What follows belongs to an exercise in optimizing a design on an open flow for small area and a short achievable clock period; a production flow would make more cautious choices. At most, simulation tests tie the RTL to the original design; equivalence was not proved. Not every run is shown, and edits may drop behaviour that the tests do not exercise. For runs 6, 11 and 12, only the layout was checked, not whether the RTL still works. Power is estimated from default activity; no workload was simulated.

Fig. 1: run 1, clock nets
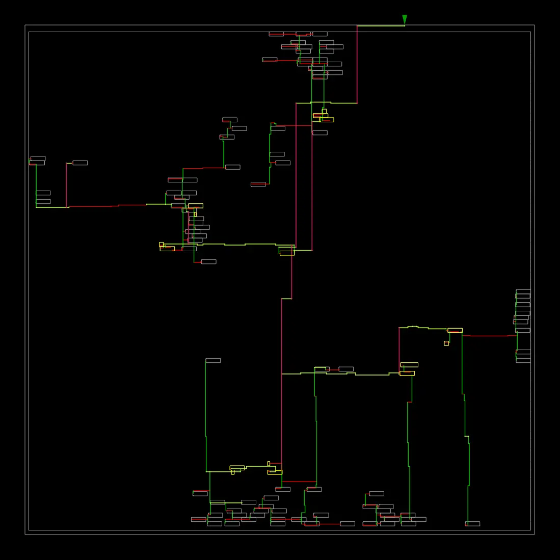
Fig. 2: run 1, nets reached from selected ports
(1 px per um)
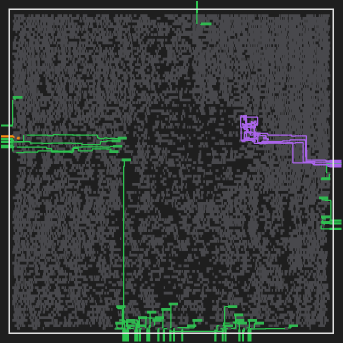
Fig. 3: run 1, signal metal coverage by tile
(1 px per um) 32 x 32 tiles, from white (low) to dark blue (high), scaled to the fullest tile. Values are wire area over tile area, all layers added.
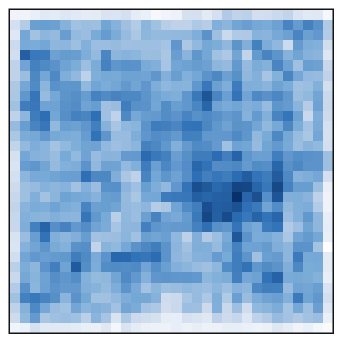
--- design/flow/design.v ---
module NOT_gate(
	input logic a,
	output logic y
);
	assign y = ~a;
endmodule
module AND_gate
	#(parameter width = 4)(
	input logic [width-1:0]a,
	input logic [width-1:0]b,
	output logic [width-1:0]y,
	output logic N,
   output logic Z,
   output logic C,
   output logic V
);		
	assign y = a & b;
	assign N = y[3];        
	assign Z = (y == 4'd0);  
	assign C = 1'b0;         
	assign V = 1'b0;        
endmodule
module OR_gate
	#(parameter width = 4)(
	input logic  [width-1:0]a,
	input logic  [width-1:0]b,
	output logic [width-1:0]y,
	output logic N,
   output logic Z,
   output logic C,
   output logic V
);			
	assign y = a | b;
	assign N = y[3];        
	assign Z = (y == 4'd0);  
	assign C = 1'b0;         
	assign V = 1'b0;         
endmodule
module XOR_gate
	#(parameter width = 4)(
	input logic [width-1:0]a,
	input logic [width-1:0]b,
	output logic [width-1:0]y,
	output logic N,
   output logic Z,
   output logic C,
   output logic V
);		
	assign y = a ^ b;
	assign N = y[3];        
	assign Z = (y == 4'd0);  
	assign C = 1'b0;	 
	assign V = 1'b0;         
endmodule
module Full_Adder(
	input logic A,
	input logic B,
	input logic Cin,
	output logic Sum,
	output logic Cout
);
	logic xor1;
	XOR_gate xora (.a(A),    .b(B),   .y(xor1));
	XOR_gate xorb (.a(xor1), .b(Cin), .y(Sum));
	logic and1, and2;
	AND_gate anda (.a(A),  .b(B),    .y(and1));
	AND_gate andb(.a(Cin), .b(xor1), .y(and2));
	OR_gate ora(.a(and1),  .b(and2), .y(Cout));
endmodule
module Full_Substractor (
	input logic A,
	input logic B,
	input logic Cin,
	output logic Sub,
	output logic Cout
);
	logic xor1;
	XOR_gate xora(.a(A), .b(B), .y(xor1));
	XOR_gate xorb(.a(xor1), .b(Cin), .y(Sub));
	logic and1, and2, nA, nxor1;
	NOT_gate nota(.a(A), .y(nA));
	NOT_gate notb(.a(xor1), .y(nxor1));
	AND_gate anda(.a(nA), .b(B), .y(and1));
	AND_gate andb(.a(Cin), .b(nxor1), .y(and2));
	OR_gate or1(.a(and1), .b(and2), .y(Cout));
endmodule
module Ripple_carry_adder32(
	input logic [31:0] A,
	input logic [31:0] B, 
	input logic Cin,
	output logic [31:0] Sum,
	output logic Cout,
	output logic N,
   output logic Z,
   output logic C,
   output logic V
);
	logic c[31:0];
	Full_Adder a0 (.A(A[0]), .B(B[0]), .Cin(Cin), .Sum(Sum[0]), .Cout(c[0]));
	Full_Adder a1 (.A(A[1]), .B(B[1]), .Cin(c[0]), .Sum(Sum[1]), .Cout(c[1]));
	Full_Adder a2 (.A(A[2]), .B(B[2]), .Cin(c[1]), .Sum(Sum[2]), .Cout(c[2]));
	Full_Adder a3 (.A(A[3]), .B(B[3]), .Cin(c[2]), .Sum(Sum[3]), .Cout(c[3]));
	Full_Adder a4 (.A(A[4]), .B(B[4]), .Cin(c[3]), .Sum(Sum[4]), .Cout(c[4]));
	Full_Adder a5 (.A(A[5]), .B(B[5]), .Cin(c[4]), .Sum(Sum[5]), .Cout(c[5]));
	Full_Adder a6 (.A(A[6]), .B(B[6]), .Cin(c[5]), .Sum(Sum[6]), .Cout(c[6]));
	Full_Adder a7 (.A(A[7]), .B(B[7]), .Cin(c[6]), .Sum(Sum[7]), .Cout(c[7]));
	Full_Adder a8 (.A(A[8]), .B(B[8]), .Cin(c[7]), .Sum(Sum[8]), .Cout(c[8]));
	Full_Adder a9 (.A(A[9]), .B(B[9]), .Cin(c[8]), .Sum(Sum[9]), .Cout(c[9]));
	Full_Adder a10 (.A(A[10]), .B(B[10]), .Cin(c[9]), .Sum(Sum[10]), .Cout(c[10]));
	Full_Adder a11 (.A(A[11]), .B(B[11]), .Cin(c[10]), .Sum(Sum[11]), .Cout(c[11]));
	Full_Adder a12 (.A(A[12]), .B(B[12]), .Cin(c[11]), .Sum(Sum[12]), .Cout(c[12]));
	Full_Adder a13 (.A(A[13]), .B(B[13]), .Cin(c[12]), .Sum(Sum[13]), .Cout(c[13]));
	Full_Adder a14 (.A(A[14]), .B(B[14]), .Cin(c[13]), .Sum(Sum[14]), .Cout(c[14]));
	Full_Adder a15 (.A(A[15]), .B(B[15]), .Cin(c[14]), .Sum(Sum[15]), .Cout(c[15]));
	Full_Adder a16 (.A(A[16]), .B(B[16]), .Cin(c[15]), .Sum(Sum[16]), .Cout(c[16]));
	Full_Adder a17 (.A(A[17]), .B(B[17]), .Cin(c[16]), .Sum(Sum[17]), .Cout(c[17]));
	Full_Adder a18 (.A(A[18]), .B(B[18]), .Cin(c[17]), .Sum(Sum[18]), .Cout(c[18]));
	Full_Adder a19 (.A(A[19]), .B(B[19]), .Cin(c[18]), .Sum(Sum[19]), .Cout(c[19]));
	Full_Adder a20 (.A(A[20]), .B(B[20]), .Cin(c[19]), .Sum(Sum[20]), .Cout(c[20]));
	Full_Adder a21 (.A(A[21]), .B(B[21]), .Cin(c[20]), .Sum(Sum[21]), .Cout(c[21]));
	Full_Adder a22 (.A(A[22]), .B(B[22]), .Cin(c[21]), .Sum(Sum[22]), .Cout(c[22]));
	Full_Adder a23 (.A(A[23]), .B(B[23]), .Cin(c[22]), .Sum(Sum[23]), .Cout(c[23]));
	Full_Adder a24 (.A(A[24]), .B(B[24]), .Cin(c[23]), .Sum(Sum[24]), .Cout(c[24]));
	Full_Adder a25 (.A(A[25]), .B(B[25]), .Cin(c[24]), .Sum(Sum[25]), .Cout(c[25]));
	Full_Adder a26 (.A(A[26]), .B(B[26]), .Cin(c[25]), .Sum(Sum[26]), .Cout(c[26]));
	Full_Adder a27 (.A(A[27]), .B(B[27]), .Cin(c[26]), .Sum(Sum[27]), .Cout(c[27]));
	Full_Adder a28 (.A(A[28]), .B(B[28]), .Cin(c[27]), .Sum(Sum[28]), .Cout(c[28]));
	Full_Adder a29 (.A(A[29]), .B(B[29]), .Cin(c[28]), .Sum(Sum[29]), .Cout(c[29]));
	Full_Adder a30 (.A(A[30]), .B(B[30]), .Cin(c[29]), .Sum(Sum[30]), .Cout(c[30]));
	Full_Adder a31 (.A(A[31]), .B(B[31]), .Cin(c[30]), .Sum(Sum[31]), .Cout(Cout));
   assign N = Sum[31];           
   assign Z = (Sum == 32'd0);    
   assign C = Cout;             
   assign V = (~(A[31] ^ B[31])) & (A[31] ^ Sum[31]);  
endmodule
module Full_subtractor32(
	input logic [31:0] A,
	input logic [31:0] B, 
	input logic Cin,
	output logic [31:0] Sub,
	output logic Cout,
	output logic N,
   output logic Z,
   output logic C,
   output logic V
);
	logic c[31:0];
	Full_Substractor a0 (.A(A[0]), .B(B[0]), .Cin(Cin), .Sub(Sub[0]), .Cout(c[0]));
	Full_Substractor a1 (.A(A[1]), .B(B[1]), .Cin(c[0]), .Sub(Sub[1]), .Cout(c[1]));
	Full_Substractor a2 (.A(A[2]), .B(B[2]), .Cin(c[1]), .Sub(Sub[2]), .Cout(c[2]));
	Full_Substractor a3 (.A(A[3]), .B(B[3]), .Cin(c[2]), .Sub(Sub[3]), .Cout(c[3]));
	Full_Substractor a4 (.A(A[4]), .B(B[4]), .Cin(c[3]), .Sub(Sub[4]), .Cout(c[4]));
	Full_Substractor a5 (.A(A[5]), .B(B[5]), .Cin(c[4]), .Sub(Sub[5]), .Cout(c[5]));
	Full_Substractor a6 (.A(A[6]), .B(B[6]), .Cin(c[5]), .Sub(Sub[6]), .Cout(c[6]));
	Full_Substractor a7 (.A(A[7]), .B(B[7]), .Cin(c[6]), .Sub(Sub[7]), .Cout(c[7]));
	Full_Substractor a8 (.A(A[8]), .B(B[8]), .Cin(c[7]), .Sub(Sub[8]), .Cout(c[8]));
	Full_Substractor a9 (.A(A[9]), .B(B[9]), .Cin(c[8]), .Sub(Sub[9]), .Cout(c[9]));
	Full_Substractor a10 (.A(A[10]), .B(B[10]), .Cin(c[9]), .Sub(Sub[10]), .Cout(c[10]));
	Full_Substractor a11 (.A(A[11]), .B(B[11]), .Cin(c[10]), .Sub(Sub[11]), .Cout(c[11]));
	Full_Substractor a12 (.A(A[12]), .B(B[12]), .Cin(c[11]), .Sub(Sub[12]), .Cout(c[12]));
	Full_Substractor a13 (.A(A[13]), .B(B[13]), .Cin(c[12]), .Sub(Sub[13]), .Cout(c[13]));
	Full_Substractor a14 (.A(A[14]), .B(B[14]), .Cin(c[13]), .Sub(Sub[14]), .Cout(c[14]));
	Full_Substractor a15 (.A(A[15]), .B(B[15]), .Cin(c[14]), .Sub(Sub[15]), .Cout(c[15]));
	Full_Substractor a16 (.A(A[16]), .B(B[16]), .Cin(c[15]), .Sub(Sub[16]), .Cout(c[16]));
	Full_Substractor a17 (.A(A[17]), .B(B[17]), .Cin(c[16]), .Sub(Sub[17]), .Cout(c[17]));
	Full_Substractor a18 (.A(A[18]), .B(B[18]), .Cin(c[17]), .Sub(Sub[18]), .Cout(c[18]));
	Full_Substractor a19 (.A(A[19]), .B(B[19]), .Cin(c[18]), .Sub(Sub[19]), .Cout(c[19]));
	Full_Substractor a20 (.A(A[20]), .B(B[20]), .Cin(c[19]), .Sub(Sub[20]), .Cout(c[20]));
	Full_Substractor a21 (.A(A[21]), .B(B[21]), .Cin(c[20]), .Sub(Sub[21]), .Cout(c[21]));
	Full_Substractor a22 (.A(A[22]), .B(B[22]), .Cin(c[21]), .Sub(Sub[22]), .Cout(c[22]));
	Full_Substractor a23 (.A(A[23]), .B(B[23]), .Cin(c[22]), .Sub(Sub[23]), .Cout(c[23]));
	Full_Substractor a24 (.A(A[24]), .B(B[24]), .Cin(c[23]), .Sub(Sub[24]), .Cout(c[24]));
	Full_Substractor a25 (.A(A[25]), .B(B[25]), .Cin(c[24]), .Sub(Sub[25]), .Cout(c[25]));
	Full_Substractor a26 (.A(A[26]), .B(B[26]), .Cin(c[25]), .Sub(Sub[26]), .Cout(c[26]));
	Full_Substractor a27 (.A(A[27]), .B(B[27]), .Cin(c[26]), .Sub(Sub[27]), .Cout(c[27]));
	Full_Substractor a28 (.A(A[28]), .B(B[28]), .Cin(c[27]), .Sub(Sub[28]), .Cout(c[28]));
	Full_Substractor a29 (.A(A[29]), .B(B[29]), .Cin(c[28]), .Sub(Sub[29]), .Cout(c[29]));
	Full_Substractor a30 (.A(A[30]), .B(B[30]), .Cin(c[29]), .Sub(Sub[30]), .Cout(c[30]));
	Full_Substractor a31 (.A(A[31]), .B(B[31]), .Cin(c[30]), .Sub(Sub[31]), .Cout(Cout));
   assign N = Sub[31];           
   assign Z = (Sub == 32'd0);    
   assign C = Cout;             
   assign V = (~(A[31] ^ B[31])) & (A[31] ^ Sub[31]);  
endmodule
module Multiplicacion32 (
    input logic [31:0] A,
    input logic [31:0] B,
    output logic [31:0] P,    
    output logic N,
    output logic Z,
    output logic C,
    output logic V
);
	logic [63:0] Pf;
   assign Pf = A * B;
   assign P = Pf[31:0];
   assign N = P[31];                 
   assign Z = (P == 32'd0);          
   assign C = 1'b0;                  
   assign V = (Pf[63:32] != 0);  
endmodule
module Division
	#(parameter width = 4)(
	input logic [width-1:0] a,
	input logic [width-1:0] b,
	output logic [width-1:0] y,
	output logic N,
   output logic Z,
   output logic C,
   output logic V
);		
	assign y = (b == '0) ? {width{1'b1}} : a / b;
   assign N = y[3];           
   assign Z = (y == 4'd0);    
   assign C = 1'b0;            
   assign V = 1'b0;            
endmodule
module Modulo
	#(parameter width = 4)(
	input logic [width-1:0] a,
	input logic [width-1:0] b,
	output logic [width-1:0] y,
	output logic N,
   output logic Z,
   output logic C,
   output logic V
);	
	assign y = (b == '0) ? a : a % b;
   assign N = y[3];           
   assign Z = (y == 4'd0);    
   assign C = 1'b0;            
   assign V = 1'b0;            
endmodule
module shift_left
	#(parameter width = 4)(
	input logic [width-1:0]a,
	input logic [width-1:0]b,     
	output logic [width-1:0]y,
	output logic N,
   output logic Z,
   output logic C,
   output logic V
);				
	logic [width:0] temp;
	assign temp = {1'b0, a} << b;
	assign y = temp[width-1:0];
   assign N    = y[width-1];                 
   assign Z    = (y == 4'd0);          
	assign C    = temp[width];              
   assign V    = 1'b0;                 
endmodule
module shift_right
	#(parameter width = 4)(
	input logic [width-1:0]a,
	input logic [width-1:0]b,     
	output logic [width-1:0]y,
	output logic N,
   output logic Z,
   output logic C,
   output logic V
);				
	logic [width:0] temp;
	assign temp = {a, 1'b0} >> b;
	assign y = temp[width:1];
   assign N    = y[width-1];                 
   assign Z    = (y == 4'd0);          
	assign C    = temp[0];              
   assign V    = 1'b0;                 
endmodule
module Alu_control2(
    input  logic [31:0] A,
    input  logic [31:0] B,
    input  logic [3:0] op,
    output logic [31:0] Y,
    output logic N,
    output logic Z,
    output logic C,
    output logic V
);
    logic [31:0] y_sum, y_sub, y_mult, y_div, y_mod, y_and, y_or, y_xor, y_shiftl, y_shiftr;
    logic z_sum, n_sum, c_sum, v_sum;
    logic z_sub, n_sub, c_sub, v_sub;
    logic z_mult, n_mult, c_mult, v_mult;
    logic z_div, n_div, c_div, v_div;
    logic z_mod, n_mod, c_mod, v_mod;
    logic z_and, n_and, c_and, v_and;  
    logic z_or, n_or, c_or, v_or;
    logic z_xor, n_xor, c_xor, v_xor;   
    logic z_shiftl, n_shiftl, c_shiftl, v_shiftl;
    logic z_shiftr, n_shiftr, c_shiftr, v_shiftr;
    Ripple_carry_adder32 suma (.A(A), .B(B), .Cin(1'b0), .Sum(y_sum), .N(n_sum), .Z(z_sum), .C(c_sum), .V(v_sum));
    Full_subtractor32 suba (.A(A), .B(B), .Cin(1'b0), .Sub(y_sub), .N(n_sub), .Z(z_sub), .C(c_sub), .V(v_sub));
    Multiplicacion32 multi (.A(A), .B(B), .P(y_mult), .N(n_mult), .Z(z_mult), .C(c_mult), .V(v_mult));
    Division #(32) diva (.a(A), .b(B), .y(y_div), .N(n_div), .Z(z_div), .C(c_div), .V(v_div));
    Modulo #(32) moda (.a(A), .b(B), .y(y_mod), .N(n_mod), .Z(z_mod), .C(c_mod), .V(v_mod));
    AND_gate #(32) anda (.a(A), .b(B), .y(y_and), .N(n_and), .Z(z_and), .C(c_and), .V(v_and));
    OR_gate #(32) ora (.a(A), .b(B), .y(y_or), .N(n_or), .Z(z_or), .C(c_or), .V(v_or));
    XOR_gate #(32) xora (.a(A), .b(B), .y(y_xor), .N(n_xor), .Z(z_xor), .C(c_xor), .V(v_xor));
    shift_left #(32) shiftl (.a(A), .b(B), .y(y_shiftl), .N(n_shiftl), .Z(z_shiftl), .C(c_shiftl), .V(v_shiftl));
    shift_right #(32) shiftr (.a(A), .b(B), .y(y_shiftr), .N(n_shiftr), .Z(z_shiftr), .C(c_shiftr), .V(v_shiftr));
    logic sel_sum, sel_sub, sel_mult, sel_div, sel_mod, sel_and, sel_or, sel_xor, sel_shiftl, sel_shiftr;
    assign sel_sum = (op == 4'b0000);
    assign sel_sub = (op == 4'b0001);
    assign sel_mult = (op == 4'b0010);
    assign sel_div = (op == 4'b0011);
    assign sel_mod = (op == 4'b0100);
    assign sel_and = (op == 4'b0101);
    assign sel_or = (op == 4'b0110);
    assign sel_xor = (op == 4'b0111);
    assign sel_shiftl = (op == 4'b1000);
    assign sel_shiftr = (op == 4'b1001);
    genvar i;
    generate
      for (i = 0; i < 32; i++) begin: loop
        assign Y[i] =
             (y_sum[i] & sel_sum)    |
             (y_sub[i] & sel_sub)    |
             (y_mult[i] & sel_mult)   |
             (y_div[i] & sel_div)    |
             (y_mod[i] & sel_mod)    |
             (y_and[i] & sel_and)    |
             (y_or[i] & sel_or)     |
             (y_xor[i] & sel_xor)    |
             (y_shiftl[i] & sel_shiftl) |
             (y_shiftr[i] & sel_shiftr);
      end
    endgenerate
    assign N = (n_sum & sel_sum) |
               (n_sub & sel_sub) |
               (n_mult & sel_mult) |
               (n_div & sel_div) |
               (n_mod & sel_mod) |
               (n_and & sel_and) |
               (n_or & sel_or) |
               (n_xor & sel_xor) |
               (n_shiftl & sel_shiftl) |
               (n_shiftr & sel_shiftr);
    assign Z = (z_sum & sel_sum) |
               (z_sub & sel_sub) |
               (z_mult & sel_mult) |
               (z_div & sel_div) |
               (z_mod & sel_mod) |
               (z_and & sel_and) |
               (z_or & sel_or) |
               (z_xor & sel_xor) |
               (z_shiftl & sel_shiftl) |
               (z_shiftr & sel_shiftr);
    assign C = (c_sum & sel_sum) |
               (c_sub & sel_sub) |
               (c_mult & sel_mult) |
               (c_div & sel_div) |
               (c_mod & sel_mod) |
               (c_and & sel_and) |
               (c_or & sel_or) |
               (c_xor & sel_xor) |
               (c_shiftl & sel_shiftl) |
               (c_shiftr & sel_shiftr);
    assign V = (v_sum & sel_sum) |
               (v_sub & sel_sub) |
               (v_mult & sel_mult) |
               (v_div & sel_div) |
               (v_mod & sel_mod) |
               (v_and & sel_and) |
               (v_or & sel_or) |
               (v_xor & sel_xor) |
               (v_shiftl & sel_shiftl) |
               (v_shiftr & sel_shiftr);
endmodule
module ALU2 (
    input  logic clk,
    input  logic reset,
    input  logic [31:0] A, B,
    input  logic [3:0] op,
    output logic [31:0] Y
);
    logic [31:0] regA, regB;
    logic [31:0] aluO;
    always_ff @(posedge clk or posedge reset) begin
        if (reset) begin
            regA <= '0;
            regB <= '0;
        end else begin
            regA <= A;
            regB <= B;
        end
    end
    Alu_control2 alu (.A(regA), .B(regB), .op(op), .Y(aluO));
    always_ff @(posedge clk or posedge reset) begin
        if (reset)
            Y <= '0;
        else
            Y <= aluO;
    end
endmodule
--- design/flow/run.sh ---
#!/bin/bash
# synth_recipe.tcl (not shown) runs the flow's synth.tcl, then flattens the netlist and writes it again
# the make line also repeats each setting of config.mk as NAME=value (left out here)
make -C /OpenROAD-flow-scripts/flow DESIGN_CONFIG=/design/flow/config.mk WORK_HOME=/design/flow/orfs CLKGATE_MAP_FILE= SYNTH_SCRIPT=/design/flow/synth_recipe.tcl finish
--- design/flow/config.mk ---
export PLATFORM = sky130hd
export DESIGN_NAME = ALU2
export DESIGN_NICKNAME = ALU2
export VERILOG_FILES = /design/flow/design.v
export SDC_FILE = /design/flow/constraint.sdc
export NUM_CORES = 4
export LEC_CHECK = 0
export CAP_MARGIN = 20
export CORE_MARGIN = 2
export CORE_UTILIZATION = 55
export PLACE_DENSITY = 0.7
export SLEW_MARGIN = 20
--- design/flow/constraint.sdc ---
create_clock -name core_clock -period 75.0 [get_ports {clk}]
set_input_delay 15.0000 -clock core_clock [delete_from_list [all_inputs] [get_ports {clk}]]
set_output_delay 15.0000 -clock core_clock [all_outputs]
set_load 0.01 [all_outputs]
==> run summary, run 1 <==
* Signal buf overhead at 0.09313
* Crit path to: Y[20]
* Postcts setup bufs at 0
* Final Hold Vio Count at 0
* Top Usage Layer GRT: met2
* Clock-cell share of area at 0.004608
* GR Util met3 at 0.1705
* Worst-Skew Late Latency at 430 ps
* Mean post-synth cell area at 7.385 um^2
* # fillers at 8904
* Detailed placement HPWL at 215800 um
* Ys async rst share at 1.000
* H-tree lvl count at 3
* Period minus WS final at 72040 ps
* Status: timing/DRC/antenna clean
* Worst Hold Launch: regA[30]
* Synth top area share at 0.1682
* Max frequency at 13.88 MHz
* CTS Hold Bufs at 0
* Logic inverters at 624
* Reg2Reg Depth at 293
* Post-placement cell area at 62080 um^2
* Critical path type: reg -> reg
* Seq. cell area at 2409 um^2
* First-pass detailed-route iteration total at 12
* Hold Path Class: reg -> reg
* Seq pwr at 70.8 uW
* Synth Net Count at 8816
* CP max-delay cell: nor3_2
* Final ANT Viol Nets at 0
* WL met3 at 40930 um
* CP max stage delay at 870 ps
* MaxCap Viol Count at 0
* Largest family of logic cells by synthesized area: adder cells
* Slew @ Worst Pin at 1302 ps
* Final GP Congestion at 1.136
* Buffers, non-clock at 729
* Post-Synthesis Cell Area at 55820 um^2
* Clock Power Share at 0.022
* Crit. End Element: flip-flop
* Synth Instances at 7558
* Worst slew margin at 0.1228
* PnR worst setup slack at 2957 ps
* Sw Share at 0.5879
* Final Setup Violations at 0
* Internal at 1.027 mW
* Multi-input combinational cell area at 50350 um^2
* CP startpoint: regB[31]
* Hold WS at 896.5 ps
* PwrDens at 39.57 nW/um^2
* Post-route insts no fill at 9330
* Top cell category: multi-input gates
* Synth Area in Simple Gates at 0.2084
* Sequential share of cell area at 0.03823
* Total CTS buffers at 9
* CP arrival at 72340 ps
* Multi-input gates at 6496
* Antenna diode count at 12
* Reg2reg start: regB[31]
* Most numerous cell in the Yosys netlist: nor2_1
* Logic pwr share at 0.950
* Vias per cell at 6.985
* Number of distinct library cells after synthesis at 113
* Fin crit share at 0.9606
* Initial antenna violation count at 22
* FF+latch count at 96
* P&R area growth vs syn at 12.87%
* Top power group: combinational logic
* Top flop regs: Y: 32 flops, regA: 32 flops, regB: 32 flops
* Most frequent cells in the layout: nor2_1, ha_1, buf_4, nand2_1, inv_1
* Dpl cells at 9288
* Crit path required time at 75300 ps
* Layout cell share with drive strength beyond 1 at 0.1176
* Multi-input combinational area share at 0.7992
* Leak at 28.96 nW
* Number of synthesized register bits at 96
* Drt drc at 0
* Net Sw Power at 1.466 mW
* Root buf cell: clkbuf_16
* Reg2reg setup slack at 2960 ps
* CTS clk-pin slew, worst paths at 90 ps
* Worst path depth at 293
* Die Y at 322.6 um
* CP delay by family, top: compound AO/OA/AOI/OAI gates
Back to the opening pictures, Fig. 1:
skew final: 21.33 ps
Clock Power: 54.5 uW
TritonCTS Sinks: 96

Back to the opening pictures, Fig. 2:
- reset: orange (bits 1; direction input; end cells 1; buffers 1; wire 5.80 um)
- op: purple (bits 4; direction input; end cells 20; buffers 4; wire 719 um)
- B: green (bits 32; direction input; end cells 32; buffers 32; wire 1320 um)
IO Port Bufs: 101
# IOs: 102

Back to the opening pictures, Fig. 3:
- mean over tiles: 0.50
- nearly empty tiles: 0.10%
- fullest tile: 1.0
- tiles over half the peak: 49%
DR vias: 65170
Routed WL: 276900 um
GRT Overall Usage: 0.5193
drt wl/cell: 29.68 um

Fig. 4: run 1, routing view
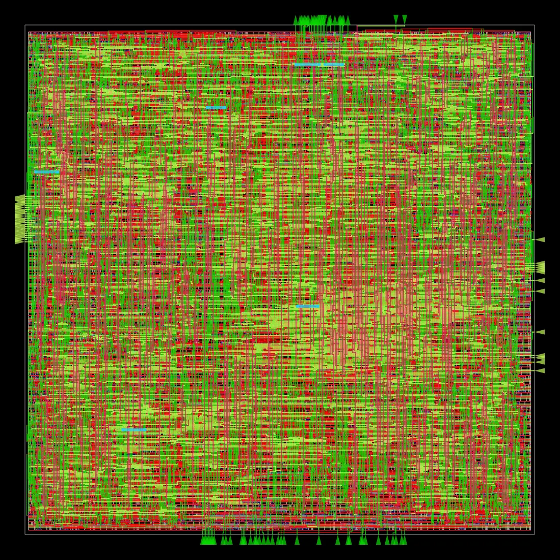

==> inputs of run 2 (changes only) <==
==> design/flow/design.v (replaced) <==
module ALU2 #(parameter K = 16) (
    input  logic clk,
    input  logic reset,
    input  logic [31:0] A, B,
    input  logic [3:0] op,
    output logic [31:0] Y
);
    logic [31:0] x1 [32:K];
    logic [31:K] q1;
    assign x1[32] = A;
    genvar j;
    generate
      for (j = 31; j >= K; j--) begin : s1
        localparam int W = 32 - j;
        logic [W:0] d;
        logic hi;
        assign d  = {1'b0, x1[j+1][31:j]} - {1'b0, B[W-1:0]};
        if (W < 32) begin : g_hi
          assign hi = |B[31:W];
        end else begin : g_nohi
          assign hi = 1'b0;
        end
        assign q1[j] = ~d[W] & ~hi;
        if (j > 0) begin : g_lo
          assign x1[j] = q1[j] ? {d[W-1:0], x1[j+1][j-1:0]} : x1[j+1];
        end else begin : g_nolo
          assign x1[j] = q1[j] ? d[W-1:0] : x1[j+1];
        end
      end
    endgenerate
    logic [31:0] regA, regB;
    logic [31:K] regR, regQ;
    always_ff @(posedge clk or posedge reset) begin
        if (reset) begin
            regA <= '0;
            regB <= '0;
            regR <= '0;
            regQ <= '1;
        end else begin
            regA <= A;
            regB <= B;
            regR <= x1[K][31:K];
            regQ <= q1;
        end
    end
    logic [31:0] x2 [K:0];
    logic [K-1:0] q2;
    assign x2[K] = {regR, regA[K-1:0]};
    generate
      for (j = K-1; j >= 0; j--) begin : s2
        localparam int W = 32 - j;
        logic [W:0] d;
        logic hi;
        assign d  = {1'b0, x2[j+1][31:j]} - {1'b0, regB[W-1:0]};
        if (W < 32) begin : g_hi
          assign hi = |regB[31:W];
        end else begin : g_nohi
          assign hi = 1'b0;
        end
        assign q2[j] = ~d[W] & ~hi;
        if (j > 0) begin : g_lo
          assign x2[j] = q2[j] ? {d[W-1:0], x2[j+1][j-1:0]} : x2[j+1];
        end else begin : g_nolo
          assign x2[j] = q2[j] ? d[W-1:0] : x2[j+1];
        end
      end
    endgenerate
    logic [31:0] quo, rem, prod, aluO;
    assign quo  = {regQ, q2};
    assign rem  = x2[0];
    assign prod = regA * regB;
    always_comb begin
        case (op)
            4'd0: aluO = regA + regB;
            4'd1: aluO = regA - regB;
            4'd2: aluO = prod;
            4'd3: aluO = quo;
            4'd4: aluO = rem;
            4'd5: aluO = regA & regB;
            4'd6: aluO = regA | regB;
            4'd7: aluO = regA ^ regB;
            4'd8: aluO = regA << regB;
            4'd9: aluO = regA >> regB;
            default: aluO = '0;
        endcase
    end
    always_ff @(posedge clk or posedge reset) begin
        if (reset)
            Y <= '0;
        else
            Y <= aluO;
    end
endmodule
Fig. 5: run 2, routing view
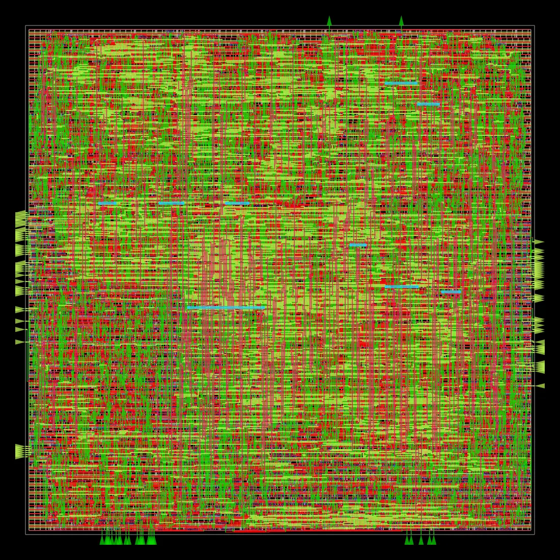
M1 WL: 98970 um
Routed WL: 252800 um
WL met2: 101600 um

Fig. 6: run 2, nets reached from selected ports
(1 px per um)
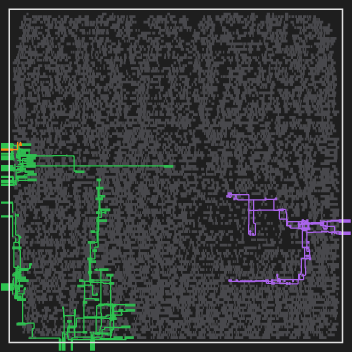

==> run 2 against run 1 <==
Against the previous run: die area is 5.8% higher; wire length is 8.7% lower; first-iteration DRC count is 23% lower; final cell count is 1.3% higher; clock-buffer cell count is 8 higher; synthesized cell count is 6.7% higher; critical path type unchanged; largest cell class unchanged.
==> run summary, run 2 <==
* Ys async rst share at 1.000 (unchanged)
* Top cell category: multi-input gates (unchanged)
* H-tree lvl count at 4 (was 3)
* CP max stage delay at 980 ps (was 870 ps)
* Final ANT Viol Nets at 0 (unchanged)
* Period minus WS final at 50420 ps (was 72040 ps)
* Status: timing/DRC/antenna clean (unchanged)
* Clock-cell share of area at 0.008731 (was 0.004608)
* Worst Hold Launch: regA[0] (was regA[30])
* Reg2reg start: regB[16] (was regB[31])
* Detailed placement HPWL at 196600 um (was 215800 um)
* Signal buf overhead at 0.03436 (was 0.09313)
* Slew @ Worst Pin at 1352 ps (was 1302 ps)
* Logic pwr share at 0.933 (was 0.950)
* Reg2reg setup slack at 24580 ps (was 2960 ps)
* Top flop regs: Y: 32 flops, regA: 32 flops, regB: 32 flops (unchanged)
* Net Sw Power at 1.608 mW (was 1.466 mW)
* Postcts setup bufs at 0 (unchanged)
* Sequential share of cell area at 0.05181 (was 0.03823)
* Buffers, non-clock at 253 (was 729)
* Multi-input combinational area share at 0.8304 (was 0.7992)
* Crit path to: Y[26] (was Y[20])
* GRT Overall Usage at 0.4475 (was 0.5193)
* Clock Power at 87.7 uW (was 54.5 uW)
* Max frequency at 19.83 MHz (was 13.88 MHz)
* Post-placement cell area at 61890 um^2 (was 62080 um^2)
* GR Util met3 at 0.1523 (was 0.1705)
* Antenna diode count at 11 (was 12)
* PnR worst setup slack at 24580 ps (was 2957 ps)
* Synth Area in Simple Gates at 0.2034 (was 0.2084)
* Top Usage Layer GRT: met2 (unchanged)
* Reg2Reg Depth at 151 (was 293)
* MaxCap Viol Count at 0 (unchanged)
* Crit path required time at 75320 ps (was 75300 ps)
* Final Hold Vio Count at 0 (unchanged)
* CP max-delay cell: dfrtp_1 (was nor3_2)
* First-pass detailed-route iteration total at 9 (was 12)
* CP delay by family, top: compound AO/OA/AOI/OAI gates (unchanged)
* CTS clk-pin slew, worst paths at 90 ps (about the same)
* Layout cell share with drive strength beyond 1 at 0.04904 (was 0.1176)
* Sw Share at 0.6102 (was 0.5879)
Fig. 7: run 2, clock nets
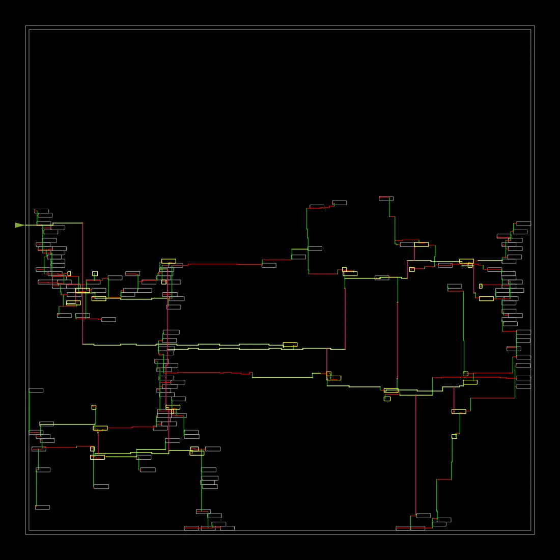
FF+latch count: 128
clock buf count: 19
skew final: 32.98 ps

Fig. 8: run 2, sequential cells grouped by signal name
(1 px per um) Other sequential cells in the stronger grey, the rest of the logic in the fainter grey.
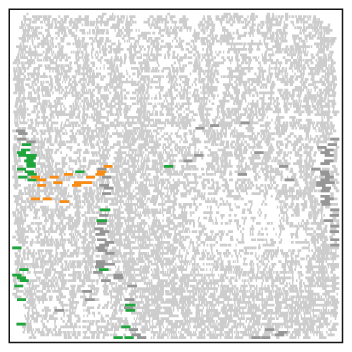
- regR: orange (placed flops 16; where west)
- regB: green (placed flops 32)
share of the core filled with cells: 0.5853
Seq. cell area: 3237 um^2
seq pwr: 89.1 uW

Fig. 9: run 2, signal metal coverage by tile
(1 px per um) 33 x 33 tiles, from white (low) to dark blue (high), scaled to the fullest tile. Values are wire area over tile area, all layers added.
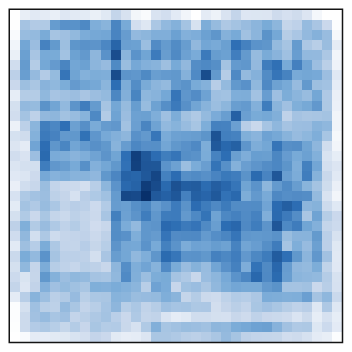

## Run 3: large edit since run 2, in outline
design/flow/design.v: 93 -> 6949 lines; modules unchanged: 0
  FA: new, 4 lines
  HA: new, 4 lines
  XOR2: new, 3 lines
  NOR2: new, 3 lines
  ALU2: edited, 93 -> 6935 lines
==> module FA as of run 3 <==
module FA (input logic a, b, c, output logic s, co);
    assign s  = a ^ b ^ c;
    assign co = (a & b) | (a & c) | (b & c);
endmodule
==> module HA as of run 3 <==
module HA (input logic a, b, output logic s, co);
    assign s  = a ^ b;
    assign co = a & b;
endmodule
==> module NOR2 as of run 3 <==
module NOR2 (input logic a, b, output logic y);
    assign y = ~(a | b);
endmodule
==> module XOR2 as of run 3 <==
module XOR2 (input logic a, b, output logic y);
    assign y = a ^ b;
endmodule
--- a/design/flow/config.mk
+++ b/design/flow/config.mk
@@ -6,4 +6,5 @@
 export NUM_CORES = 4
 export LEC_CHECK = 0
+export ABC_AREA = 1
 export CAP_MARGIN = 20
 export CORE_MARGIN = 2
@@ -11,2 +12,4 @@
 export PLACE_DENSITY = 0.7
 export SLEW_MARGIN = 20
+export SYNTH_HIERARCHICAL = 1
+export SYNTH_MINIMUM_KEEP_SIZE = 0
Fig. 10: run 3, signal metal coverage by tile
(1 px per um) 31 x 31 tiles, from white (low) to dark blue (high), scaled to the fullest tile. Values are wire area over tile area, all layers added.
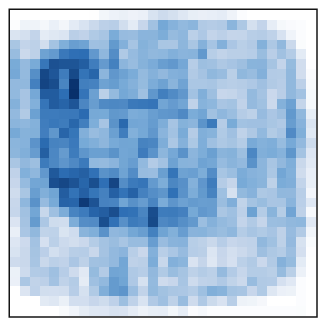
Routed WL: 183500 um
DR vias: 47400

Fig. 11: run 3, sequential cells grouped by signal name
(1 px per um) Other sequential cells in the stronger grey, the rest of the logic in the fainter grey.
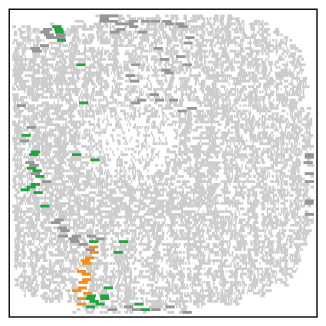
- regR: orange (placed flops 14; where south-west)
- regB: green (placed flops 32)
share of the core filled with cells: 0.5910
sequential share of cell area: 0.05848

Fig. 12: run 3, routing view
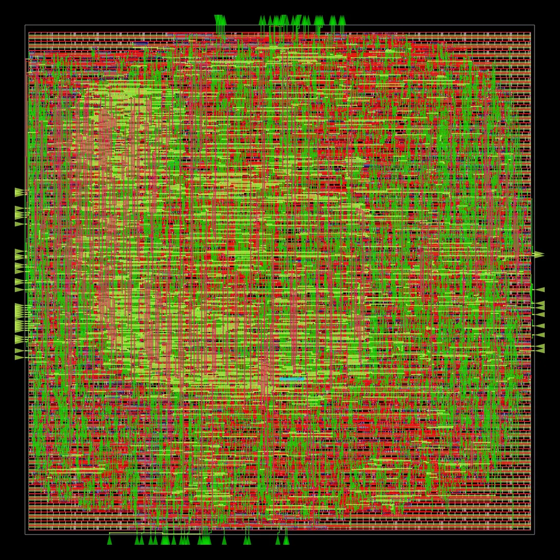
highest routed layer: met5
WL met3: 19110 um

Fig. 13: run 3, cell classes on the final placement
(1.5 px per um)
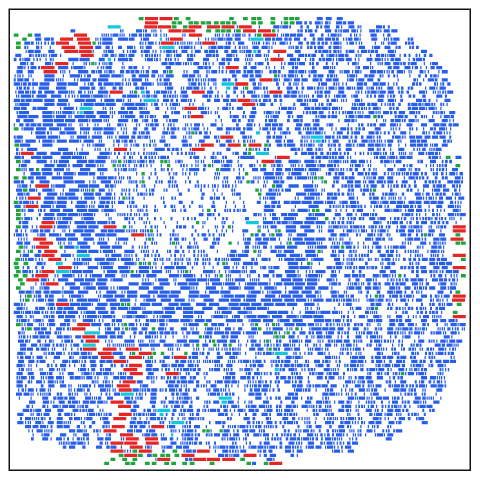
- remaining logic cells: blue (cells 6484)
- registers: red (cells 124)
- clock drivers and dummy loads: cyan (cells 32)
- remaining buffers and delay cells: green (cells 198)
core box area: 90290 um^2
Rows: 110
final instance area: 53360 um^2

==> run 3 against run 2 <==
Against the previous run: utilization grew 0.57 points; die area shrank 15%; worst hold slack lost 150 ps; final cell count shrank 15%; critical path depth grew 148; sequential cell count shrank 4; clock skew shrank 6.7 ps; critical path type unchanged.
==> run summary, run 3 <==
* Status: timing/DRC/antenna clean (unchanged)
* CP max stage delay at 670 ps (was 980 ps)
* Drt wl/cell at 22.87 um (was 26.75 um)
* H-tree lvl count at 4 (unchanged)
* Multi-input combinational area share at 0.8178 (was 0.8304)
* Net Sw Power at 716.2 uW (was 1.608 mW)
* GRT Overall Usage at 0.3940 (was 0.4475)
* Unrepaired setup endpoints after global routing: no (unchanged)
* Max frequency at 19.37 MHz (was 19.83 MHz)
* Worst path depth at 299 (was 151)
* Initial Util at 0.5569 (was 0.5535)
* Number of global-route vias before repair at 47100 (was 60330)
* Final ANT Viol Nets at 0 (unchanged)
* Initial antenna violation count at 6 (was 17)
* Signal buf overhead at 0.03259 (was 0.03436)
* Hold WS at 926.5 ps (was 1076 ps)
* Root buf cell: clkbuf_16 (unchanged)
* Skew final at 26.31 ps (was 32.98 ps)
* Most frequent cells in the layout: nand2_1, ha_1, nor2_1, inv_1, fa_1 (was nand2_1, ha_1, inv_1, nor2_1, a21oi_1)
* Largest family of logic cells by synthesized area: adder cells (unchanged)
* CP startpoint: regB[2] (was regB[16])
* First-pass detailed-route iteration total at 9 (unchanged)
* Yosys warnings at 7 (was 3)
* Multiplexer share of the synthesized area at 0.001593 (was 0.02948)
* Post-CTS resize count at 0 (unchanged)
* Synth top area share at 0.2782 (was 0.1609)
* Met2 Use GR at 0.6044 (was 0.6466)
* Synth Net Count at 8411 (was 9337)
* Synth Instances at 6756 (was 8067)
* Internal at 593.6 uW (was 1.027 mW)
* Worst Hold Launch: regQ[20] (was regA[0])
* Antenna diode count at 6 (was 11)
* Top flop regs: Y: 32 flops, regA: 32 flops, regB: 32 flops (unchanged)
* PwrDens at 24.55 nW/um^2 (was 42.18 nW/um^2)
* Postcts setup bufs at 0 (unchanged)
* Crit. End Element: flip-flop (unchanged)
* TritonCTS Sinks at 124 (was 128)
* Buffers, non-clock at 198 (was 253)
* Post-placement cell area at 52770 um^2 (was 61890 um^2)
* IO Port Bufs at 101 (unchanged)
* Synth Area in Simple Gates at 0.2782 (was 0.2034)
* CP arrival at 52040 ps (was 50740 ps)
* Reg2reg setup slack at 23370 ps (was 24580 ps)
* WL met2 at 77480 um (was 101600 um)
* Multi-input gates at 5741 (was 6856)
* Final Hold Vio Count at 0 (unchanged)
* Layout cell share with drive strength beyond 1 at 0.07005 (was 0.04904)
* Worst-Skew Late Latency at 530 ps (about the same)
* Worst slew margin at 0.2324 (was 0.08907)
* Clock-cell share of area at 0.01079 (was 0.008731)
* Clock buf count at 19 (unchanged)
* Ys async rst share at 1.000 (unchanged)
* CTS Buffer Depth at 2 (unchanged)
* Total CTS buffers at 17 (unchanged)
* Mean post-synth cell area at 7.443 um^2 (was 7.324 um^2)
* Reg2reg start: regB[2] (was regB[16])
* Seq pwr at 84.0 uW (was 89.1 uW)
* Detailed placement HPWL at 142300 um (was 196600 um)
* WP buf/inv at 35 (was 12)
* GR Util met3 at 0.09242 (was 0.1523)
* Final Setup Violations at 0 (unchanged)
* Sequential element share of the synthesized area at 0.06206 (was 0.05455)
* Logic pwr share at 0.866 (was 0.933)
* Crit path required time at 75410 ps (was 75320 ps)
* Post-route insts no fill at 8020 (was 9449)
* Post-Synthesis Cell Area at 50280 um^2 (was 59080 um^2)
* Multi-input combinational cell area at 43640 um^2 (was 51890 um^2)
* P&R area growth vs syn at 6.114% (was 5.749%)
* Number of distinct library cells after synthesis at 71 (was 90)
* MaxCap Viol Count at 0 (unchanged)
* Clock Power at 91.4 uW (was 87.7 uW)
* Sw Share at 0.5468 (was 0.6102)
* Total design power at 1.310 mW (was 2.635 mW)
* Clock Power Share at 0.070 (was 0.033)
* Hold Path Class: reg -> reg (unchanged)
* Critical path type: reg -> reg (unchanged)
* PnR worst setup slack at 23370 ps (was 24580 ps)
* # fillers at 8474 (was 10350)
* Fin crit share at 0.6884 (was 0.6722)
* Most numerous cell in the Yosys netlist: nand2_1 (unchanged)
* FF+latch count at 124 (was 128)
* Dpl cells at 7982 (was 9404)
* M1 WL at 73020 um (was 98970 um)
* Top Usage Layer GRT: met2 (unchanged)
* Seq. cell area at 3120 um^2 (was 3237 um^2)
* Die Y at 306.4 um (was 331.8 um)
* Top power group: combinational logic (unchanged)
* Crit path to: Y[1] (was Y[26])
* Slew @ Worst Pin at 1151 ps (was 1352 ps)
* Leak at 29.62 nW (was 29.35 nW)
* CP delay by family, top: simple AND/OR/NAND/NOR gates (was compound AO/OA/AOI/OAI gates)
* Top cell category: multi-input gates (unchanged)
* Logic power comb at 1.13 mW (was 2.46 mW)
* CTS Hold Bufs at 0 (unchanged)
* Final GP Congestion at 1.038 (was 1.084)
* Reg2Reg Depth at 299 (was 151)
* Drt drc at 0 (unchanged)
* Number of synthesized register bits at 124 (was 128)
* Synth Area in Compound Gates at 0.1123 (was 0.2609)
* CTS clk-pin slew, worst paths at 70 ps (was 90 ps)
* Area leader, netlist: ha_1 (unchanged)
* Logic inverters at 743 (was 766)
* # IOs at 102 (unchanged)
* Vias per cell at 5.910 (was 6.733)
* Period minus WS final at 51630 ps (was 50420 ps)
* CP max-delay cell: nand2_2 (was dfrtp_1)
Fig. 14: run 3, clock nets
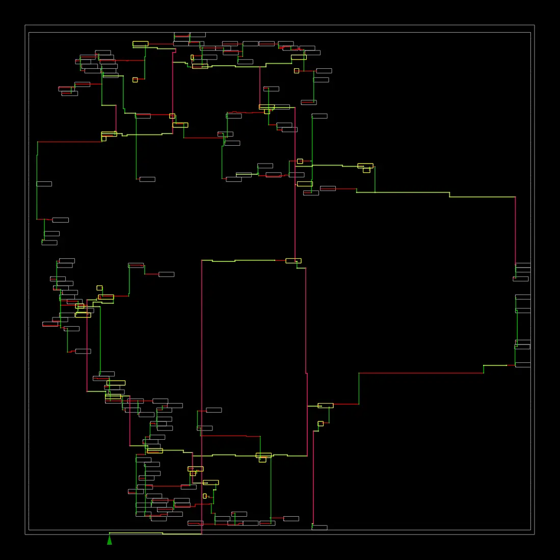

==> inputs of run 4 (changes only) <==
==> design/flow/flow/run.sh (new file) <==
#!/bin/bash
set -euo pipefail
R=$PWD/orfs/results/sky130hd/ALU2/base
bash standard.sh $R/1_2_yosys.v > synth_flow.log 2>&1
python3 flow/ha2xor.py $R/1_2_yosys.v > ha2xor.log 2>&1
bash standard.sh SETUP_SLACK_MARGIN=33 finish > layout_flow.log 2>&1
==> design/flow/flow/ha2xor.py (new file) <==
#!/usr/bin/env python3
"""Replace each sky130 half adder whose carry output drives nothing with an
XOR2 cell (same function on the used output, a third less area).
usage: ha2xor.py NETLIST.v   (edited in place)"""
import re, sys
p = sys.argv[1]
t = open(p).read()
inst = re.compile(r'(  sky130_fd_sc_hd__ha_1 (\S+) \(\n\s*\.A\(([^)]*)\),\n\s*\.B\(([^)]*)\),\n\s*\.COUT\(([^)]*)\),\n\s*\.SUM\(([^)]*)\)\n\s*\);)')
# count every use of every net name in pin connections / assigns
uses = {}
for m in re.finditer(r'\.\w+\(([^()]*)\)', t):
    n = m.group(1).strip()
    uses[n] = uses.get(n, 0) + 1
for m in re.finditer(r'assign\s+([^=]+)=([^;]+);', t):
    for n in re.findall(r'[\\\w$.\[\]:]+ ?', m.group(0)):
        n = n.strip()
        uses[n] = uses.get(n, 0) + 1
cnt = 0
def rep(m):
    global cnt
    whole, name, a, b, co, s = m.groups()
    co = co.strip()
    if co == '' or uses.get(co, 0) <= 1:
        cnt += 1
        return f"  sky130_fd_sc_hd__xor2_1 {name} (\n    .A({a}),\n    .B({b}),\n    .X({s})\n  );"
    return whole
t2 = inst.sub(rep, t)
open(p, 'w').write(t2)
print(f"ha2xor: replaced {cnt} half adders")
==> design/flow/standard.sh (new file) <==
#!/bin/bash
# synth_recipe.tcl (not shown) runs the flow's synth.tcl, then flattens the netlist and writes it again
# the make line also repeats each setting of config.mk as NAME=value (left out here)
make -C /OpenROAD-flow-scripts/flow DESIGN_CONFIG=/design/flow/config.mk WORK_HOME=/design/flow/orfs CLKGATE_MAP_FILE= SYNTH_SCRIPT=/design/flow/synth_recipe.tcl "${@:-finish}"
removed: design/flow/run.sh
Fig. 15: run 4, clock nets
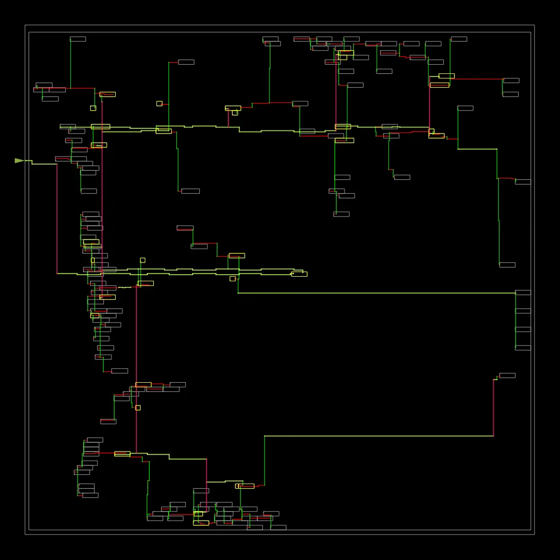
FF+latch count: 124
TritonCTS Sinks: 124
Worst-Skew Late Latency: 530 ps
total CTS buffers: 17

Fig. 16: run 4, routing view
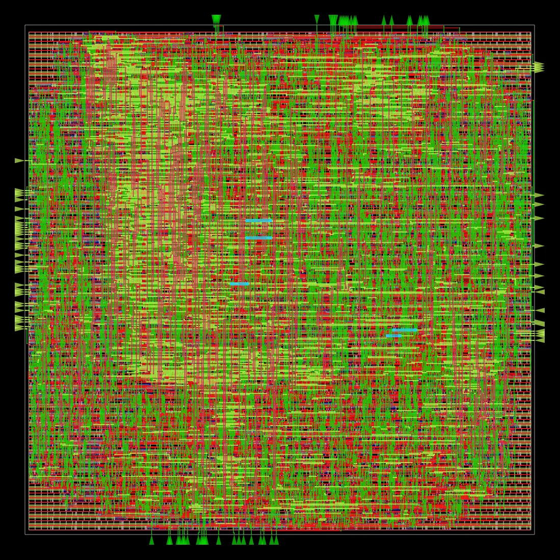
WL met3: 20370 um
M1 WL: 70700 um
drt wl/cell: 23.07 um
GRT Overall Usage: 0.4026
DR vias: 48940

Fig. 17: run 4, cell classes on the final placement
(1.5 px per um)
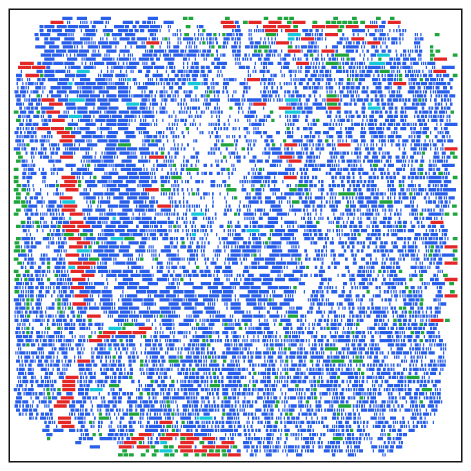
- remaining logic cells: blue (cells 6511)
- remaining buffers and delay cells: green (cells 365)
- registers: red (cells 124)
- clock drivers and dummy loads: cyan (cells 32)
sequential share of cell area: 0.05686
Rows: 108
share of the core filled with cells: 0.6351
core box area: 87020 um^2
final instance area: 55270 um^2

Fig. 18: run 4, nets reached from selected ports
(1 px per um)
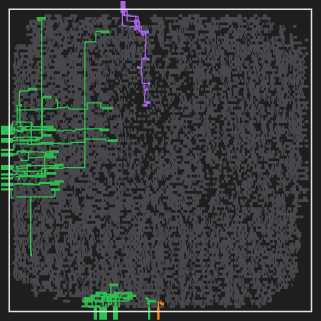
- B: green (bits 32; direction input; end cells 63; buffers 32; wire 1960 um)
- op: purple (bits 4; direction input; end cells 20; buffers 4; wire 267 um)
- reset: orange (bits 1; direction input; end cells 1; buffers 1; wire 13.0 um)

==> run 4 against run 3 <==
Against the previous run: synthesized cell count unchanged; fmax increased by 29%; utilization increased by 4.4 points; first-iteration DRC count increased by 3.8%; die area decreased by 3.7%; clock power increased by 7.5%; worst hold slack got worse by 130 ps; via count increased by 3.2%; clock-buffer cell count increased by 1; largest cell class unchanged; largest power group unchanged; highest routed layer unchanged.
==> run summary, run 4 <==
* Status: timing/DRC/antenna clean (unchanged)
* Period minus WS final at 40110 ps (was 51630 ps)
* Sw Share at 0.5316 (was 0.5468)
* Total design power at 1.335 mW (was 1.310 mW)
* Die Y at 300.7 um (was 306.4 um)
* CP arrival at 40530 ps (was 52040 ps)
* Reg2Reg Depth at 303 (was 299)
* Synth Instances at 6756 (unchanged)
* Worst slew margin at 0.2519 (was 0.2324)
* CP max stage delay at 460 ps (was 670 ps)
* Signal buf overhead at 0.06361 (was 0.03259)
* Root buf cell: clkbuf_16 (unchanged)
* Antenna diode count at 1 (was 6)
* Critical path type: in -> reg (was reg -> reg)
* Top Usage Layer GRT: met2 (unchanged)
* Worst path depth at 193 (was 299)
* Multi-input gates at 5761 (was 5741)
* CP max-delay cell: clkdlybuf4s50_1 (was nand2_2)
* Crit path required time at 75420 ps (was 75410 ps)
* Leak at 29.33 nW (was 29.62 nW)
* Top power group: combinational logic (unchanged)
* Layout cell share with drive strength beyond 1 at 0.1303 (was 0.07005)
* Post-CTS resize count at 108 (was 0)
* Clock Power Share at 0.074 (was 0.070)
* Clock buf count at 20 (was 19)
* Initial antenna violation count at 7 (was 6)
* Worst Hold Launch: regA[0] (was regQ[20])
* Final Setup Violations at 0 (unchanged)
* WL met2 at 83500 um (was 77480 um)
* IO Port Bufs at 101 (unchanged)
* Synth Net Count at 7915 (was 8411)
* GR Util met3 at 0.1098 (was 0.09242)
* Reg2reg setup slack at 35000 ps (was 23370 ps)
* Highest routed layer: met5 (unchanged)
* Logic pwr share at 0.862 (was 0.866)
* Yosys warnings at 7 (unchanged)
* Hold WS at 801.1 ps (was 926.5 ps)
* Max frequency at 24.93 MHz (was 19.37 MHz)
* CP delay by family, top: compound AO/OA/AOI/OAI gates (was simple AND/OR/NAND/NOR gates)
* Routed WL at 188900 um (was 183500 um)
* Internal at 625.1 uW (was 593.6 uW)
* Reg2reg start: regB[29] (was regB[2])
* WP buf/inv at 26 (was 35)
* PwrDens at 24.15 nW/um^2 (was 24.55 nW/um^2)
* CTS Buffer Depth at 2 (unchanged)
* Clock-cell share of area at 0.01132 (was 0.01079)
* Detailed placement HPWL at 136600 um (was 142300 um)
* Initial Util at 0.5564 (was 0.5569)
* Multi-input combinational cell area at 43540 um^2 (was 43640 um^2)
Fig. 19: run 4, sequential cells grouped by signal name
(1 px per um) Other sequential cells in the stronger grey, the rest of the logic in the fainter grey.
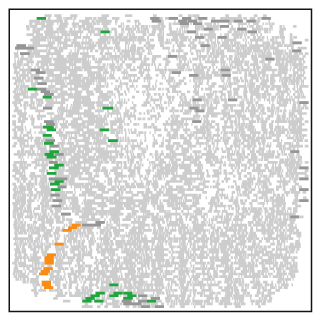

==> inputs of run 5 (changes only) <==
==> design/flow/flow/run.sh (replaced) <==
#!/bin/bash
set -euo pipefail
R=$PWD/orfs/results/sky130hd/ALU2/base
bash standard.sh $R/1_2_yosys.v > synth_flow.log 2>&1
python3 flow/ha2xor.py $R/1_2_yosys.v > ha2xor.log 2>&1
bash standard.sh "BUFFER_PORTS_ARGS=-buffer_cell sky130_fd_sc_hd__buf_1" SETUP_SLACK_MARGIN=33 finish > layout_flow.log 2>&1
--- a/design/flow/config.mk
+++ b/design/flow/config.mk
@@ -9,6 +9,6 @@
 export CAP_MARGIN = 20
 export CORE_MARGIN = 2
-export CORE_UTILIZATION = 55
-export PLACE_DENSITY = 0.7
+export CORE_UTILIZATION = 65
+export PLACE_DENSITY = 0.75
 export SLEW_MARGIN = 20
 export SYNTH_HIERARCHICAL = 1
Fig. 20: run 5, sequential cells grouped by signal name
(1.5 px per um) Other sequential cells in the stronger grey, the rest of the logic in the fainter grey.
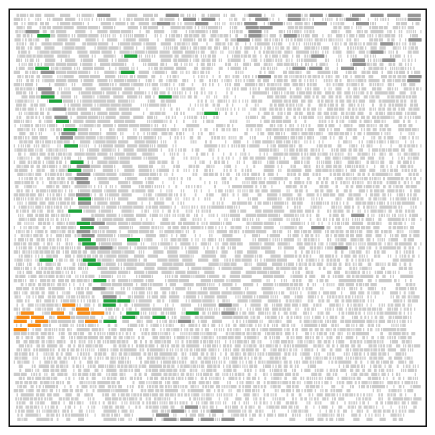
seq pwr: 85.2 uW
sequential share of cell area: 0.05782

Fig. 21: run 5, nets reached from selected ports
(1.5 px per um)
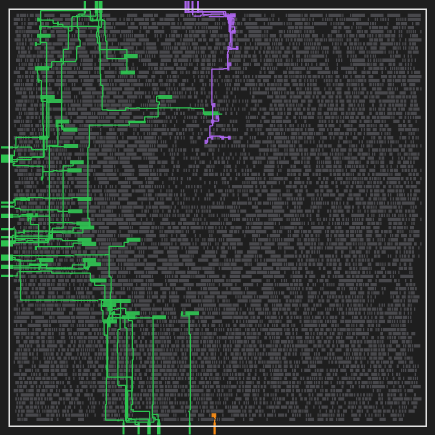
- reset: orange (bits 1; direction input; end cells 1; buffers 1; wire 6.50 um)
- B: green (bits 32; direction input; end cells 63; buffers 32; wire 3000 um)
- op: purple (bits 4; direction input; end cells 20; buffers 5; wire 311 um)

Fig. 22: run 5, cell classes on the final placement
(1.5 px per um)
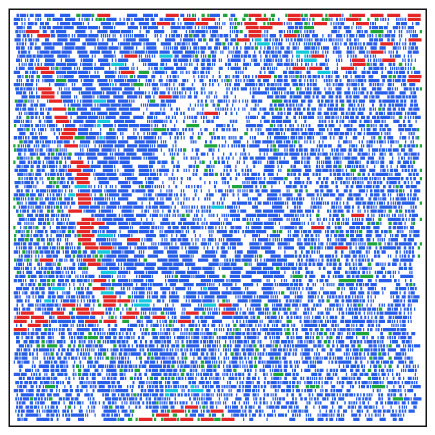
final instance area: 54250 um^2
share of the core filled with cells: 0.7324
Rows: 100

Fig. 23: run 5, routing view
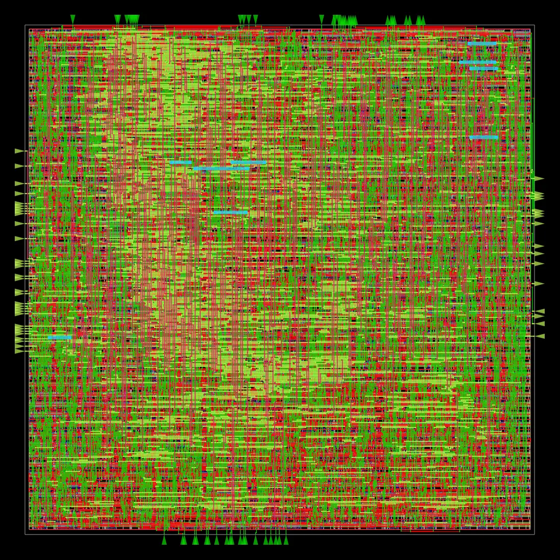
WL met2: 79930 um
WL met3: 24050 um
DR vias: 49530
drt wl/cell: 23.36 um
Routed WL: 187200 um

==> run 5 against run 4 <==
Against the previous run: fmax fell by 0.16%; die area fell by 15%; combinational power barely moved; sequential power fell by 2%; utilization rose by 9.7 points; sequential share of layout area rose by 0.096 points; first-iteration DRC count rose by 10%; total power rose by 0.52%; largest cell class unchanged; non-clock buffer count rose by 10; global-route usage rose by 6.6 points; critical path depth rose by 3; still clean on timing, DRC and antenna; synthesized area did not move.
==> run summary, run 5 <==
* Final GP Congestion at 1.023 (was 1.022)
* Max frequency at 24.89 MHz (was 24.93 MHz)
* Logic power comb at 1.16 mW (was 1.15 mW)
* Crit path to: regR[24] (was regR[29])
* WP buf/inv at 28 (was 26)
* First-pass detailed-route iteration total at 10 (was 6)
* PwrDens at 24.73 nW/um^2 (was 24.15 nW/um^2)
* CP delay by family, top: compound AO/OA/AOI/OAI gates (unchanged)
* Total design power at 1.342 mW (was 1.335 mW)
* Signal buf overhead at 0.05141 (was 0.06361)
* Post-Synthesis Cell Area at 48420 um^2 (unchanged)
* Setup Total Neg Slack at 0 ps (unchanged)
* Post-placement cell area at 49920 um^2 (was 50790 um^2)
* Worst Hold Launch: regA[0] (unchanged)
* Top flop regs: Y: 32 flops, regA: 32 flops, regB: 32 flops (unchanged)
* MaxCap Viol Count at 0 (unchanged)
* Mean post-synth cell area at 7.167 um^2 (unchanged)
* Initial DRC Count at 5243 (was 4768)
* Final Hold Vio Count at 0 (unchanged)
* Sw Share at 0.5393 (was 0.5316)
* H-tree lvl count at 4 (unchanged)
* Met2 Use GR at 0.7216 (was 0.6353)
* CTS Hold Bufs at 0 (unchanged)
* Reg2reg start: regB[0] (was regB[29])
* Hold Path Class: reg -> reg (unchanged)
* Logic pwr share at 0.865 (was 0.862)
* Top Usage Layer GRT: met2 (unchanged)
* Dpl cells at 7760 (was 7947)
* Initial antenna violation count at 10 (was 7)
* Hold WS at 743.5 ps (was 801.1 ps)
* Die Y at 276.9 um (was 300.7 um)
* Internal at 617.9 uW (was 625.1 uW)
* Clock buf count at 20 (unchanged)
* First-pass GRT wire length at 273700 um (was 274900 um)
* CTS clk-pin slew, worst paths at 60 ps (was 70 ps)
* Multi-input combinational area share at 0.8023 (was 0.7877)
* P&R area growth vs syn at 12.03% (was 14.15%)
* Multi-input gates at 5763 (was 5761)
* Detailed placement HPWL at 134200 um (was 136600 um)
* Period minus WS final at 40180 ps (was 40110 ps)
* CP max-delay cell: ha_1 (was clkdlybuf4s50_1)
* GR Util met3 at 0.1676 (was 0.1098)
* Multi-input combinational cell area at 43520 um^2 (was 43540 um^2)
* Reg2reg setup slack at 35040 ps (was 35000 ps)
* Seq. cell area at 3137 um^2 (was 3143 um^2)
* Total CTS buffers at 17 (unchanged)
* Top power group: combinational logic (unchanged)
* Post-route insts no fill at 8012 (was 8188)
* Buffers, non-clock at 375 (was 365)
* Synth Net Count at 7915 (unchanged)
* CTS Buffer Depth at 2 (unchanged)
* Postcts setup bufs at 31 (was 30)
* CP max stage delay at 330 ps (was 460 ps)
* CP startpoint: B[19] (was B[25])
* Slew @ Worst Pin at 1321 ps (was 1121 ps)
* Crit. End Element: flip-flop (unchanged)
* Net Sw Power at 723.5 uW (was 709.4 uW)
* Highest routed layer: met5 (unchanged)
* Worst path depth at 196 (was 193)
* Critical path type: in -> reg (unchanged)
* Top cell category: multi-input gates (unchanged)
* Clock Power Share at 0.071 (was 0.074)
* Status: timing/DRC/antenna clean (unchanged)
* Logic inverters at 747 (was 750)
* Clock Power at 95.7 uW (was 98.3 uW)
* Leak at 29.05 nW (was 29.33 nW)
* FF+latch count at 124 (unchanged)
* Vias per cell at 6.181 (was 5.977)
* Crit path required time at 75380 ps (was 75420 ps)
* GRT Overall Usage at 0.4684 (was 0.4026)
* Drt drc at 0 (unchanged)
* # fillers at 6029 (was 7918)
* Layout cell share with drive strength beyond 1 at 0.1297 (was 0.1303)
* Final Setup Violations at 0 (unchanged)
* Unrepaired setup endpoints after global routing: no (unchanged)
* Post-CTS resize count at 94 (was 108)
* Skew final at 51.82 ps (was 27.27 ps)
* M1 WL at 66880 um (was 70700 um)
* Clock-cell share of area at 0.01153 (was 0.01132)
* Core box area at 74070 um^2 (was 87020 um^2)
* Number of global-route vias before repair at 47500 (was 46900)
* TritonCTS Sinks at 124 (unchanged)
* Fin crit share at 0.5357 (was 0.5349)
* Initial Util at 0.6537 (was 0.5564)
* Antenna diode count at 2 (was 1)
* Root buf cell: clkbuf_16 (unchanged)
* Reg2Reg Depth at 303 (unchanged)
Fig. 24: run 5, clock nets
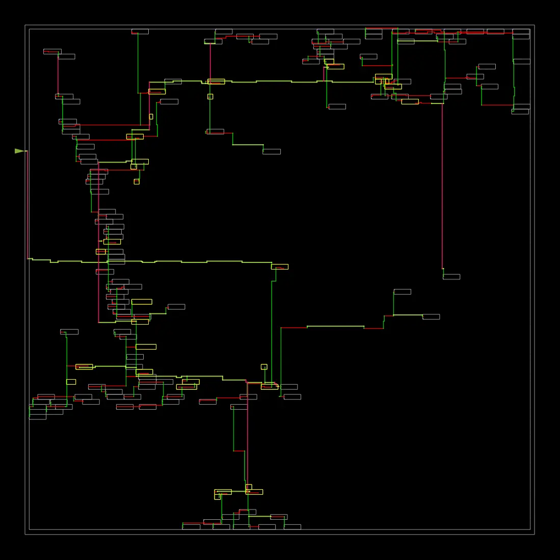

## Run 6: large edit since run 5, in outline
design/flow/design.v: 6949 -> 6485 lines; modules unchanged: 4
  ALU2: edited, 6935 -> 6471 lines
==> design/flow/flow/run.sh (replaced) <==
#!/bin/bash
set -euo pipefail
R=$PWD/orfs/results/sky130hd/ALU2/base
bash standard.sh $R/1_2_yosys.v > synth_flow.log 2>&1
python3 flow/ha2xor.py $R/1_2_yosys.v > ha2xor.log 2>&1
bash standard.sh SETUP_SLACK_MARGIN=33 finish > layout_flow.log 2>&1
--- a/design/flow/config.mk
+++ b/design/flow/config.mk
@@ -9,6 +9,6 @@
 export CAP_MARGIN = 20
 export CORE_MARGIN = 2
-export CORE_UTILIZATION = 65
-export PLACE_DENSITY = 0.75
+export CORE_UTILIZATION = 55
+export PLACE_DENSITY = 0.7
 export SLEW_MARGIN = 20
 export SYNTH_HIERARCHICAL = 1
Fig. 25: run 6, clock nets
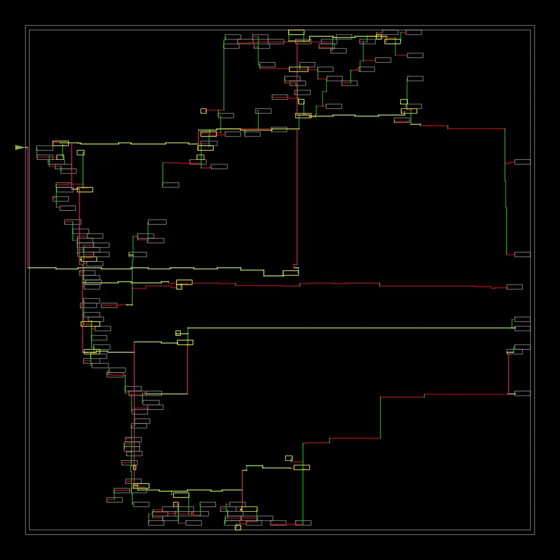
clock buf count: 18
Worst-Skew Late Latency: 570 ps
Clock Power: 96.8 uW
skew final: 48.39 ps

Fig. 26: run 6, sequential cells grouped by signal name
(1 px per um) Other sequential cells in the stronger grey, the rest of the logic in the fainter grey.
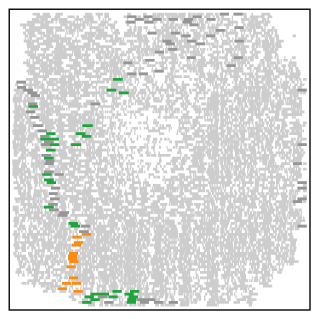
- regR: orange (placed flops 14; where south-west)
- regB: green (placed flops 32)
Seq. cell area: 3146 um^2
seq pwr: 83.8 uW
share of the core filled with cells: 0.6591
sequential share of cell area: 0.05519

Fig. 27: run 6, routing view
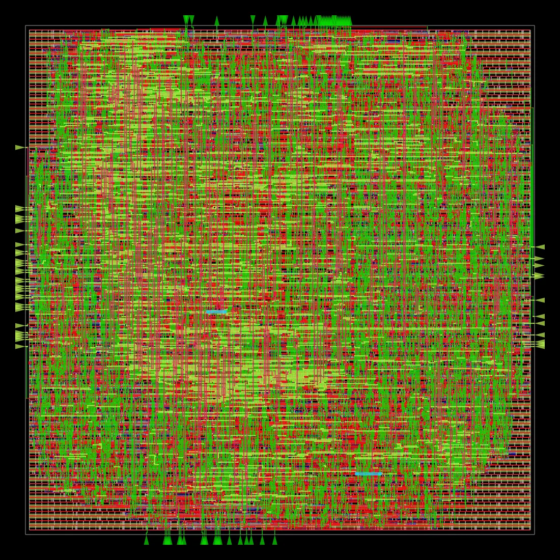
DR vias: 48680
M1 WL: 69910 um

Fig. 28: run 6, signal metal coverage by tile
(1 px per um) 30 x 30 tiles, from white (low) to dark blue (high), scaled to the fullest tile. Values are wire area over tile area, all layers added.
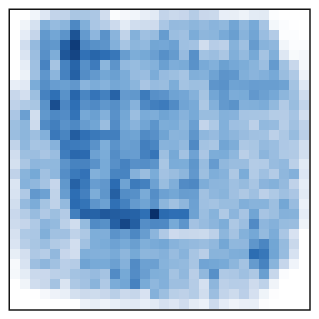
- fullest tile: 0.87
- tiles over half the peak: 31%
- nearly empty tiles: 5.6%
- mean over tiles: 0.36
drt wl/cell: 22.64 um
Routed WL: 184000 um

==> run 6 against run 5 <==
Against the previous run: final cell count is 1.5% higher; final area is 5.1% higher; sequential cell count stayed put; clock-buffer cell count is 2 lower; die area is 17% higher; still clean; non-clock buffer count is 88 higher; combinational power is 3% higher; utilization is 7.3 points lower; clock skew is 3.4 ps lower.
==> run summary, run 6 <==
* Status: timing/DRC/antenna clean (unchanged)
* Crit path required time at 75430 ps (was 75380 ps)
* PwrDens at 24.21 nW/um^2 (was 24.73 nW/um^2)
* Die Y at 299.1 um (was 276.9 um)
* DIE AREA at 89480 um^2 (was 76690 um^2)
* Final #Nets at 8121 (was 8187)
* Max frequency at 24.55 MHz (was 24.89 MHz)
* CP startpoint: B[31] (was B[19])
* Crit path to: regR[25] (was regR[24])
* Worst path depth at 196 (unchanged)
* CTS Buffer Depth at 2 (unchanged)
* Highest routed layer: met5 (unchanged)
* H-tree lvl count at 4 (unchanged)
* Post-route insts no fill at 8131 (was 8012)
* Total CTS buffers at 17 (unchanged)
* Multi-input combinational cell area at 45070 um^2 (was 43520 um^2)
* Final Hold Vio Count at 0 (unchanged)
* Total design power at 1.380 mW (was 1.342 mW)
* Reg2reg setup slack at 34500 ps (was 35040 ps)
* Initial DRC Count at 4567 (was 5243)
* # IOs at 102 (unchanged)
* Reg2reg start: regB[9] (was regB[0])
* IO Port Bufs at 101 (unchanged)
* Leak at 29.46 nW (was 29.05 nW)
* First-pass detailed-route iteration total at 6 (was 10)
* Setup Total Neg Slack at 0 ps (unchanged)
* Final ANT Viol Nets at 0 (unchanged)
* Multi-input gates at 5690 (was 5763)
* Net Sw Power at 729.0 uW (was 723.5 uW)
* Slew @ Worst Pin at 1392 ps (was 1321 ps)
* Clock Power Share at 0.070 (was 0.071)
* Hold WS at 875.2 ps (was 743.5 ps)
* Postcts setup bufs at 97 (was 31)
* Antenna diode count at 1 (was 2)
* Worst Hold Launch: regA[0] (unchanged)
* Mean post-synth cell area at 7.265 um^2 (was 7.167 um^2)
* Top flop regs: Y: 32 flops, regA: 32 flops, regB: 32 flops (unchanged)
* Crit. End Element: flip-flop (unchanged)
* Post-placement cell area at 50140 um^2 (was 49920 um^2)
* PnR worst setup slack at 34270 ps (was 34820 ps)
* GR Util met3 at 0.08611 (was 0.1676)
* Fin crit share at 0.5431 (was 0.5357)
* Hold Path Class: reg -> reg (unchanged)
* Final Setup Violations at 0 (unchanged)
* Internal at 650.7 uW (was 617.9 uW)
* Root buf cell: clkbuf_16 (unchanged)
* # fillers at 7414 (was 6029)
* Top cell category: multi-input gates (unchanged)
* CTS Hold Bufs at 0 (unchanged)
* Sw Share at 0.5284 (was 0.5393)
* Critical path type: in -> reg (unchanged)
* P&R area growth vs syn at 18.97% (was 12.03%)
* Unrepaired setup endpoints after global routing: no (unchanged)
* CP max stage delay at 320 ps (was 330 ps)
* Initial Util at 0.5540 (was 0.6537)
* Yosys warnings at 7 (unchanged)
* Most frequent cells in the layout: nand2_1, nor2_1, inv_1, ha_1, xor2_1 (unchanged)
* MaxCap Viol Count at 0 (unchanged)
* Layout cell share with drive strength beyond 1 at 0.1832 (was 0.1297)
* Logic inverters at 666 (was 747)
* Logic pwr share at 0.869 (was 0.865)
* Final GP Congestion at 1.017 (was 1.023)
* Logic power comb at 1.20 mW (was 1.16 mW)
* Vias per cell at 5.986 (was 6.181)
* Number of global-route vias before repair at 46870 (was 47500)
* Core box area at 86480 um^2 (was 74070 um^2)
* Max-slew violation count at 0 (unchanged)
* Worst slew margin at 0.06874 (was 0.1194)
* Clock-cell share of area at 0.01060 (was 0.01153)
* Synth Net Count at 7754 (was 7915)
* Drt drc at 0 (unchanged)
* WP buf/inv at 33 (was 28)
* Post-Synthesis Cell Area at 47910 um^2 (was 48420 um^2)
* Post-CTS resize count at 196 (was 94)
* Buffers, non-clock at 463 (was 375)
* GRT Overall Usage at 0.3928 (was 0.4684)
* CP max-delay cell: dlygate4sd2_1 (was ha_1)
* Rows at 108 (was 100)
* Period minus WS final at 40730 ps (was 40180 ps)
* Met2 Use GR at 0.6234 (was 0.7216)
* CP delay by family, top: compound AO/OA/AOI/OAI gates (unchanged)
* Top power group: combinational logic (unchanged)
* Reg2Reg Depth at 365 (was 303)
* CTS clk-pin slew, worst paths at 70 ps (was 60 ps)
* WL met2 at 82160 um (was 79930 um)
* First-pass GRT wire length at 268900 um (was 273700 um)
* Signal buf overhead at 0.07049 (was 0.05141)
* Multi-input combinational area share at 0.7907 (was 0.8023)
* CP arrival at 41160 ps (was 40560 ps)
* Synth Instances at 6595 (was 6756)
* Detailed placement HPWL at 128900 um (was 134200 um)
* Final instance area at 57000 um^2 (was 54250 um^2)
* Top Usage Layer GRT: met2 (unchanged)
* TritonCTS Sinks at 124 (unchanged)
* WL met3 at 18540 um (was 24050 um)
* Dpl ws at 21430 ps (was 24020 ps)
* FF+latch count at 124 (unchanged)
* Initial antenna violation count at 3 (was 10)
* Dpl cells at 7771 (was 7760)
Fig. 29: run 6, cell classes on the final placement
(1.5 px per um)
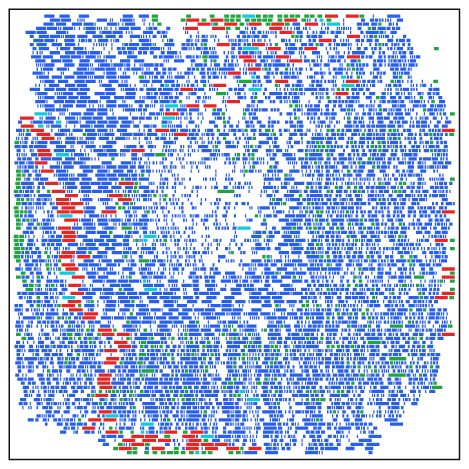

==> run 7: too many edits to list; what changed since run 6 <==
design/flow/design.v: 6485 -> 8411 lines; modules unchanged: 4
  ALU2: edited, 6471 -> 8397 lines
==> design/flow/flow/run.sh (replaced) <==
#!/bin/bash
set -euo pipefail
bash standard.sh SETUP_SLACK_MARGIN=38 finish > standard_flow.log 2>&1
removed: design/flow/flow/ha2xor.py
Fig. 30: run 7, cell classes on the final placement
(1.5 px per um)
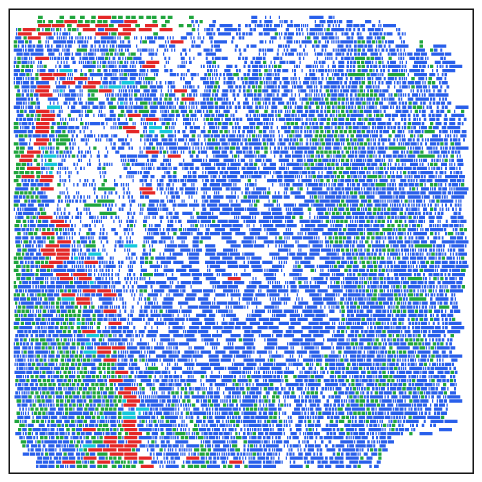
- remaining buffers and delay cells: green (cells 1200)
- remaining logic cells: blue (cells 6812)
- registers: red (cells 124)
- clock drivers and dummy loads: cyan (cells 32)
sequential share of cell area: 0.04541
share of the core filled with cells: 0.7563
core box area: 91660 um^2

Fig. 31: run 7, nets reached from selected ports
(1 px per um)
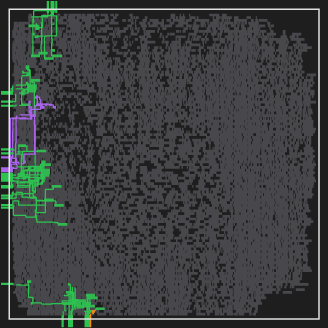
- reset: orange (bits 1; direction input; end cells 1; buffers 1; wire 7.50 um)
- B: green (bits 32; direction input; end cells 66; buffers 34; wire 1760 um)
- op: purple (bits 4; direction input; end cells 16; buffers 4; wire 419 um)

Fig. 32: run 7, sequential cells grouped by signal name
(1 px per um) Other sequential cells in the stronger grey, the rest of the logic in the fainter grey.
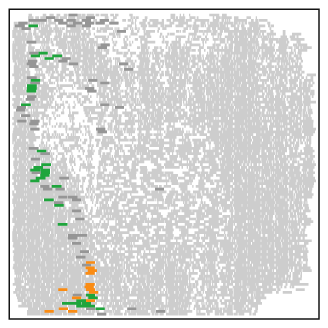
- regR: orange (placed flops 14; where south-west)
- regB: green (placed flops 32; where a column on the left)
- not coloured: 78
seq pwr: 83.5 uW
Seq. cell area: 3148 um^2

Fig. 33: run 7, signal metal coverage by tile
(1 px per um) 31 x 31 tiles, from white (low) to dark blue (high), scaled to the fullest tile. Values are wire area over tile area, all layers added.
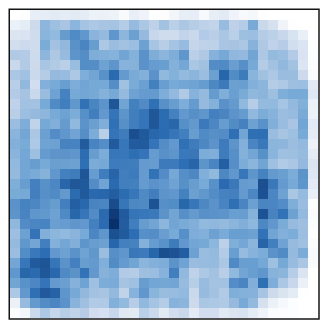
- densest ninth of the die: centre
- nearly empty tiles: 3.3%
- mean over tiles: 0.48
- fullest tile: 1.0
- tiles over half the peak: 50%
GRT Overall Usage: 0.4514
DR vias: 60030
drt wl/cell: 25.98 um

==> run 7 against run 6 <==
Against the previous run: now fails the layout checks on capacitance limit, slew limit; largest power group unchanged; clock-buffer cell count decreased by 1; sequential cell count unchanged; global-route usage increased by 5.9 points; worst setup slack improved by 59 ps.
==> run summary, run 7 <==
* Most numerous cell in the Yosys netlist: nand2_1
* Logic power comb at 1.58 mW (was 1.20 mW)
* Reg2Reg Depth at 290 (was 365)
* Top power group: combinational logic (unchanged)
* Sequential element share of the synthesized area at 0.06128
* Critical path type: in -> reg (unchanged)
* CP max stage delay at 340 ps (was 320 ps)
* CTS Hold Bufs at 0 (unchanged)
* Internal at 760.2 uW (was 650.7 uW)
* IO Port Bufs at 101 (unchanged)
* Hold WS at 795.3 ps (was 875.2 ps)
* Multi-input combinational cell area at 51080 um^2 (was 45070 um^2)
* Most frequent cells in the layout: nand2_1, buf_4, ha_1, nor2_1, inv_1 (was nand2_1, nor2_1, inv_1, ha_1, xor2_1)
* CTS clk-pin slew, worst paths at 70 ps (about the same)
* Clock Power Share at 0.049 (was 0.070)
* Unrepaired setup endpoints after global routing: yes (was no)
* Dpl ws at 26690 ps (was 21430 ps)
* CTS Buffer Depth at 2 (unchanged)
* # fillers at 6262 (was 7414)
* Hold Path Class: reg -> reg (unchanged)
* Total CTS buffers at 17 (unchanged)
* Post-Synthesis Cell Area at 50920 um^2 (was 47910 um^2)
* Period minus WS final at 40670 ps (was 40730 ps)
* Met2 Use GR at 0.6858 (was 0.6234)
* PwrDens at 25.16 nW/um^2 (was 24.21 nW/um^2)
* Signal buf overhead at 0.1435 (was 0.07049)
* Initial DRC Count at 7519 (was 4567)
* Multiplexer share of the synthesized area at 0.001573
* H-tree lvl count at 4 (unchanged)
* CP max-delay cell: ha_1 (was dlygate4sd2_1)
* Top flop regs: Y: 32 flops, regA: 32 flops, regB: 32 flops (unchanged)
* Synth top area share at 0.2747
* Detailed placement HPWL at 141300 um (was 128900 um)
* Worst Hold Launch: regQ[29] (was regA[0])
* Logic pwr share at 0.903 (was 0.869)
* Largest family of logic cells by synthesized area: adder cells
* M1 WL at 83880 um (was 69910 um)
* Top Usage Layer GRT: met2 (unchanged)
* First-pass GRT wire length at 325400 um (was 268900 um)
* FF+latch count at 124 (unchanged)
* Clock-cell share of area at 0.007978 (was 0.01060)
* Yosys warnings at 7 (unchanged)
* Postcts setup bufs at 761 (was 97)
* Net Sw Power at 984.1 uW (was 729.0 uW)
* MaxCap Viol Count at 1 (was 0)
* Failing Checks: capacitance limit, slew limit
* Reg2reg setup slack at 35410 ps (was 34500 ps)
* Logic inverters at 739 (was 666)
* Root buf cell: clkbuf_16 (unchanged)
* Reg2reg start: regB[6] (was regB[9])
* Initial antenna violation count at 15 (was 3)
* Dpl cells at 8294 (was 7771)
* Mean post-synth cell area at 7.220 um^2 (was 7.265 um^2)
* Clock buf count at 17 (was 18)
* Rows at 111 (was 108)
* Max-slew violation count at 2 (was 0)
* Ys async rst share at 1.000
* DIE AREA at 95030 um^2 (was 89480 um^2)
* Status: complete, but fails checks (was timing/DRC/antenna clean)
* CP startpoint: B[21] (was B[31])
* CP delay by family, top: compound AO/OA/AOI/OAI gates (unchanged)
* Antenna diode count at 7 (was 1)
* Initial Util at 0.5555 (was 0.5540)
* Worst path depth at 193 (was 196)
* WL met2 at 99730 um (was 82160 um)
* Layout cell share with drive strength beyond 1 at 0.3113 (was 0.1832)
* Drt drc at 0 (unchanged)
* Number of synthesized register bits at 124
* CP arrival at 41010 ps (was 41160 ps)
* Multi-input gates at 6073 (was 5690)
* WL met3 at 34740 um (was 18540 um)
* Fin crit share at 0.5423 (was 0.5431)
* Final instance area at 69320 um^2 (was 57000 um^2)
Fig. 34: run 7, routing view
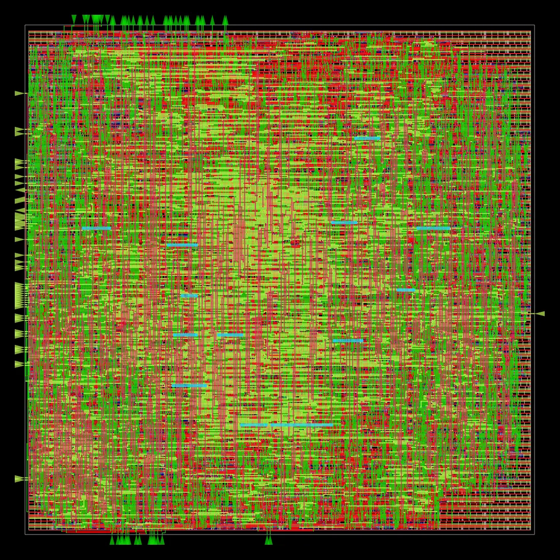

==> inputs of run 8 (changes only) <==
==> design/flow/flow/run.sh (replaced) <==
#!/bin/bash
set -euo pipefail
bash standard.sh SETUP_SLACK_MARGIN=30 finish > standard_flow.log 2>&1
Fig. 35: run 8, routing view
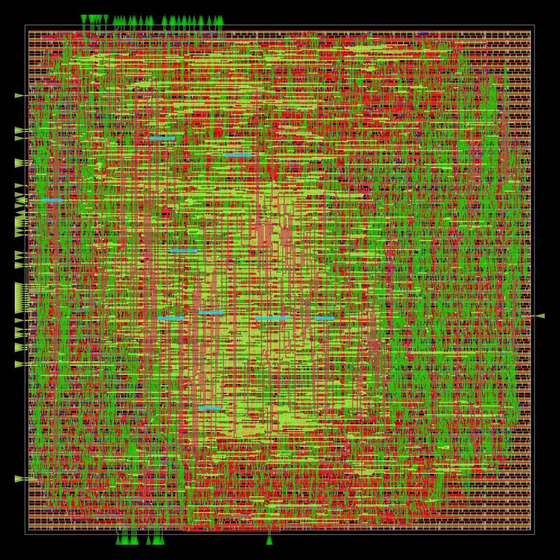
Routed WL: 188100 um
WL met3: 22660 um
M1 WL: 75290 um
drt wl/cell: 22.31 um

Fig. 36: run 8, clock nets
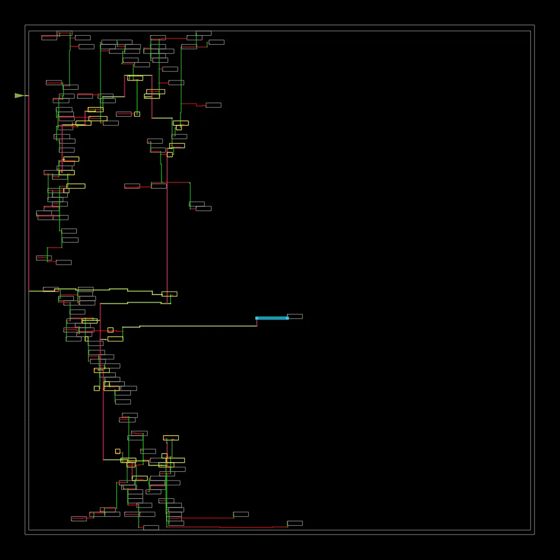
skew final: 24.81 ps
Worst-Skew Late Latency: 470 ps
Clock Power: 95.0 uW

==> run 8 against run 7 <==
Against the previous run: the run now finishes clean; first-iteration DRC count is 32% lower; clock skew is 4.2 ps higher; sequential cell count stayed put; global-route usage is 6.1 points lower; clock-buffer cell count is 1 higher; critical path depth is 2 lower; largest power group unchanged; highest routed layer unchanged.
==> run summary, run 8 <==
* Highest routed layer: met5 (unchanged)
* Most numerous cell in the Yosys netlist: nand2_1 (unchanged)
* Clock buf count at 18 (was 17)
* Setup Total Neg Slack at 0 ps (unchanged)
* Leak at 30.25 nW (was 35.79 nW)
* PwrDens at 27.02 nW/um^2 (was 25.16 nW/um^2)
* Vias per cell at 5.948 (was 6.412)
* WL met2 at 78790 um (was 99730 um)
* Core box area at 91660 um^2 (unchanged)
* Drt drc at 0 (unchanged)
* Buffers, non-clock at 282 (was 1200)
* Post-placement cell area at 53600 um^2 (was 53570 um^2)
* Ys async rst share at 1.000 (unchanged)
* CTS clk-pin slew, worst paths at 70 ps (about the same)
* Reg2reg start: regB[2] (was regB[6])
* Number of distinct library cells after synthesis at 65 (unchanged)
* Period minus WS final at 42200 ps (was 40670 ps)
* Crit. End Element: flip-flop (unchanged)
* Top flop regs: Y: 32 flops, regA: 32 flops, regB: 32 flops (unchanged)
* Clock-cell share of area at 0.01155 (was 0.007978)
* Post-Synthesis Cell Area at 50920 um^2 (unchanged)
* Post-CTS resize count at 13 (was 776)
* CP arrival at 42550 ps (was 41010 ps)
* Signal buf overhead at 0.04506 (was 0.1435)
* Fin crit share at 0.5627 (was 0.5423)
* PnR worst setup slack at 32800 ps (was 34330 ps)
* Worst path depth at 191 (was 193)
* Final Setup Violations at 0 (unchanged)
* Worst Hold Launch: regQ[29] (unchanged)
* Seq pwr at 82.8 uW (was 83.5 uW)
* Multiplexer share of the synthesized area at 0.001573 (unchanged)
* Total CTS buffers at 17 (unchanged)
* Total design power at 1.501 mW (was 1.744 mW)
* TritonCTS Sinks at 124 (unchanged)
* Final ANT Viol Nets at 0 (unchanged)
* Sequential element share of the synthesized area at 0.06128 (unchanged)
* Critical path type: in -> reg (unchanged)
* Hold WS at 752.3 ps (was 795.3 ps)
* Max frequency at 23.70 MHz (was 24.59 MHz)
* # fillers at 8695 (was 6262)
* CP delay by family, top: compound AO/OA/AOI/OAI gates (unchanged)
* Seq. cell area at 3120 um^2 (was 3148 um^2)
* DIE AREA at 95030 um^2 (unchanged)
* Top Usage Layer GRT: met2 (unchanged)
* Crit path required time at 75350 ps (was 75340 ps)
* Reg2reg setup slack at 33560 ps (was 35410 ps)
* Root buf cell: clkbuf_16 (unchanged)
* Top cell category: multi-input gates (unchanged)
* Status: timing/DRC/antenna clean (was complete, but fails checks)
* Yosys warnings at 7 (unchanged)
* CP max stage delay at 460 ps (was 340 ps)
* Met2 Use GR at 0.5858 (was 0.6858)
* Dpl ws at 27740 ps (was 26690 ps)
* Slew @ Worst Pin at 1297 ps (was 2483 ps)
* Internal at 669.9 uW (was 760.2 uW)
* Largest family of logic cells by synthesized area: adder cells (unchanged)
* # IOs at 102 (unchanged)
* Post-route insts no fill at 8429 (was 9361)
* Reg2Reg Depth at 304 (was 290)
* Number of global-route vias before repair at 47750 (was 56530)
* Final Hold Vio Count at 0 (unchanged)
* Multi-input gates at 6068 (was 6073)
* CP startpoint: B[28] (was B[21])
* MaxCap Viol Count at 0 (was 1)
* Final #Nets at 8878 (was 9810)
* Postcts setup bufs at 0 (was 761)
* Final GP Congestion at 1.056 (was 1.031)
* Layout cell share with drive strength beyond 1 at 0.08167 (was 0.3113)
* Number of synthesized register bits at 124 (unchanged)
* IO Port Bufs at 101 (unchanged)
* WP buf/inv at 44 (was 48)
* GR Util met3 at 0.1210 (was 0.1537)
* Synth Area in Compound Gates at 0.1224 (unchanged)
Fig. 37: run 8, cell classes on the final placement
(1.5 px per um)
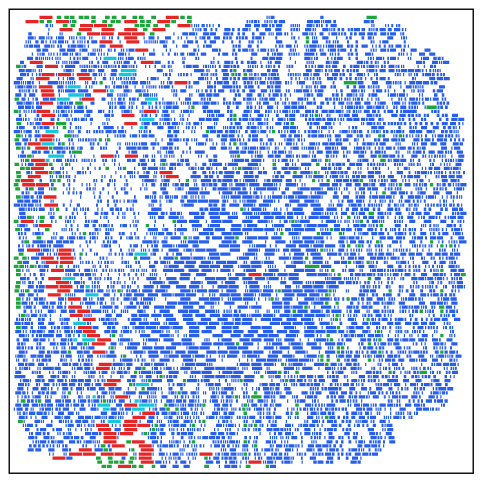
- clock drivers and dummy loads: cyan (cells 32)
- remaining logic cells: blue (cells 6798)
- remaining buffers and delay cells: green (cells 282)
- registers: red (cells 124)
sequential share of cell area: 0.05616
Rows: 111
final instance area: 55560 um^2
share of the core filled with cells: 0.6062

Fig. 38: run 8, signal metal coverage by tile
(1 px per um) 31 x 31 tiles, from white (low) to dark blue (high), scaled to the fullest tile. Values are wire area over tile area, all layers added.
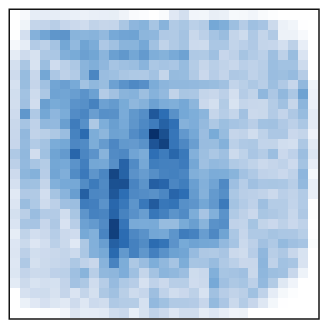
GRT Overall Usage: 0.3900
DR vias: 50140

Fig. 39: run 8, sequential cells grouped by signal name
(1 px per um) Other sequential cells in the stronger grey, the rest of the logic in the fainter grey.
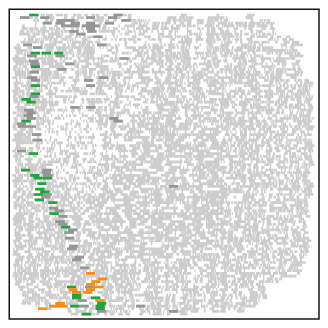

==> inputs of run 9 (changes only) <==
==> design/flow/flow/run.sh (replaced) <==
#!/bin/bash
set -euo pipefail
bash standard.sh SETUP_SLACK_MARGIN=33 finish > standard_flow.log 2>&1
Fig. 40: run 9, sequential cells grouped by signal name
(1 px per um) Other sequential cells in the stronger grey, the rest of the logic in the fainter grey.
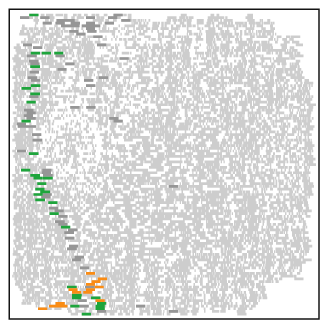
- regR: orange (placed flops 14; where south-west)
- regB: green (placed flops 32; where a column on the left)
- not coloured: 78
share of the core filled with cells: 0.6313
seq pwr: 83.0 uW
sequential share of cell area: 0.05419
Seq. cell area: 3136 um^2

Fig. 41: run 9, nets reached from selected ports
(1 px per um)
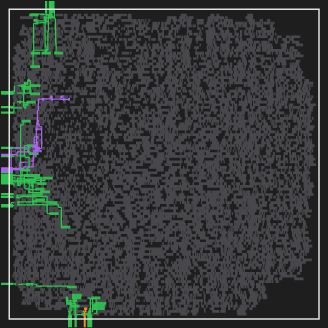
- reset: orange (bits 1; direction input; end cells 1; buffers 1; wire 11.7 um)
- B: green (bits 32; direction input; end cells 66; buffers 32; wire 1330 um)
- op: purple (bits 4; direction input; end cells 16; buffers 4; wire 329 um)

==> run 9 against run 8 <==
Against the previous run: critical path type unchanged; die area stayed put; non-clock buffer count is 111 higher; largest power group unchanged; utilization is 2.5 points higher; sequential power hardly changed; sequential cell count stayed put; final cell count is 1.3% higher; still clean; highest routed layer unchanged; first-iteration DRC count is 3.8% higher.
==> run summary, run 9 <==
* Multiplexer share of the synthesized area at 0.001573 (unchanged)
* Crit path to: regR[27] (was regR[26])
* Worst-Skew Late Latency at 470 ps (about the same)
* Post-Synthesis Cell Area at 50920 um^2 (unchanged)
* CTS Hold Bufs at 0 (unchanged)
* Ys async rst share at 1.000 (unchanged)
* Internal at 680.3 uW (was 669.9 uW)
* Post-route insts no fill at 8540 (was 8429)
* Clock buf count at 18 (unchanged)
* Vias per cell at 5.980 (was 5.948)
* Synth Net Count at 8708 (unchanged)
* Top power group: combinational logic (unchanged)
* Clock-cell share of area at 0.01109 (was 0.01155)
* Clock Power Share at 0.063 (about the same)
* CP arrival at 40610 ps (was 42550 ps)
* Unrepaired setup endpoints after global routing: no (unchanged)
* Final Setup Violations at 0 (unchanged)
* Final #Nets at 8993 (was 8878)
* Leak at 31.00 nW (was 30.25 nW)
* Hold WS at 748.6 ps (was 752.3 ps)
* Die Y at 308.3 um (unchanged)
* First-pass GRT wire length at 283900 um (was 281100 um)
* Logic pwr share at 0.883 (was 0.882)
* Post-CTS resize count at 85 (was 13)
* Sw Share at 0.5521 (was 0.5538)
* Synth Instances at 7053 (unchanged)
* Rows at 111 (unchanged)
* Initial antenna violation count at 14 (unchanged)
* Top flop regs: Y: 32 flops, regA: 32 flops, regB: 32 flops (unchanged)
* Reg2reg setup slack at 35710 ps (was 33560 ps)
* Final Hold Vio Count at 0 (unchanged)
* WL met3 at 23030 um (was 22660 um)
* Period minus WS final at 40220 ps (was 42200 ps)
* Logic power comb at 1.34 mW (was 1.32 mW)
* Reg2reg start: regB[2] (unchanged)
* Final ANT Viol Nets at 0 (unchanged)
* Total CTS buffers at 17 (unchanged)
* Slew @ Worst Pin at 1172 ps (was 1297 ps)
* FF+latch count at 124 (unchanged)
* Max-slew violation count at 0 (unchanged)
* Root buf cell: clkbuf_16 (unchanged)
* Area leader, netlist: ha_1 (unchanged)
* GR Util met3 at 0.1170 (was 0.1210)
* Top cell category: multi-input gates (unchanged)
* IO Port Bufs at 101 (unchanged)
* DIE AREA at 95030 um^2 (unchanged)
* P&R area growth vs syn at 13.63% (was 9.121%)
* Final GP Congestion at 1.056 (unchanged)
* PnR worst setup slack at 34780 ps (was 32800 ps)
* Number of distinct library cells after synthesis at 65 (unchanged)
* CTS clk-pin slew, worst paths at 70 ps (about the same)
* Postcts setup bufs at 13 (was 0)
* Number of global-route vias before repair at 48120 (was 47750)
* WP buf/inv at 46 (was 44)
* # IOs at 102 (unchanged)
* Detailed placement HPWL at 142500 um (unchanged)
* CP delay by family, top: compound AO/OA/AOI/OAI gates (unchanged)
* Top Usage Layer GRT: met2 (unchanged)
* Met2 Use GR at 0.5918 (was 0.5858)
* # fillers at 8379 (was 8695)
* Highest routed layer: met5 (unchanged)
* Max frequency at 24.86 MHz (was 23.70 MHz)
* Post-placement cell area at 53600 um^2 (unchanged)
* Largest family of logic cells by synthesized area: adder cells (unchanged)
* Most numerous cell in the Yosys netlist: nand2_1 (unchanged)
* First-pass detailed-route iteration total at 6 (unchanged)
* Most frequent cells in the layout: nand2_1, ha_1, nor2_1, inv_1, nand3_1 (unchanged)
* Status: timing/DRC/antenna clean (unchanged)
* Multi-input gates at 6072 (was 6068)
* CP max-delay cell: clkdlybuf4s50_1 (unchanged)
* Dpl cells at 8302 (unchanged)
* Antenna diode count at 3 (was 7)
* Dpl ws at 27740 ps (unchanged)
Fig. 42: run 9, routing view
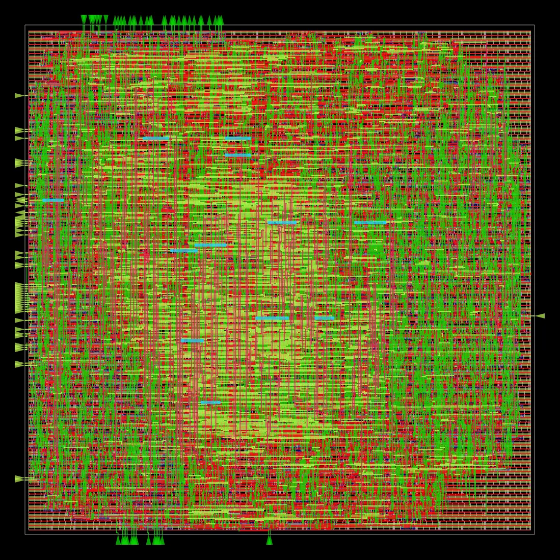
GRT Overall Usage: 0.3939
Routed WL: 193700 um
DR vias: 51070

Fig. 43: run 9, cell classes on the final placement
(1.5 px per um)
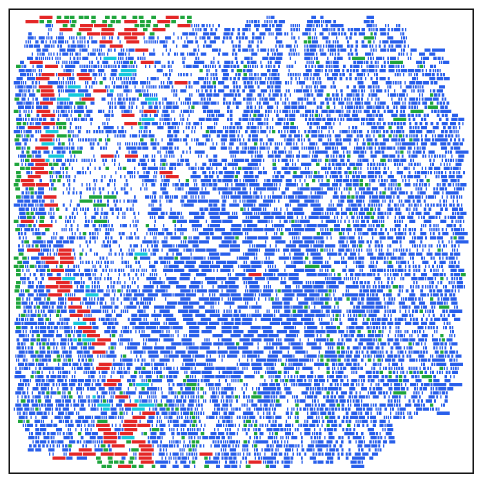
- remaining buffers and delay cells: green (cells 393)
- registers: red (cells 124)
- clock drivers and dummy loads: cyan (cells 32)
- remaining logic cells: blue (cells 6802)
final instance area: 57860 um^2

Fig. 44: run 9, signal metal coverage by tile
(1 px per um) 31 x 31 tiles, from white (low) to dark blue (high), scaled to the fullest tile. Values are wire area over tile area, all layers added.
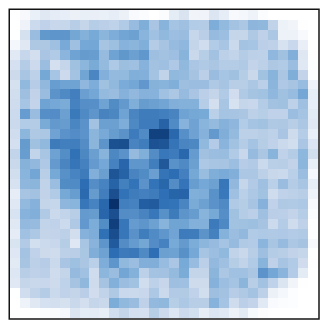

==> inputs of run 10 (changes only) <==
==> design/flow/flow/run.sh (replaced) <==
#!/bin/bash
set -euo pipefail
R=$PWD/orfs/results/sky130hd/ALU2/base
bash standard.sh $R/1_2_yosys.v > synth_flow.log 2>&1
python3 flow/ha2xor.py $R/1_2_yosys.v > ha2xor.log 2>&1
bash standard.sh SETUP_SLACK_MARGIN=33 finish > layout_flow.log 2>&1
==> design/flow/flow/ha2xor.py (new file) <==
#!/usr/bin/env python3
"""Replace each sky130 half adder whose carry output drives nothing with an
XOR2 cell (same function on the used output, a third less area).
usage: ha2xor.py NETLIST.v   (edited in place)"""
import re, sys
p = sys.argv[1]
t = open(p).read()
inst = re.compile(r'(  sky130_fd_sc_hd__ha_1 (\S+) \(\n\s*\.A\(([^)]*)\),\n\s*\.B\(([^)]*)\),\n\s*\.COUT\(([^)]*)\),\n\s*\.SUM\(([^)]*)\)\n\s*\);)')
# count every use of every net name in pin connections / assigns
uses = {}
for m in re.finditer(r'\.\w+\(([^()]*)\)', t):
    n = m.group(1).strip()
    uses[n] = uses.get(n, 0) + 1
for m in re.finditer(r'assign\s+([^=]+)=([^;]+);', t):
    for n in re.findall(r'[\\\w$.\[\]:]+ ?', m.group(0)):
        n = n.strip()
        uses[n] = uses.get(n, 0) + 1
cnt = 0
def rep(m):
    global cnt
    whole, name, a, b, co, s = m.groups()
    co = co.strip()
    if co == '' or uses.get(co, 0) <= 1:
        cnt += 1
        return f"  sky130_fd_sc_hd__xor2_1 {name} (\n    .A({a}),\n    .B({b}),\n    .X({s})\n  );"
    return whole
t2 = inst.sub(rep, t)
open(p, 'w').write(t2)
print(f"ha2xor: replaced {cnt} half adders")
Fig. 45: run 10, signal metal coverage by tile
(1 px per um) 30 x 30 tiles, from white (low) to dark blue (high), scaled to the fullest tile. Values are wire area over tile area, all layers added.
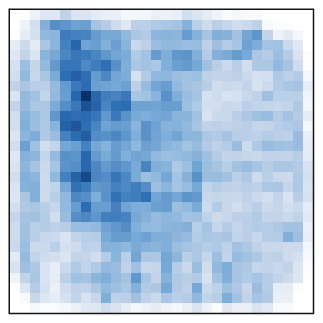
- fullest tile: 1.0
- mean over tiles: 0.37
- tiles over half the peak: 21%
- nearly empty tiles: 3.1%
Routed WL: 190400 um
drt wl/cell: 22.32 um
GRT Overall Usage: 0.3974

Fig. 46: run 10, nets reached from selected ports
(1 px per um)
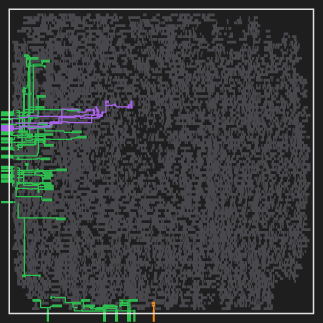
- B: green (bits 32; direction input; end cells 66; buffers 32; wire 1850 um)
- reset: orange (bits 1; direction input; end cells 1; buffers 1; wire 12.1 um)
- op: purple (bits 4; direction input; end cells 16; buffers 4; wire 504 um)

Fig. 47: run 10, clock nets
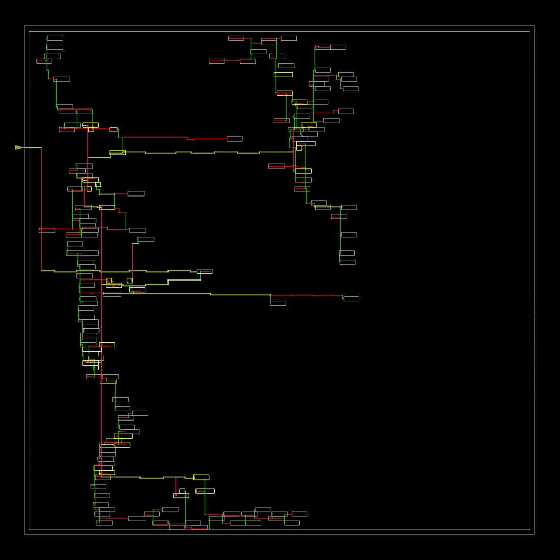
Worst-Skew Late Latency: 490 ps
skew final: 20.86 ps
Clock Power: 102 uW
clock buf count: 17

Fig. 48: run 10, routing view
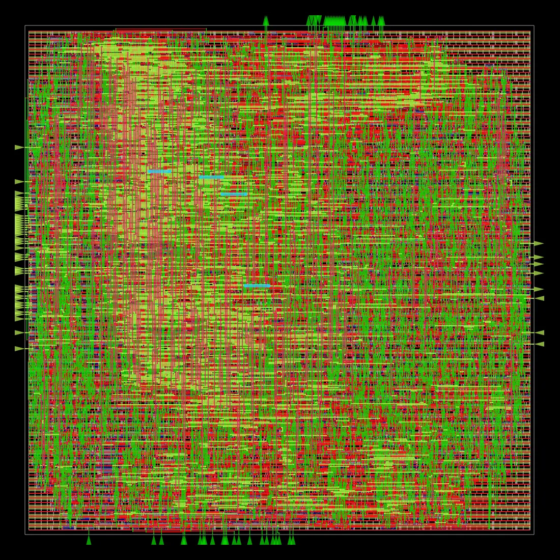
WL met3: 21430 um
WL met2: 81710 um
M1 WL: 73270 um

==> run 10 against run 9 <==
Against the previous run: first-iteration DRC count down 6.6%; utilization up 0.96 points; critical endpoint is now regR[28]; synthesized area down 3.7%; clock skew down 4.4 ps.
==> run summary, run 10 <==
* Status: timing/DRC/antenna clean (unchanged)
* H-tree lvl count at 4 (unchanged)
* Final ANT Viol Nets at 0 (unchanged)
* Clock-cell share of area at 0.01209 (was 0.01109)
* Slew @ Worst Pin at 1272 ps (was 1172 ps)
* Setup Total Neg Slack at 0 ps (unchanged)
* Post-placement cell area at 51530 um^2 (was 53600 um^2)
* Reg2Reg Depth at 295 (unchanged)
* Rows at 109 (was 111)
* Crit. End Element: flip-flop (unchanged)
* Multi-input gates at 6076 (was 6072)
* Reg2reg setup slack at 35450 ps (was 35710 ps)
* Worst Hold Launch: regQ[29] (unchanged)
* Internal at 646.6 uW (was 680.3 uW)
* Crit path required time at 75410 ps (was 75390 ps)
* Worst slew margin at 0.1520 (was 0.2104)
* Final GP Congestion at 1.035 (was 1.056)
* Logic inverters at 730 (unchanged)
* CTS Buffer Depth at 2 (unchanged)
* Seq pwr at 84.5 uW (was 83.0 uW)
* Drt drc at 0 (unchanged)
* Final #Nets at 8509 (was 8993)
* Final Hold Vio Count at 0 (unchanged)
* Multi-input combinational area share at 0.7896 (was 0.7977)
* Sw Share at 0.5282 (was 0.5521)
* Leak at 29.47 nW (was 31.00 nW)
* MaxCap Viol Count at 0 (unchanged)
* CP startpoint: B[30] (was B[28])
* CTS Hold Bufs at 0 (unchanged)
* Vias per cell at 5.987 (was 5.980)
* Sequential share of cell area at 0.05550 (was 0.05419)
* Initial Util at 0.5551 (was 0.5555)
* CP arrival at 40560 ps (was 40610 ps)
* P&R area growth vs syn at 15.44% (was 13.63%)
* Met2 Use GR at 0.6129 (was 0.5918)
* IO Port Bufs at 101 (unchanged)
* Number of global-route vias before repair at 48410 (was 48120)
* Synth Instances at 7053 (unchanged)
* Die Y at 302.7 um (was 308.3 um)
* Core box area at 88370 um^2 (was 91660 um^2)
* Hold Path Class: reg -> reg (unchanged)
* WP buf/inv at 46 (unchanged)
* CP max stage delay at 490 ps (was 460 ps)
* PnR worst setup slack at 34850 ps (was 34780 ps)
* Critical path type: in -> reg (unchanged)
* Post-Synthesis Cell Area at 49060 um^2 (was 50920 um^2)
* Logic power comb at 1.18 mW (was 1.34 mW)
* Total CTS buffers at 17 (unchanged)
* Mean post-synth cell area at 6.956 um^2 (was 7.220 um^2)
* Root buf cell: clkbuf_16 (unchanged)
* Post-route insts no fill at 8529 (was 8540)
* Max frequency at 24.91 MHz (was 24.86 MHz)
* Period minus WS final at 40150 ps (was 40220 ps)
* DIE AREA at 91600 um^2 (was 95030 um^2)
* PwrDens at 24.20 nW/um^2 (was 26.25 nW/um^2)
* Unrepaired setup endpoints after global routing: yes (was no)
* Initial antenna violation count at 6 (was 14)
* # fillers at 8084 (was 8379)
* Worst path depth at 196 (was 195)
* Yosys warnings at 7 (unchanged)
* Multi-input combinational cell area at 44720 um^2 (was 46160 um^2)
* Final Setup Violations at 0 (unchanged)
* Dpl ws at 26010 ps (was 27740 ps)
* Fin crit share at 0.5353 (was 0.5363)
* FF+latch count at 124 (unchanged)
* Final instance area at 56630 um^2 (was 57860 um^2)
* Postcts setup bufs at 14 (was 13)
* Layout cell share with drive strength beyond 1 at 0.1304 (was 0.1241)
Fig. 49: run 10, cell classes on the final placement
(1.5 px per um)
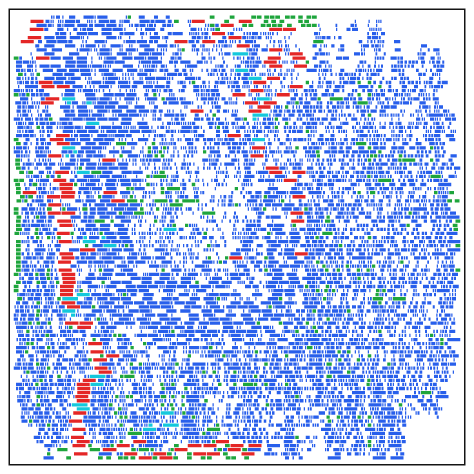

==> run 11: too many edits to list; what changed since run 10 <==
design/flow/design.v: 8411 -> 8923 lines; modules unchanged: 4
  ALU2: edited, 8397 -> 8909 lines
==> design/flow/flow/run.sh (replaced) <==
#!/bin/bash
set -euo pipefail
R=$PWD/orfs/results/sky130hd/ALU2/base
bash standard.sh $R/1_2_yosys.v > synth_flow.log 2>&1
python3 flow/ha2xor.py $R/1_2_yosys.v > ha2xor.log 2>&1
bash standard.sh SETUP_SLACK_MARGIN=46 finish > layout_flow.log 2>&1
Fig. 50: run 11, cell classes on the final placement
(1.5 px per um)
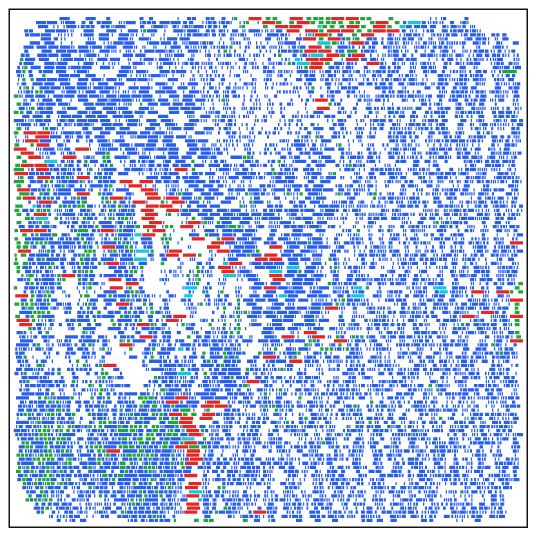
- clock drivers and dummy loads: cyan (cells 32)
- remaining buffers and delay cells: green (cells 592)
- registers: red (cells 161)
- remaining logic cells: blue (cells 8867)
Rows: 124
core box area: 114700 um^2
final instance area: 73400 um^2
share of the core filled with cells: 0.6402

Fig. 51: run 11, routing view
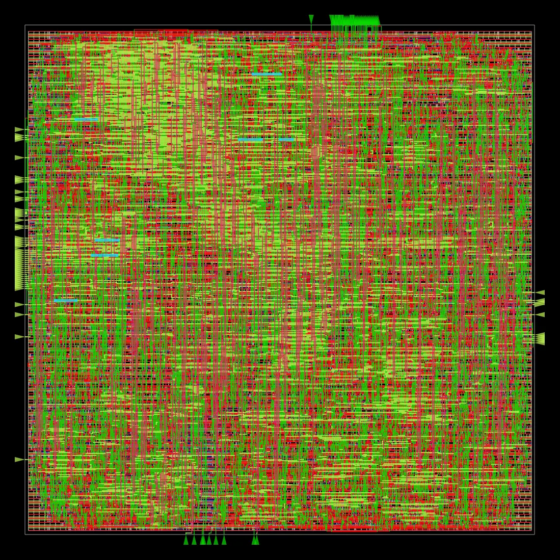
Routed WL: 272000 um
drt wl/cell: 24.35 um
M1 WL: 100300 um
WL met3: 31420 um

Fig. 52: run 11, clock nets
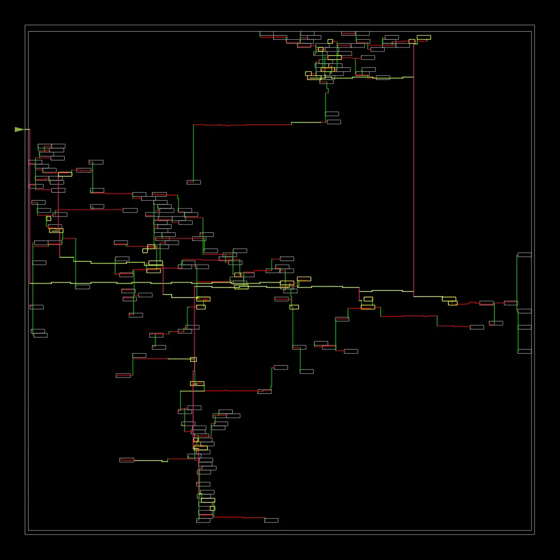
Worst-Skew Late Latency: 540 ps
TritonCTS Sinks: 161
FF+latch count: 161
skew final: 21.61 ps
clock buf count: 18

Fig. 53: run 11, sequential cells grouped by signal name
(1 px per um) Other sequential cells in the stronger grey, the rest of the logic in the fainter grey.
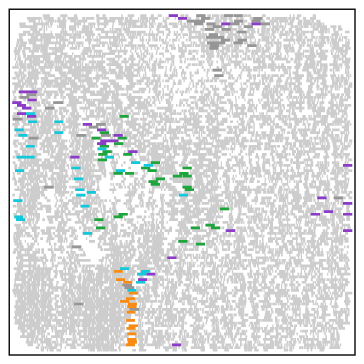
- regA: purple (placed flops 32; where widely spread)
- regB3: green (placed flops 34)
- regR: orange (placed flops 16)
- regB: cyan (placed flops 31)
- not coloured: 48
seq pwr: 109 uW
sequential share of cell area: 0.05516

==> run 11 against run 10 <==
Against the previous run: still clean; first-iteration DRC count rose by 41%; total power rose by 20%; via count increased by 33%; worst setup slack improved by 9800 ps; final area grew 30%; synthesized area increased by 30%; critical endpoint is now regR[24]; highest routed layer unchanged.
==> run summary, run 11 <==
* Total design power at 1.638 mW (was 1.371 mW)
* H-tree lvl count at 4 (unchanged)
* Final GP Congestion at 1.027 (was 1.035)
* Synth Net Count at 10700 (was 8212)
* Max-slew violation count at 0 (unchanged)
* Internal at 743.5 uW (was 646.6 uW)
* P&R area growth vs syn at 15.22% (was 15.44%)
* Worst slew margin at 0.1605 (was 0.1520)
* Buffers, non-clock at 592 (was 401)
* Clock Power at 98.3 uW (was 102 uW)
* Initial antenna violation count at 16 (was 6)
* Synth Instances at 9206 (was 7053)
* CP startpoint: B[1] (was B[30])
* Postcts setup bufs at 285 (was 14)
* CTS Hold Bufs at 0 (unchanged)
* GR Util met3 at 0.1364 (was 0.1053)
* CP max-delay cell: fa_2 (was clkdlybuf4s50_1)
* Crit path to: regR[24] (was regR[28])
* Hold Path Class: reg -> reg (unchanged)
* Dpl ws at 40740 ps (was 26010 ps)
* IO Port Bufs at 101 (unchanged)
* Post-route insts no fill at 11170 (was 8529)
* Mean post-synth cell area at 6.920 um^2 (was 6.956 um^2)
* PnR worst setup slack at 44670 ps (was 34850 ps)
* Root buf cell: clkbuf_16 (unchanged)
* DIE AREA at 118600 um^2 (was 91600 um^2)
* Total CTS buffers at 17 (unchanged)
* # fillers at 10420 (was 8084)
* Crit path required time at 75410 ps (about the same)
* First-pass GRT wire length at 398600 um (was 277300 um)
* Leak at 38.99 nW (was 29.47 nW)
* Yosys warnings at 7 (unchanged)
* Post-placement cell area at 66920 um^2 (was 51530 um^2)
* CP delay by family, top: compound AO/OA/AOI/OAI gates (unchanged)
* Clock Power Share at 0.060 (was 0.074)
* Top cell category: multi-input gates (unchanged)
* Crit. End Element: flip-flop (unchanged)
* Initial DRC Count at 6963 (was 4933)
* Logic pwr share at 0.873 (was 0.864)
* Final ANT Viol Nets at 0 (unchanged)
* # IOs at 102 (unchanged)
* Reg2reg start: regB[2] (unchanged)
* Reg2reg setup slack at 47770 ps (was 35450 ps)
* Net Sw Power at 894.6 uW (was 723.9 uW)
* Detailed placement HPWL at 203000 um (was 137600 um)
* Initial Util at 0.5556 (was 0.5551)
* Critical path type: in -> reg (unchanged)
* WP buf/inv at 26 (was 46)
* Met2 Use GR at 0.6850 (was 0.6129)
* WL met2 at 115900 um (was 81710 um)
* Clock-cell share of area at 0.008165 (was 0.01209)
* Post-CTS resize count at 622 (was 126)
* PwrDens at 22.32 nW/um^2 (was 24.20 nW/um^2)
* Unrepaired setup endpoints after global routing: yes (unchanged)
* MaxCap Viol Count at 0 (unchanged)
* DR vias at 67690 (was 51070)
* Antenna diode count at 10 (was 1)
* Highest routed layer: met5 (unchanged)
* Drt drc at 0 (unchanged)
* Final #Nets at 11130 (was 8509)
* Max frequency at 32.97 MHz (was 24.91 MHz)
* Logic inverters at 1159 (was 730)
* Status: timing/DRC/antenna clean (unchanged)
* Top power group: combinational logic (unchanged)
* Reg2Reg Depth at 146 (was 295)
* Final Setup Violations at 0 (unchanged)
* Multi-input combinational area share at 0.7825 (was 0.7896)
* Hold WS at 960.1 ps (was 810.9 ps)
* Layout cell share with drive strength beyond 1 at 0.1396 (was 0.1304)
* CTS Buffer Depth at 2 (unchanged)
* Number of global-route vias before repair at 64880 (was 48410)
* CP max stage delay at 440 ps (was 490 ps)
* Most frequent cells in the layout: nand2_1, inv_1, nor2_1, ha_1, xor2_1 (was nand2_1, nor2_1, inv_1, ha_1, xor2_1)
* CP arrival at 30740 ps (was 40560 ps)
* Period minus WS final at 30330 ps (was 40150 ps)
* Setup Total Neg Slack at 0 ps (unchanged)
* Top Usage Layer GRT: met2 (unchanged)
* Sw Share at 0.5461 (was 0.5282)
* Fin crit share at 0.4044 (was 0.5353)
* Worst Hold Launch: regA[0] (was regQ[29])
* CTS clk-pin slew, worst paths at 70 ps (about the same)
* Slew @ Worst Pin at 1252 ps (was 1272 ps)
* Worst path depth at 120 (was 196)
* GRT Overall Usage at 0.4482 (was 0.3974)
* Logic power comb at 1.43 mW (was 1.18 mW)
* Multi-input combinational cell area at 57430 um^2 (was 44720 um^2)
* First-pass detailed-route iteration total at 8 (was 6)
* Seq. cell area at 4049 um^2 (was 3143 um^2)
Fig. 54: run 11, signal metal coverage by tile
(1 px per um) 34 x 34 tiles, from white (low) to dark blue (high), scaled to the fullest tile. Values are wire area over tile area, all layers added.
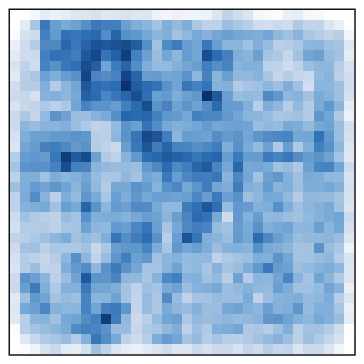

==> inputs of run 12 (changes only) <==
--- a/design/flow/design.v
+++ b/design/flow/design.v
@@ -7,7 +7,4 @@
     assign co = a & b;
 endmodule
-module XOR2 (input logic a, b, output logic y);
-    assign y = a ^ b;
-endmodule
 module NOR2 (input logic a, b, output logic y);
     assign y = ~(a | b);
@@ -8850,35 +8847,66 @@
     wire m_s464, m_c464;
     HA m_ha464 (.a(m_c434), .b(m_s463), .s(m_s464), .co(m_c464));
-    wire m_s465 = m_pp0_31 ^ m_pp10_21 ^ m_pp11_20;
-    wire m_s466 = m_pp12_19 ^ m_pp13_18 ^ m_pp14_17;
-    wire m_s467 = m_pp15_16 ^ m_pp16_15 ^ m_pp17_14;
-    wire m_s468 = m_pp18_13 ^ m_pp19_12 ^ m_pp1_30;
-    wire m_s469 = m_pp20_11 ^ m_pp21_10 ^ m_pp22_9;
-    wire m_s470 = m_pp23_8 ^ m_pp24_7 ^ m_pp25_6;
-    wire m_s471 = m_pp26_5 ^ m_pp27_4 ^ m_pp28_3;
-    wire m_s472 = m_pp29_2 ^ m_pp2_29 ^ m_pp30_1;
-    wire m_s473 = m_pp31_0 ^ m_pp3_28 ^ m_pp4_27;
-    wire m_s474 = m_pp5_26 ^ m_pp6_25 ^ m_pp7_24;
-    wire m_s475 = m_pp8_23 ^ m_pp9_22 ^ m_c435;
-    wire m_s476 = m_c436 ^ m_c437 ^ m_c438;
-    wire m_s477 = m_c439 ^ m_c440 ^ m_c441;
-    wire m_s478 = m_c442 ^ m_c443 ^ m_c444;
-    wire m_s479 = m_s465 ^ m_s466 ^ m_s467;
-    wire m_s480 = m_s468 ^ m_s469 ^ m_s470;
-    wire m_s481 = m_s471 ^ m_s472 ^ m_s473;
-    wire m_s482 = m_s474 ^ m_c445 ^ m_c446;
-    wire m_s483 = m_c447 ^ m_c448 ^ m_c449;
-    wire m_s484 = m_c450 ^ m_c451 ^ m_s475;
-    wire m_s485 = m_s476 ^ m_s477 ^ m_s478;
-    wire m_s486 = m_s479 ^ m_s480 ^ m_s481;
-    wire m_s487 = m_c452 ^ m_c453 ^ m_c454;
-    wire m_s488 = m_s482 ^ m_c455 ^ m_s483;
-    wire m_s489 = m_s484 ^ m_s485 ^ m_s486;
-    wire m_s490 = m_c456 ^ m_c457 ^ m_s487;
-    wire m_s491 = m_c458 ^ m_s488 ^ m_s489;
-    wire m_s492 = m_c459 ^ m_s490 ^ m_c460;
-    wire m_s493 = m_s491 ^ m_c461 ^ m_s492;
-    wire m_s494 = m_c462 ^ m_s493 ^ m_c463;
-    wire m_s495 = m_c464 ^ m_s494;
+    wire m_s465;
+    FA m_fa465 (.a(m_pp0_31), .b(m_pp10_21), .c(m_pp11_20), .s(m_s465), .co());
+    wire m_s466;
+    FA m_fa466 (.a(m_pp12_19), .b(m_pp13_18), .c(m_pp14_17), .s(m_s466), .co());
+    wire m_s467;
+    FA m_fa467 (.a(m_pp15_16), .b(m_pp16_15), .c(m_pp17_14), .s(m_s467), .co());
+    wire m_s468;
+    FA m_fa468 (.a(m_pp18_13), .b(m_pp19_12), .c(m_pp1_30), .s(m_s468), .co());
+    wire m_s469;
+    FA m_fa469 (.a(m_pp20_11), .b(m_pp21_10), .c(m_pp22_9), .s(m_s469), .co());
+    wire m_s470;
+    FA m_fa470 (.a(m_pp23_8), .b(m_pp24_7), .c(m_pp25_6), .s(m_s470), .co());
+    wire m_s471;
+    FA m_fa471 (.a(m_pp26_5), .b(m_pp27_4), .c(m_pp28_3), .s(m_s471), .co());
+    wire m_s472;
+    FA m_fa472 (.a(m_pp29_2), .b(m_pp2_29), .c(m_pp30_1), .s(m_s472), .co());
+    wire m_s473;
+    FA m_fa473 (.a(m_pp31_0), .b(m_pp3_28), .c(m_pp4_27), .s(m_s473), .co());
+    wire m_s474;
+    FA m_fa474 (.a(m_pp5_26), .b(m_pp6_25), .c(m_pp7_24), .s(m_s474), .co());
+    wire m_s475;
+    FA m_fa475 (.a(m_pp8_23), .b(m_pp9_22), .c(m_c435), .s(m_s475), .co());
+    wire m_s476;
+    FA m_fa476 (.a(m_c436), .b(m_c437), .c(m_c438), .s(m_s476), .co());
+    wire m_s477;
+    FA m_fa477 (.a(m_c439), .b(m_c440), .c(m_c441), .s(m_s477), .co());
+    wire m_s478;
+    FA m_fa478 (.a(m_c442), .b(m_c443), .c(m_c444), .s(m_s478), .co());
+    wire m_s479;
+    FA m_fa479 (.a(m_s465), .b(m_s466), .c(m_s467), .s(m_s479), .co());
+    wire m_s480;
+    FA m_fa480 (.a(m_s468), .b(m_s469), .c(m_s470), .s(m_s480), .co());
+    wire m_s481;
+    FA m_fa481 (.a(m_s471), .b(m_s472), .c(m_s473), .s(m_s481), .co());
+    wire m_s482;
+    FA m_fa482 (.a(m_s474), .b(m_c445), .c(m_c446), .s(m_s482), .co());
+    wire m_s483;
+    FA m_fa483 (.a(m_c447), .b(m_c448), .c(m_c449), .s(m_s483), .co());
+    wire m_s484;
+    FA m_fa484 (.a(m_c450), .b(m_c451), .c(m_s475), .s(m_s484), .co());
+    wire m_s485;
+    FA m_fa485 (.a(m_s476), .b(m_s477), .c(m_s478), .s(m_s485), .co());
+    wire m_s486;
+    FA m_fa486 (.a(m_s479), .b(m_s480), .c(m_s481), .s(m_s486), .co());
+    wire m_s487;
+    FA m_fa487 (.a(m_c452), .b(m_c453), .c(m_c454), .s(m_s487), .co());
+    wire m_s488;
+    FA m_fa488 (.a(m_s482), .b(m_c455), .c(m_s483), .s(m_s488), .co());
+    wire m_s489;
+    FA m_fa489 (.a(m_s484), .b(m_s485), .c(m_s486), .s(m_s489), .co());
+    wire m_s490;
+    FA m_fa490 (.a(m_c456), .b(m_c457), .c(m_s487), .s(m_s490), .co());
+    wire m_s491;
+    FA m_fa491 (.a(m_c458), .b(m_s488), .c(m_s489), .s(m_s491), .co());
+    wire m_s492;
+    FA m_fa492 (.a(m_c459), .b(m_s490), .c(m_c460), .s(m_s492), .co());
+    wire m_s493;
+    FA m_fa493 (.a(m_s491), .b(m_c461), .c(m_s492), .s(m_s493), .co());
+    wire m_s494;
+    FA m_fa494 (.a(m_c462), .b(m_s493), .c(m_c463), .s(m_s494), .co());
+    wire m_s495;
+    HA m_ha495 (.a(m_c464), .b(m_s494), .s(m_s495), .co());
     wire [31:0] prod = {m_s495, m_s464, m_s434, m_s405, m_s377, m_s350, m_s324, m_s299, m_s275, m_s252, m_s230, m_s209, m_s189, m_s170, m_s152, m_s135, m_s119, m_s104, m_s90, m_s77, m_s65, m_s54, m_s44, m_s35, m_s27, m_s20, m_s14, m_s9, m_s5, m_s2, m_s0, m_pp0_0};
     wire sub = (op == 4'd1);
@@ -8889,5 +8917,5 @@
     generate for (i = 0; i < 32; i++) begin : add
         wire bb;
-        XOR2 xb (.a(regB[i]), .b(sub), .y(bb));
+        HA xb (.a(regB[i]), .b(sub), .s(bb), .co());
         FA fa (.a(regA[i]), .b(bb), .c(ac[i]), .s(asum[i]), .co(ac[i+1]));
     end endgenerate
==> design/flow/flow/run.sh (replaced) <==
#!/bin/bash
set -euo pipefail
R=$PWD/orfs/results/sky130hd/ALU2/base
bash standard.sh $R/1_2_yosys.v > synth_flow.log 2>&1
python3 flow/ha2xor.py $R/1_2_yosys.v > ha2xor.log 2>&1
bash standard.sh "BUFFER_PORTS_ARGS=-buffer_cell sky130_fd_sc_hd__buf_1" SETUP_SLACK_MARGIN=43 finish > layout_flow.log 2>&1
--- a/design/flow/config.mk
+++ b/design/flow/config.mk
@@ -9,6 +9,6 @@
 export CAP_MARGIN = 20
 export CORE_MARGIN = 2
-export CORE_UTILIZATION = 55
-export PLACE_DENSITY = 0.7
+export CORE_UTILIZATION = 65
+export PLACE_DENSITY = 0.75
 export SLEW_MARGIN = 20
 export SYNTH_HIERARCHICAL = 1
Fig. 55: run 12, signal metal coverage by tile
(1 px per um) 32 x 32 tiles, from white (low) to dark blue (high), scaled to the fullest tile. Values are wire area over tile area, all layers added.
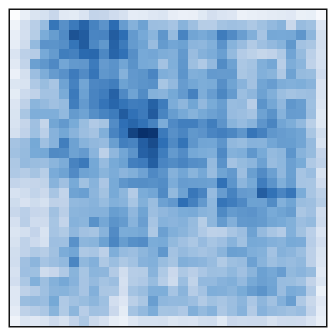
- mean over tiles: 0.49
- densest ninth of the die: centre
- fullest tile: 1.1
- nearly empty tiles: 0.10%
GRT Overall Usage: 0.5067
Routed WL: 258800 um
DR vias: 66880
drt wl/cell: 24.70 um

Fig. 56: run 12, nets reached from selected ports
(1 px per um)
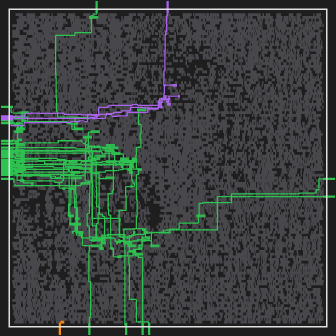
- reset: orange (bits 1; direction input; end cells 1; buffers 1; wire 5.20 um)
- B: green (bits 32; direction input; end cells 100; buffers 33; wire 4710 um)
- op: purple (bits 4; direction input; end cells 13; buffers 4; wire 696 um)

Fig. 57: run 12, sequential cells grouped by signal name
(1 px per um) Other sequential cells in the stronger grey, the rest of the logic in the fainter grey.
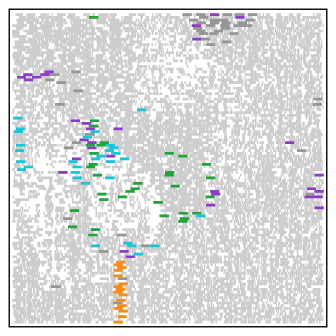
Seq. cell area: 4049 um^2
share of the core filled with cells: 0.7026
sequential share of cell area: 0.05968

Fig. 58: run 12, clock nets
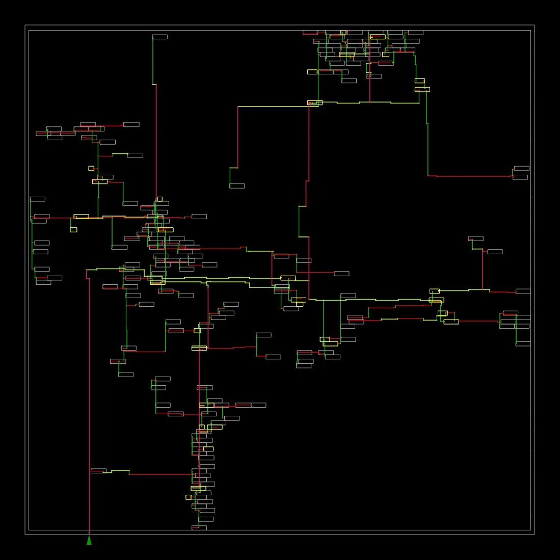
clock buf count: 17
skew final: 33.50 ps
Clock Power: 100 uW

==> run 12 against run 11 <==
Against the previous run: critical path type unchanged; via count shrank 1.2%; global-route usage grew 5.9 points; synthesized area down 0.60%; clock skew up 12 ps; worst hold slack gained 44 ps; critical endpoint is now regR[26]; sequential power barely moved; highest routed layer unchanged; largest cell class unchanged; sequential cell count unchanged; clock power about the same; first-iteration DRC count rose by 24%; synthesized cell count shrank 1.9%; register-to-register slack got worse by 2500 ps; combinational power about the same.
==> run summary, run 12 <==
* Yosys warnings at 7 (unchanged)
* Core box area at 96570 um^2 (was 114700 um^2)
* Die Y at 316.1 um (was 344.3 um)
* Unrepaired setup endpoints after global routing: no (was yes)
* Signal buf overhead at 0.03030 (was 0.06658)
* WP buf/inv at 22 (was 26)
* Internal at 714.8 uW (was 743.5 uW)
* Post-Synthesis Cell Area at 63320 um^2 (was 63700 um^2)
* Net Sw Power at 917.7 uW (was 894.6 uW)
* Slew @ Worst Pin at 1318 ps (was 1252 ps)
* Root buf cell: clkbuf_16 (unchanged)
* Initial antenna violation count at 23 (was 16)
* Drt drc at 0 (unchanged)
* Max frequency at 31.86 MHz (was 32.97 MHz)
* Number of global-route vias before repair at 63920 (was 64880)
* IO Port Bufs at 101 (unchanged)
* Max-slew violation count at 0 (unchanged)
* First-pass detailed-route iteration total at 10 (was 8)
* # fillers at 8233 (was 10420)
* WL met2 at 107200 um (was 115900 um)
* Post-route insts no fill at 10480 (was 11170)
* Worst path depth at 124 (was 120)
* Logic pwr share at 0.872 (was 0.873)
* WL met3 at 36080 um (was 31420 um)
* CP arrival at 31800 ps (was 30740 ps)
* Initial DRC Count at 8654 (was 6963)
* Antenna diode count at 9 (was 10)
* CTS Hold Bufs at 0 (unchanged)
* Total CTS buffers at 17 (unchanged)
* Critical path type: in -> reg (unchanged)
* Hold WS at 1004 ps (was 960.1 ps)
* Met2 Use GR at 0.7544 (was 0.6850)
* Top Usage Layer GRT: met2 (unchanged)
* MaxCap Viol Count at 0 (unchanged)
* Final GP Congestion at 1.071 (was 1.027)
* Dpl cells at 10330 (was 10750)
* Worst-Skew Late Latency at 540 ps (about the same)
* Multi-input combinational area share at 0.8163 (was 0.7825)
* Top flop regs: regB3: 34 flops, Y: 32 flops, regA: 32 flops (unchanged)
* TritonCTS Sinks at 161 (unchanged)
* Reg2reg start: regB3[0] (was regB[2])
* Logic inverters at 1082 (was 1159)
* Rows at 114 (was 124)
* Status: timing/DRC/antenna clean (unchanged)
* Layout cell share with drive strength beyond 1 at 0.08040 (was 0.1396)
* PnR worst setup slack at 43620 ps (was 44670 ps)
* Period minus WS final at 31380 ps (was 30330 ps)
* FF+latch count at 161 (unchanged)
* Top power group: combinational logic (unchanged)
* Final ANT Viol Nets at 0 (unchanged)
* P&R area growth vs syn at 7.145% (was 15.22%)
* Detailed placement HPWL at 193800 um (was 203000 um)
* Synth Net Count at 10560 (was 10700)
* Clock-cell share of area at 0.009000 (was 0.008165)
* Fin crit share at 0.4185 (was 0.4044)
* Worst Hold Launch: regA[0] (unchanged)
* Worst slew margin at 0.1160 (was 0.1605)
* Logic power comb at 1.42 mW (was 1.43 mW)
* Vias per cell at 6.384 (was 6.058)
* Final Hold Vio Count at 0 (unchanged)
* Highest routed layer: met5 (unchanged)
* CTS Buffer Depth at 2 (unchanged)
* Top cell category: multi-input gates (unchanged)
* Clock Power Share at 0.061 (was 0.060)
* Total design power at 1.632 mW (was 1.638 mW)
* CP startpoint: B[0] (was B[1])
* Post-placement cell area at 65030 um^2 (was 66920 um^2)
* Synth Instances at 9030 (was 9206)
* Initial Util at 0.6557 (was 0.5556)
* Final instance area at 67850 um^2 (was 73400 um^2)
* Final Setup Violations at 0 (unchanged)
* Crit path to: regR[26] (was regR[24])
* First-pass GRT wire length at 380100 um (was 398600 um)
* Sw Share at 0.5621 (was 0.5461)
* # IOs at 102 (unchanged)
* CP delay by family, top: compound AO/OA/AOI/OAI gates (unchanged)
* GR Util met3 at 0.1961 (was 0.1364)
* CP max stage delay at 420 ps (was 440 ps)
* Reg2reg setup slack at 45320 ps (was 47770 ps)

## static timing again, ports no longer ideal
No port has a modelled driver above. Below, the same layouts with a new extraction and two added sets of constraints.
Step 1 assumes that a clkbuf_16 drives the clock port and a buf_2 every other input.
Step 2 adds t to the input delays and takes it off the output delays; t is the mean of the earliest and latest rising clock arrival at the registers after step 1. Input paths then give back, and output paths get back, about the clock's delay inside the block.
Three values: ideal, step 1, step 2; two values: the first two.
run | t (ns) | setup WS [ns] | worst hold slack (ns)
run 1 | 0.483 | 2.957 / 2.957 / 2.957 | 0.897 / 0.897 / 0.897
run 2 | 0.584 | 24.584 / 24.584 / 24.295 | 1.076 / 1.076 / 1.076
run 3 | 0.582 | 23.371 / 23.371 / 23.371 | 0.927 / 0.927 / 0.927
run 4 | 0.591 | 34.886 / 34.936 / 34.345 | 0.801 / 0.801 / 0.801
run 5 | 0.555 | 34.824 / 34.839 / 34.284 | 0.743 / 0.743 / 0.743
run 6 | 0.611 | 34.268 / 34.313 / 33.702 | 0.875 / 0.875 / 0.875
run 7 | 0.522 | 34.327 / 34.360 / 33.837 | 0.795 / 0.795 / 0.795
run 8 | 0.516 | 32.801 / 32.834 / 32.317 | 0.752 / 0.752 / 0.752
run 9 | 0.516 | 34.780 / 34.815 / 34.298 | 0.749 / 0.749 / 0.749
run 10 | 0.536 | 34.851 / 34.889 / 34.353 | 0.811 / 0.811 / 0.811
run 11 | 0.604 | 44.667 / 44.660 / 44.056 | 0.960 / 0.960 / 0.960
run 12 | 0.603 | 43.616 / 43.621 / 43.019 | 1.004 / 1.004 / 1.004
For run 11, which loses most, drivers alone change the setup slack by -0.007 ns; drivers and shift together by -0.611 ns.
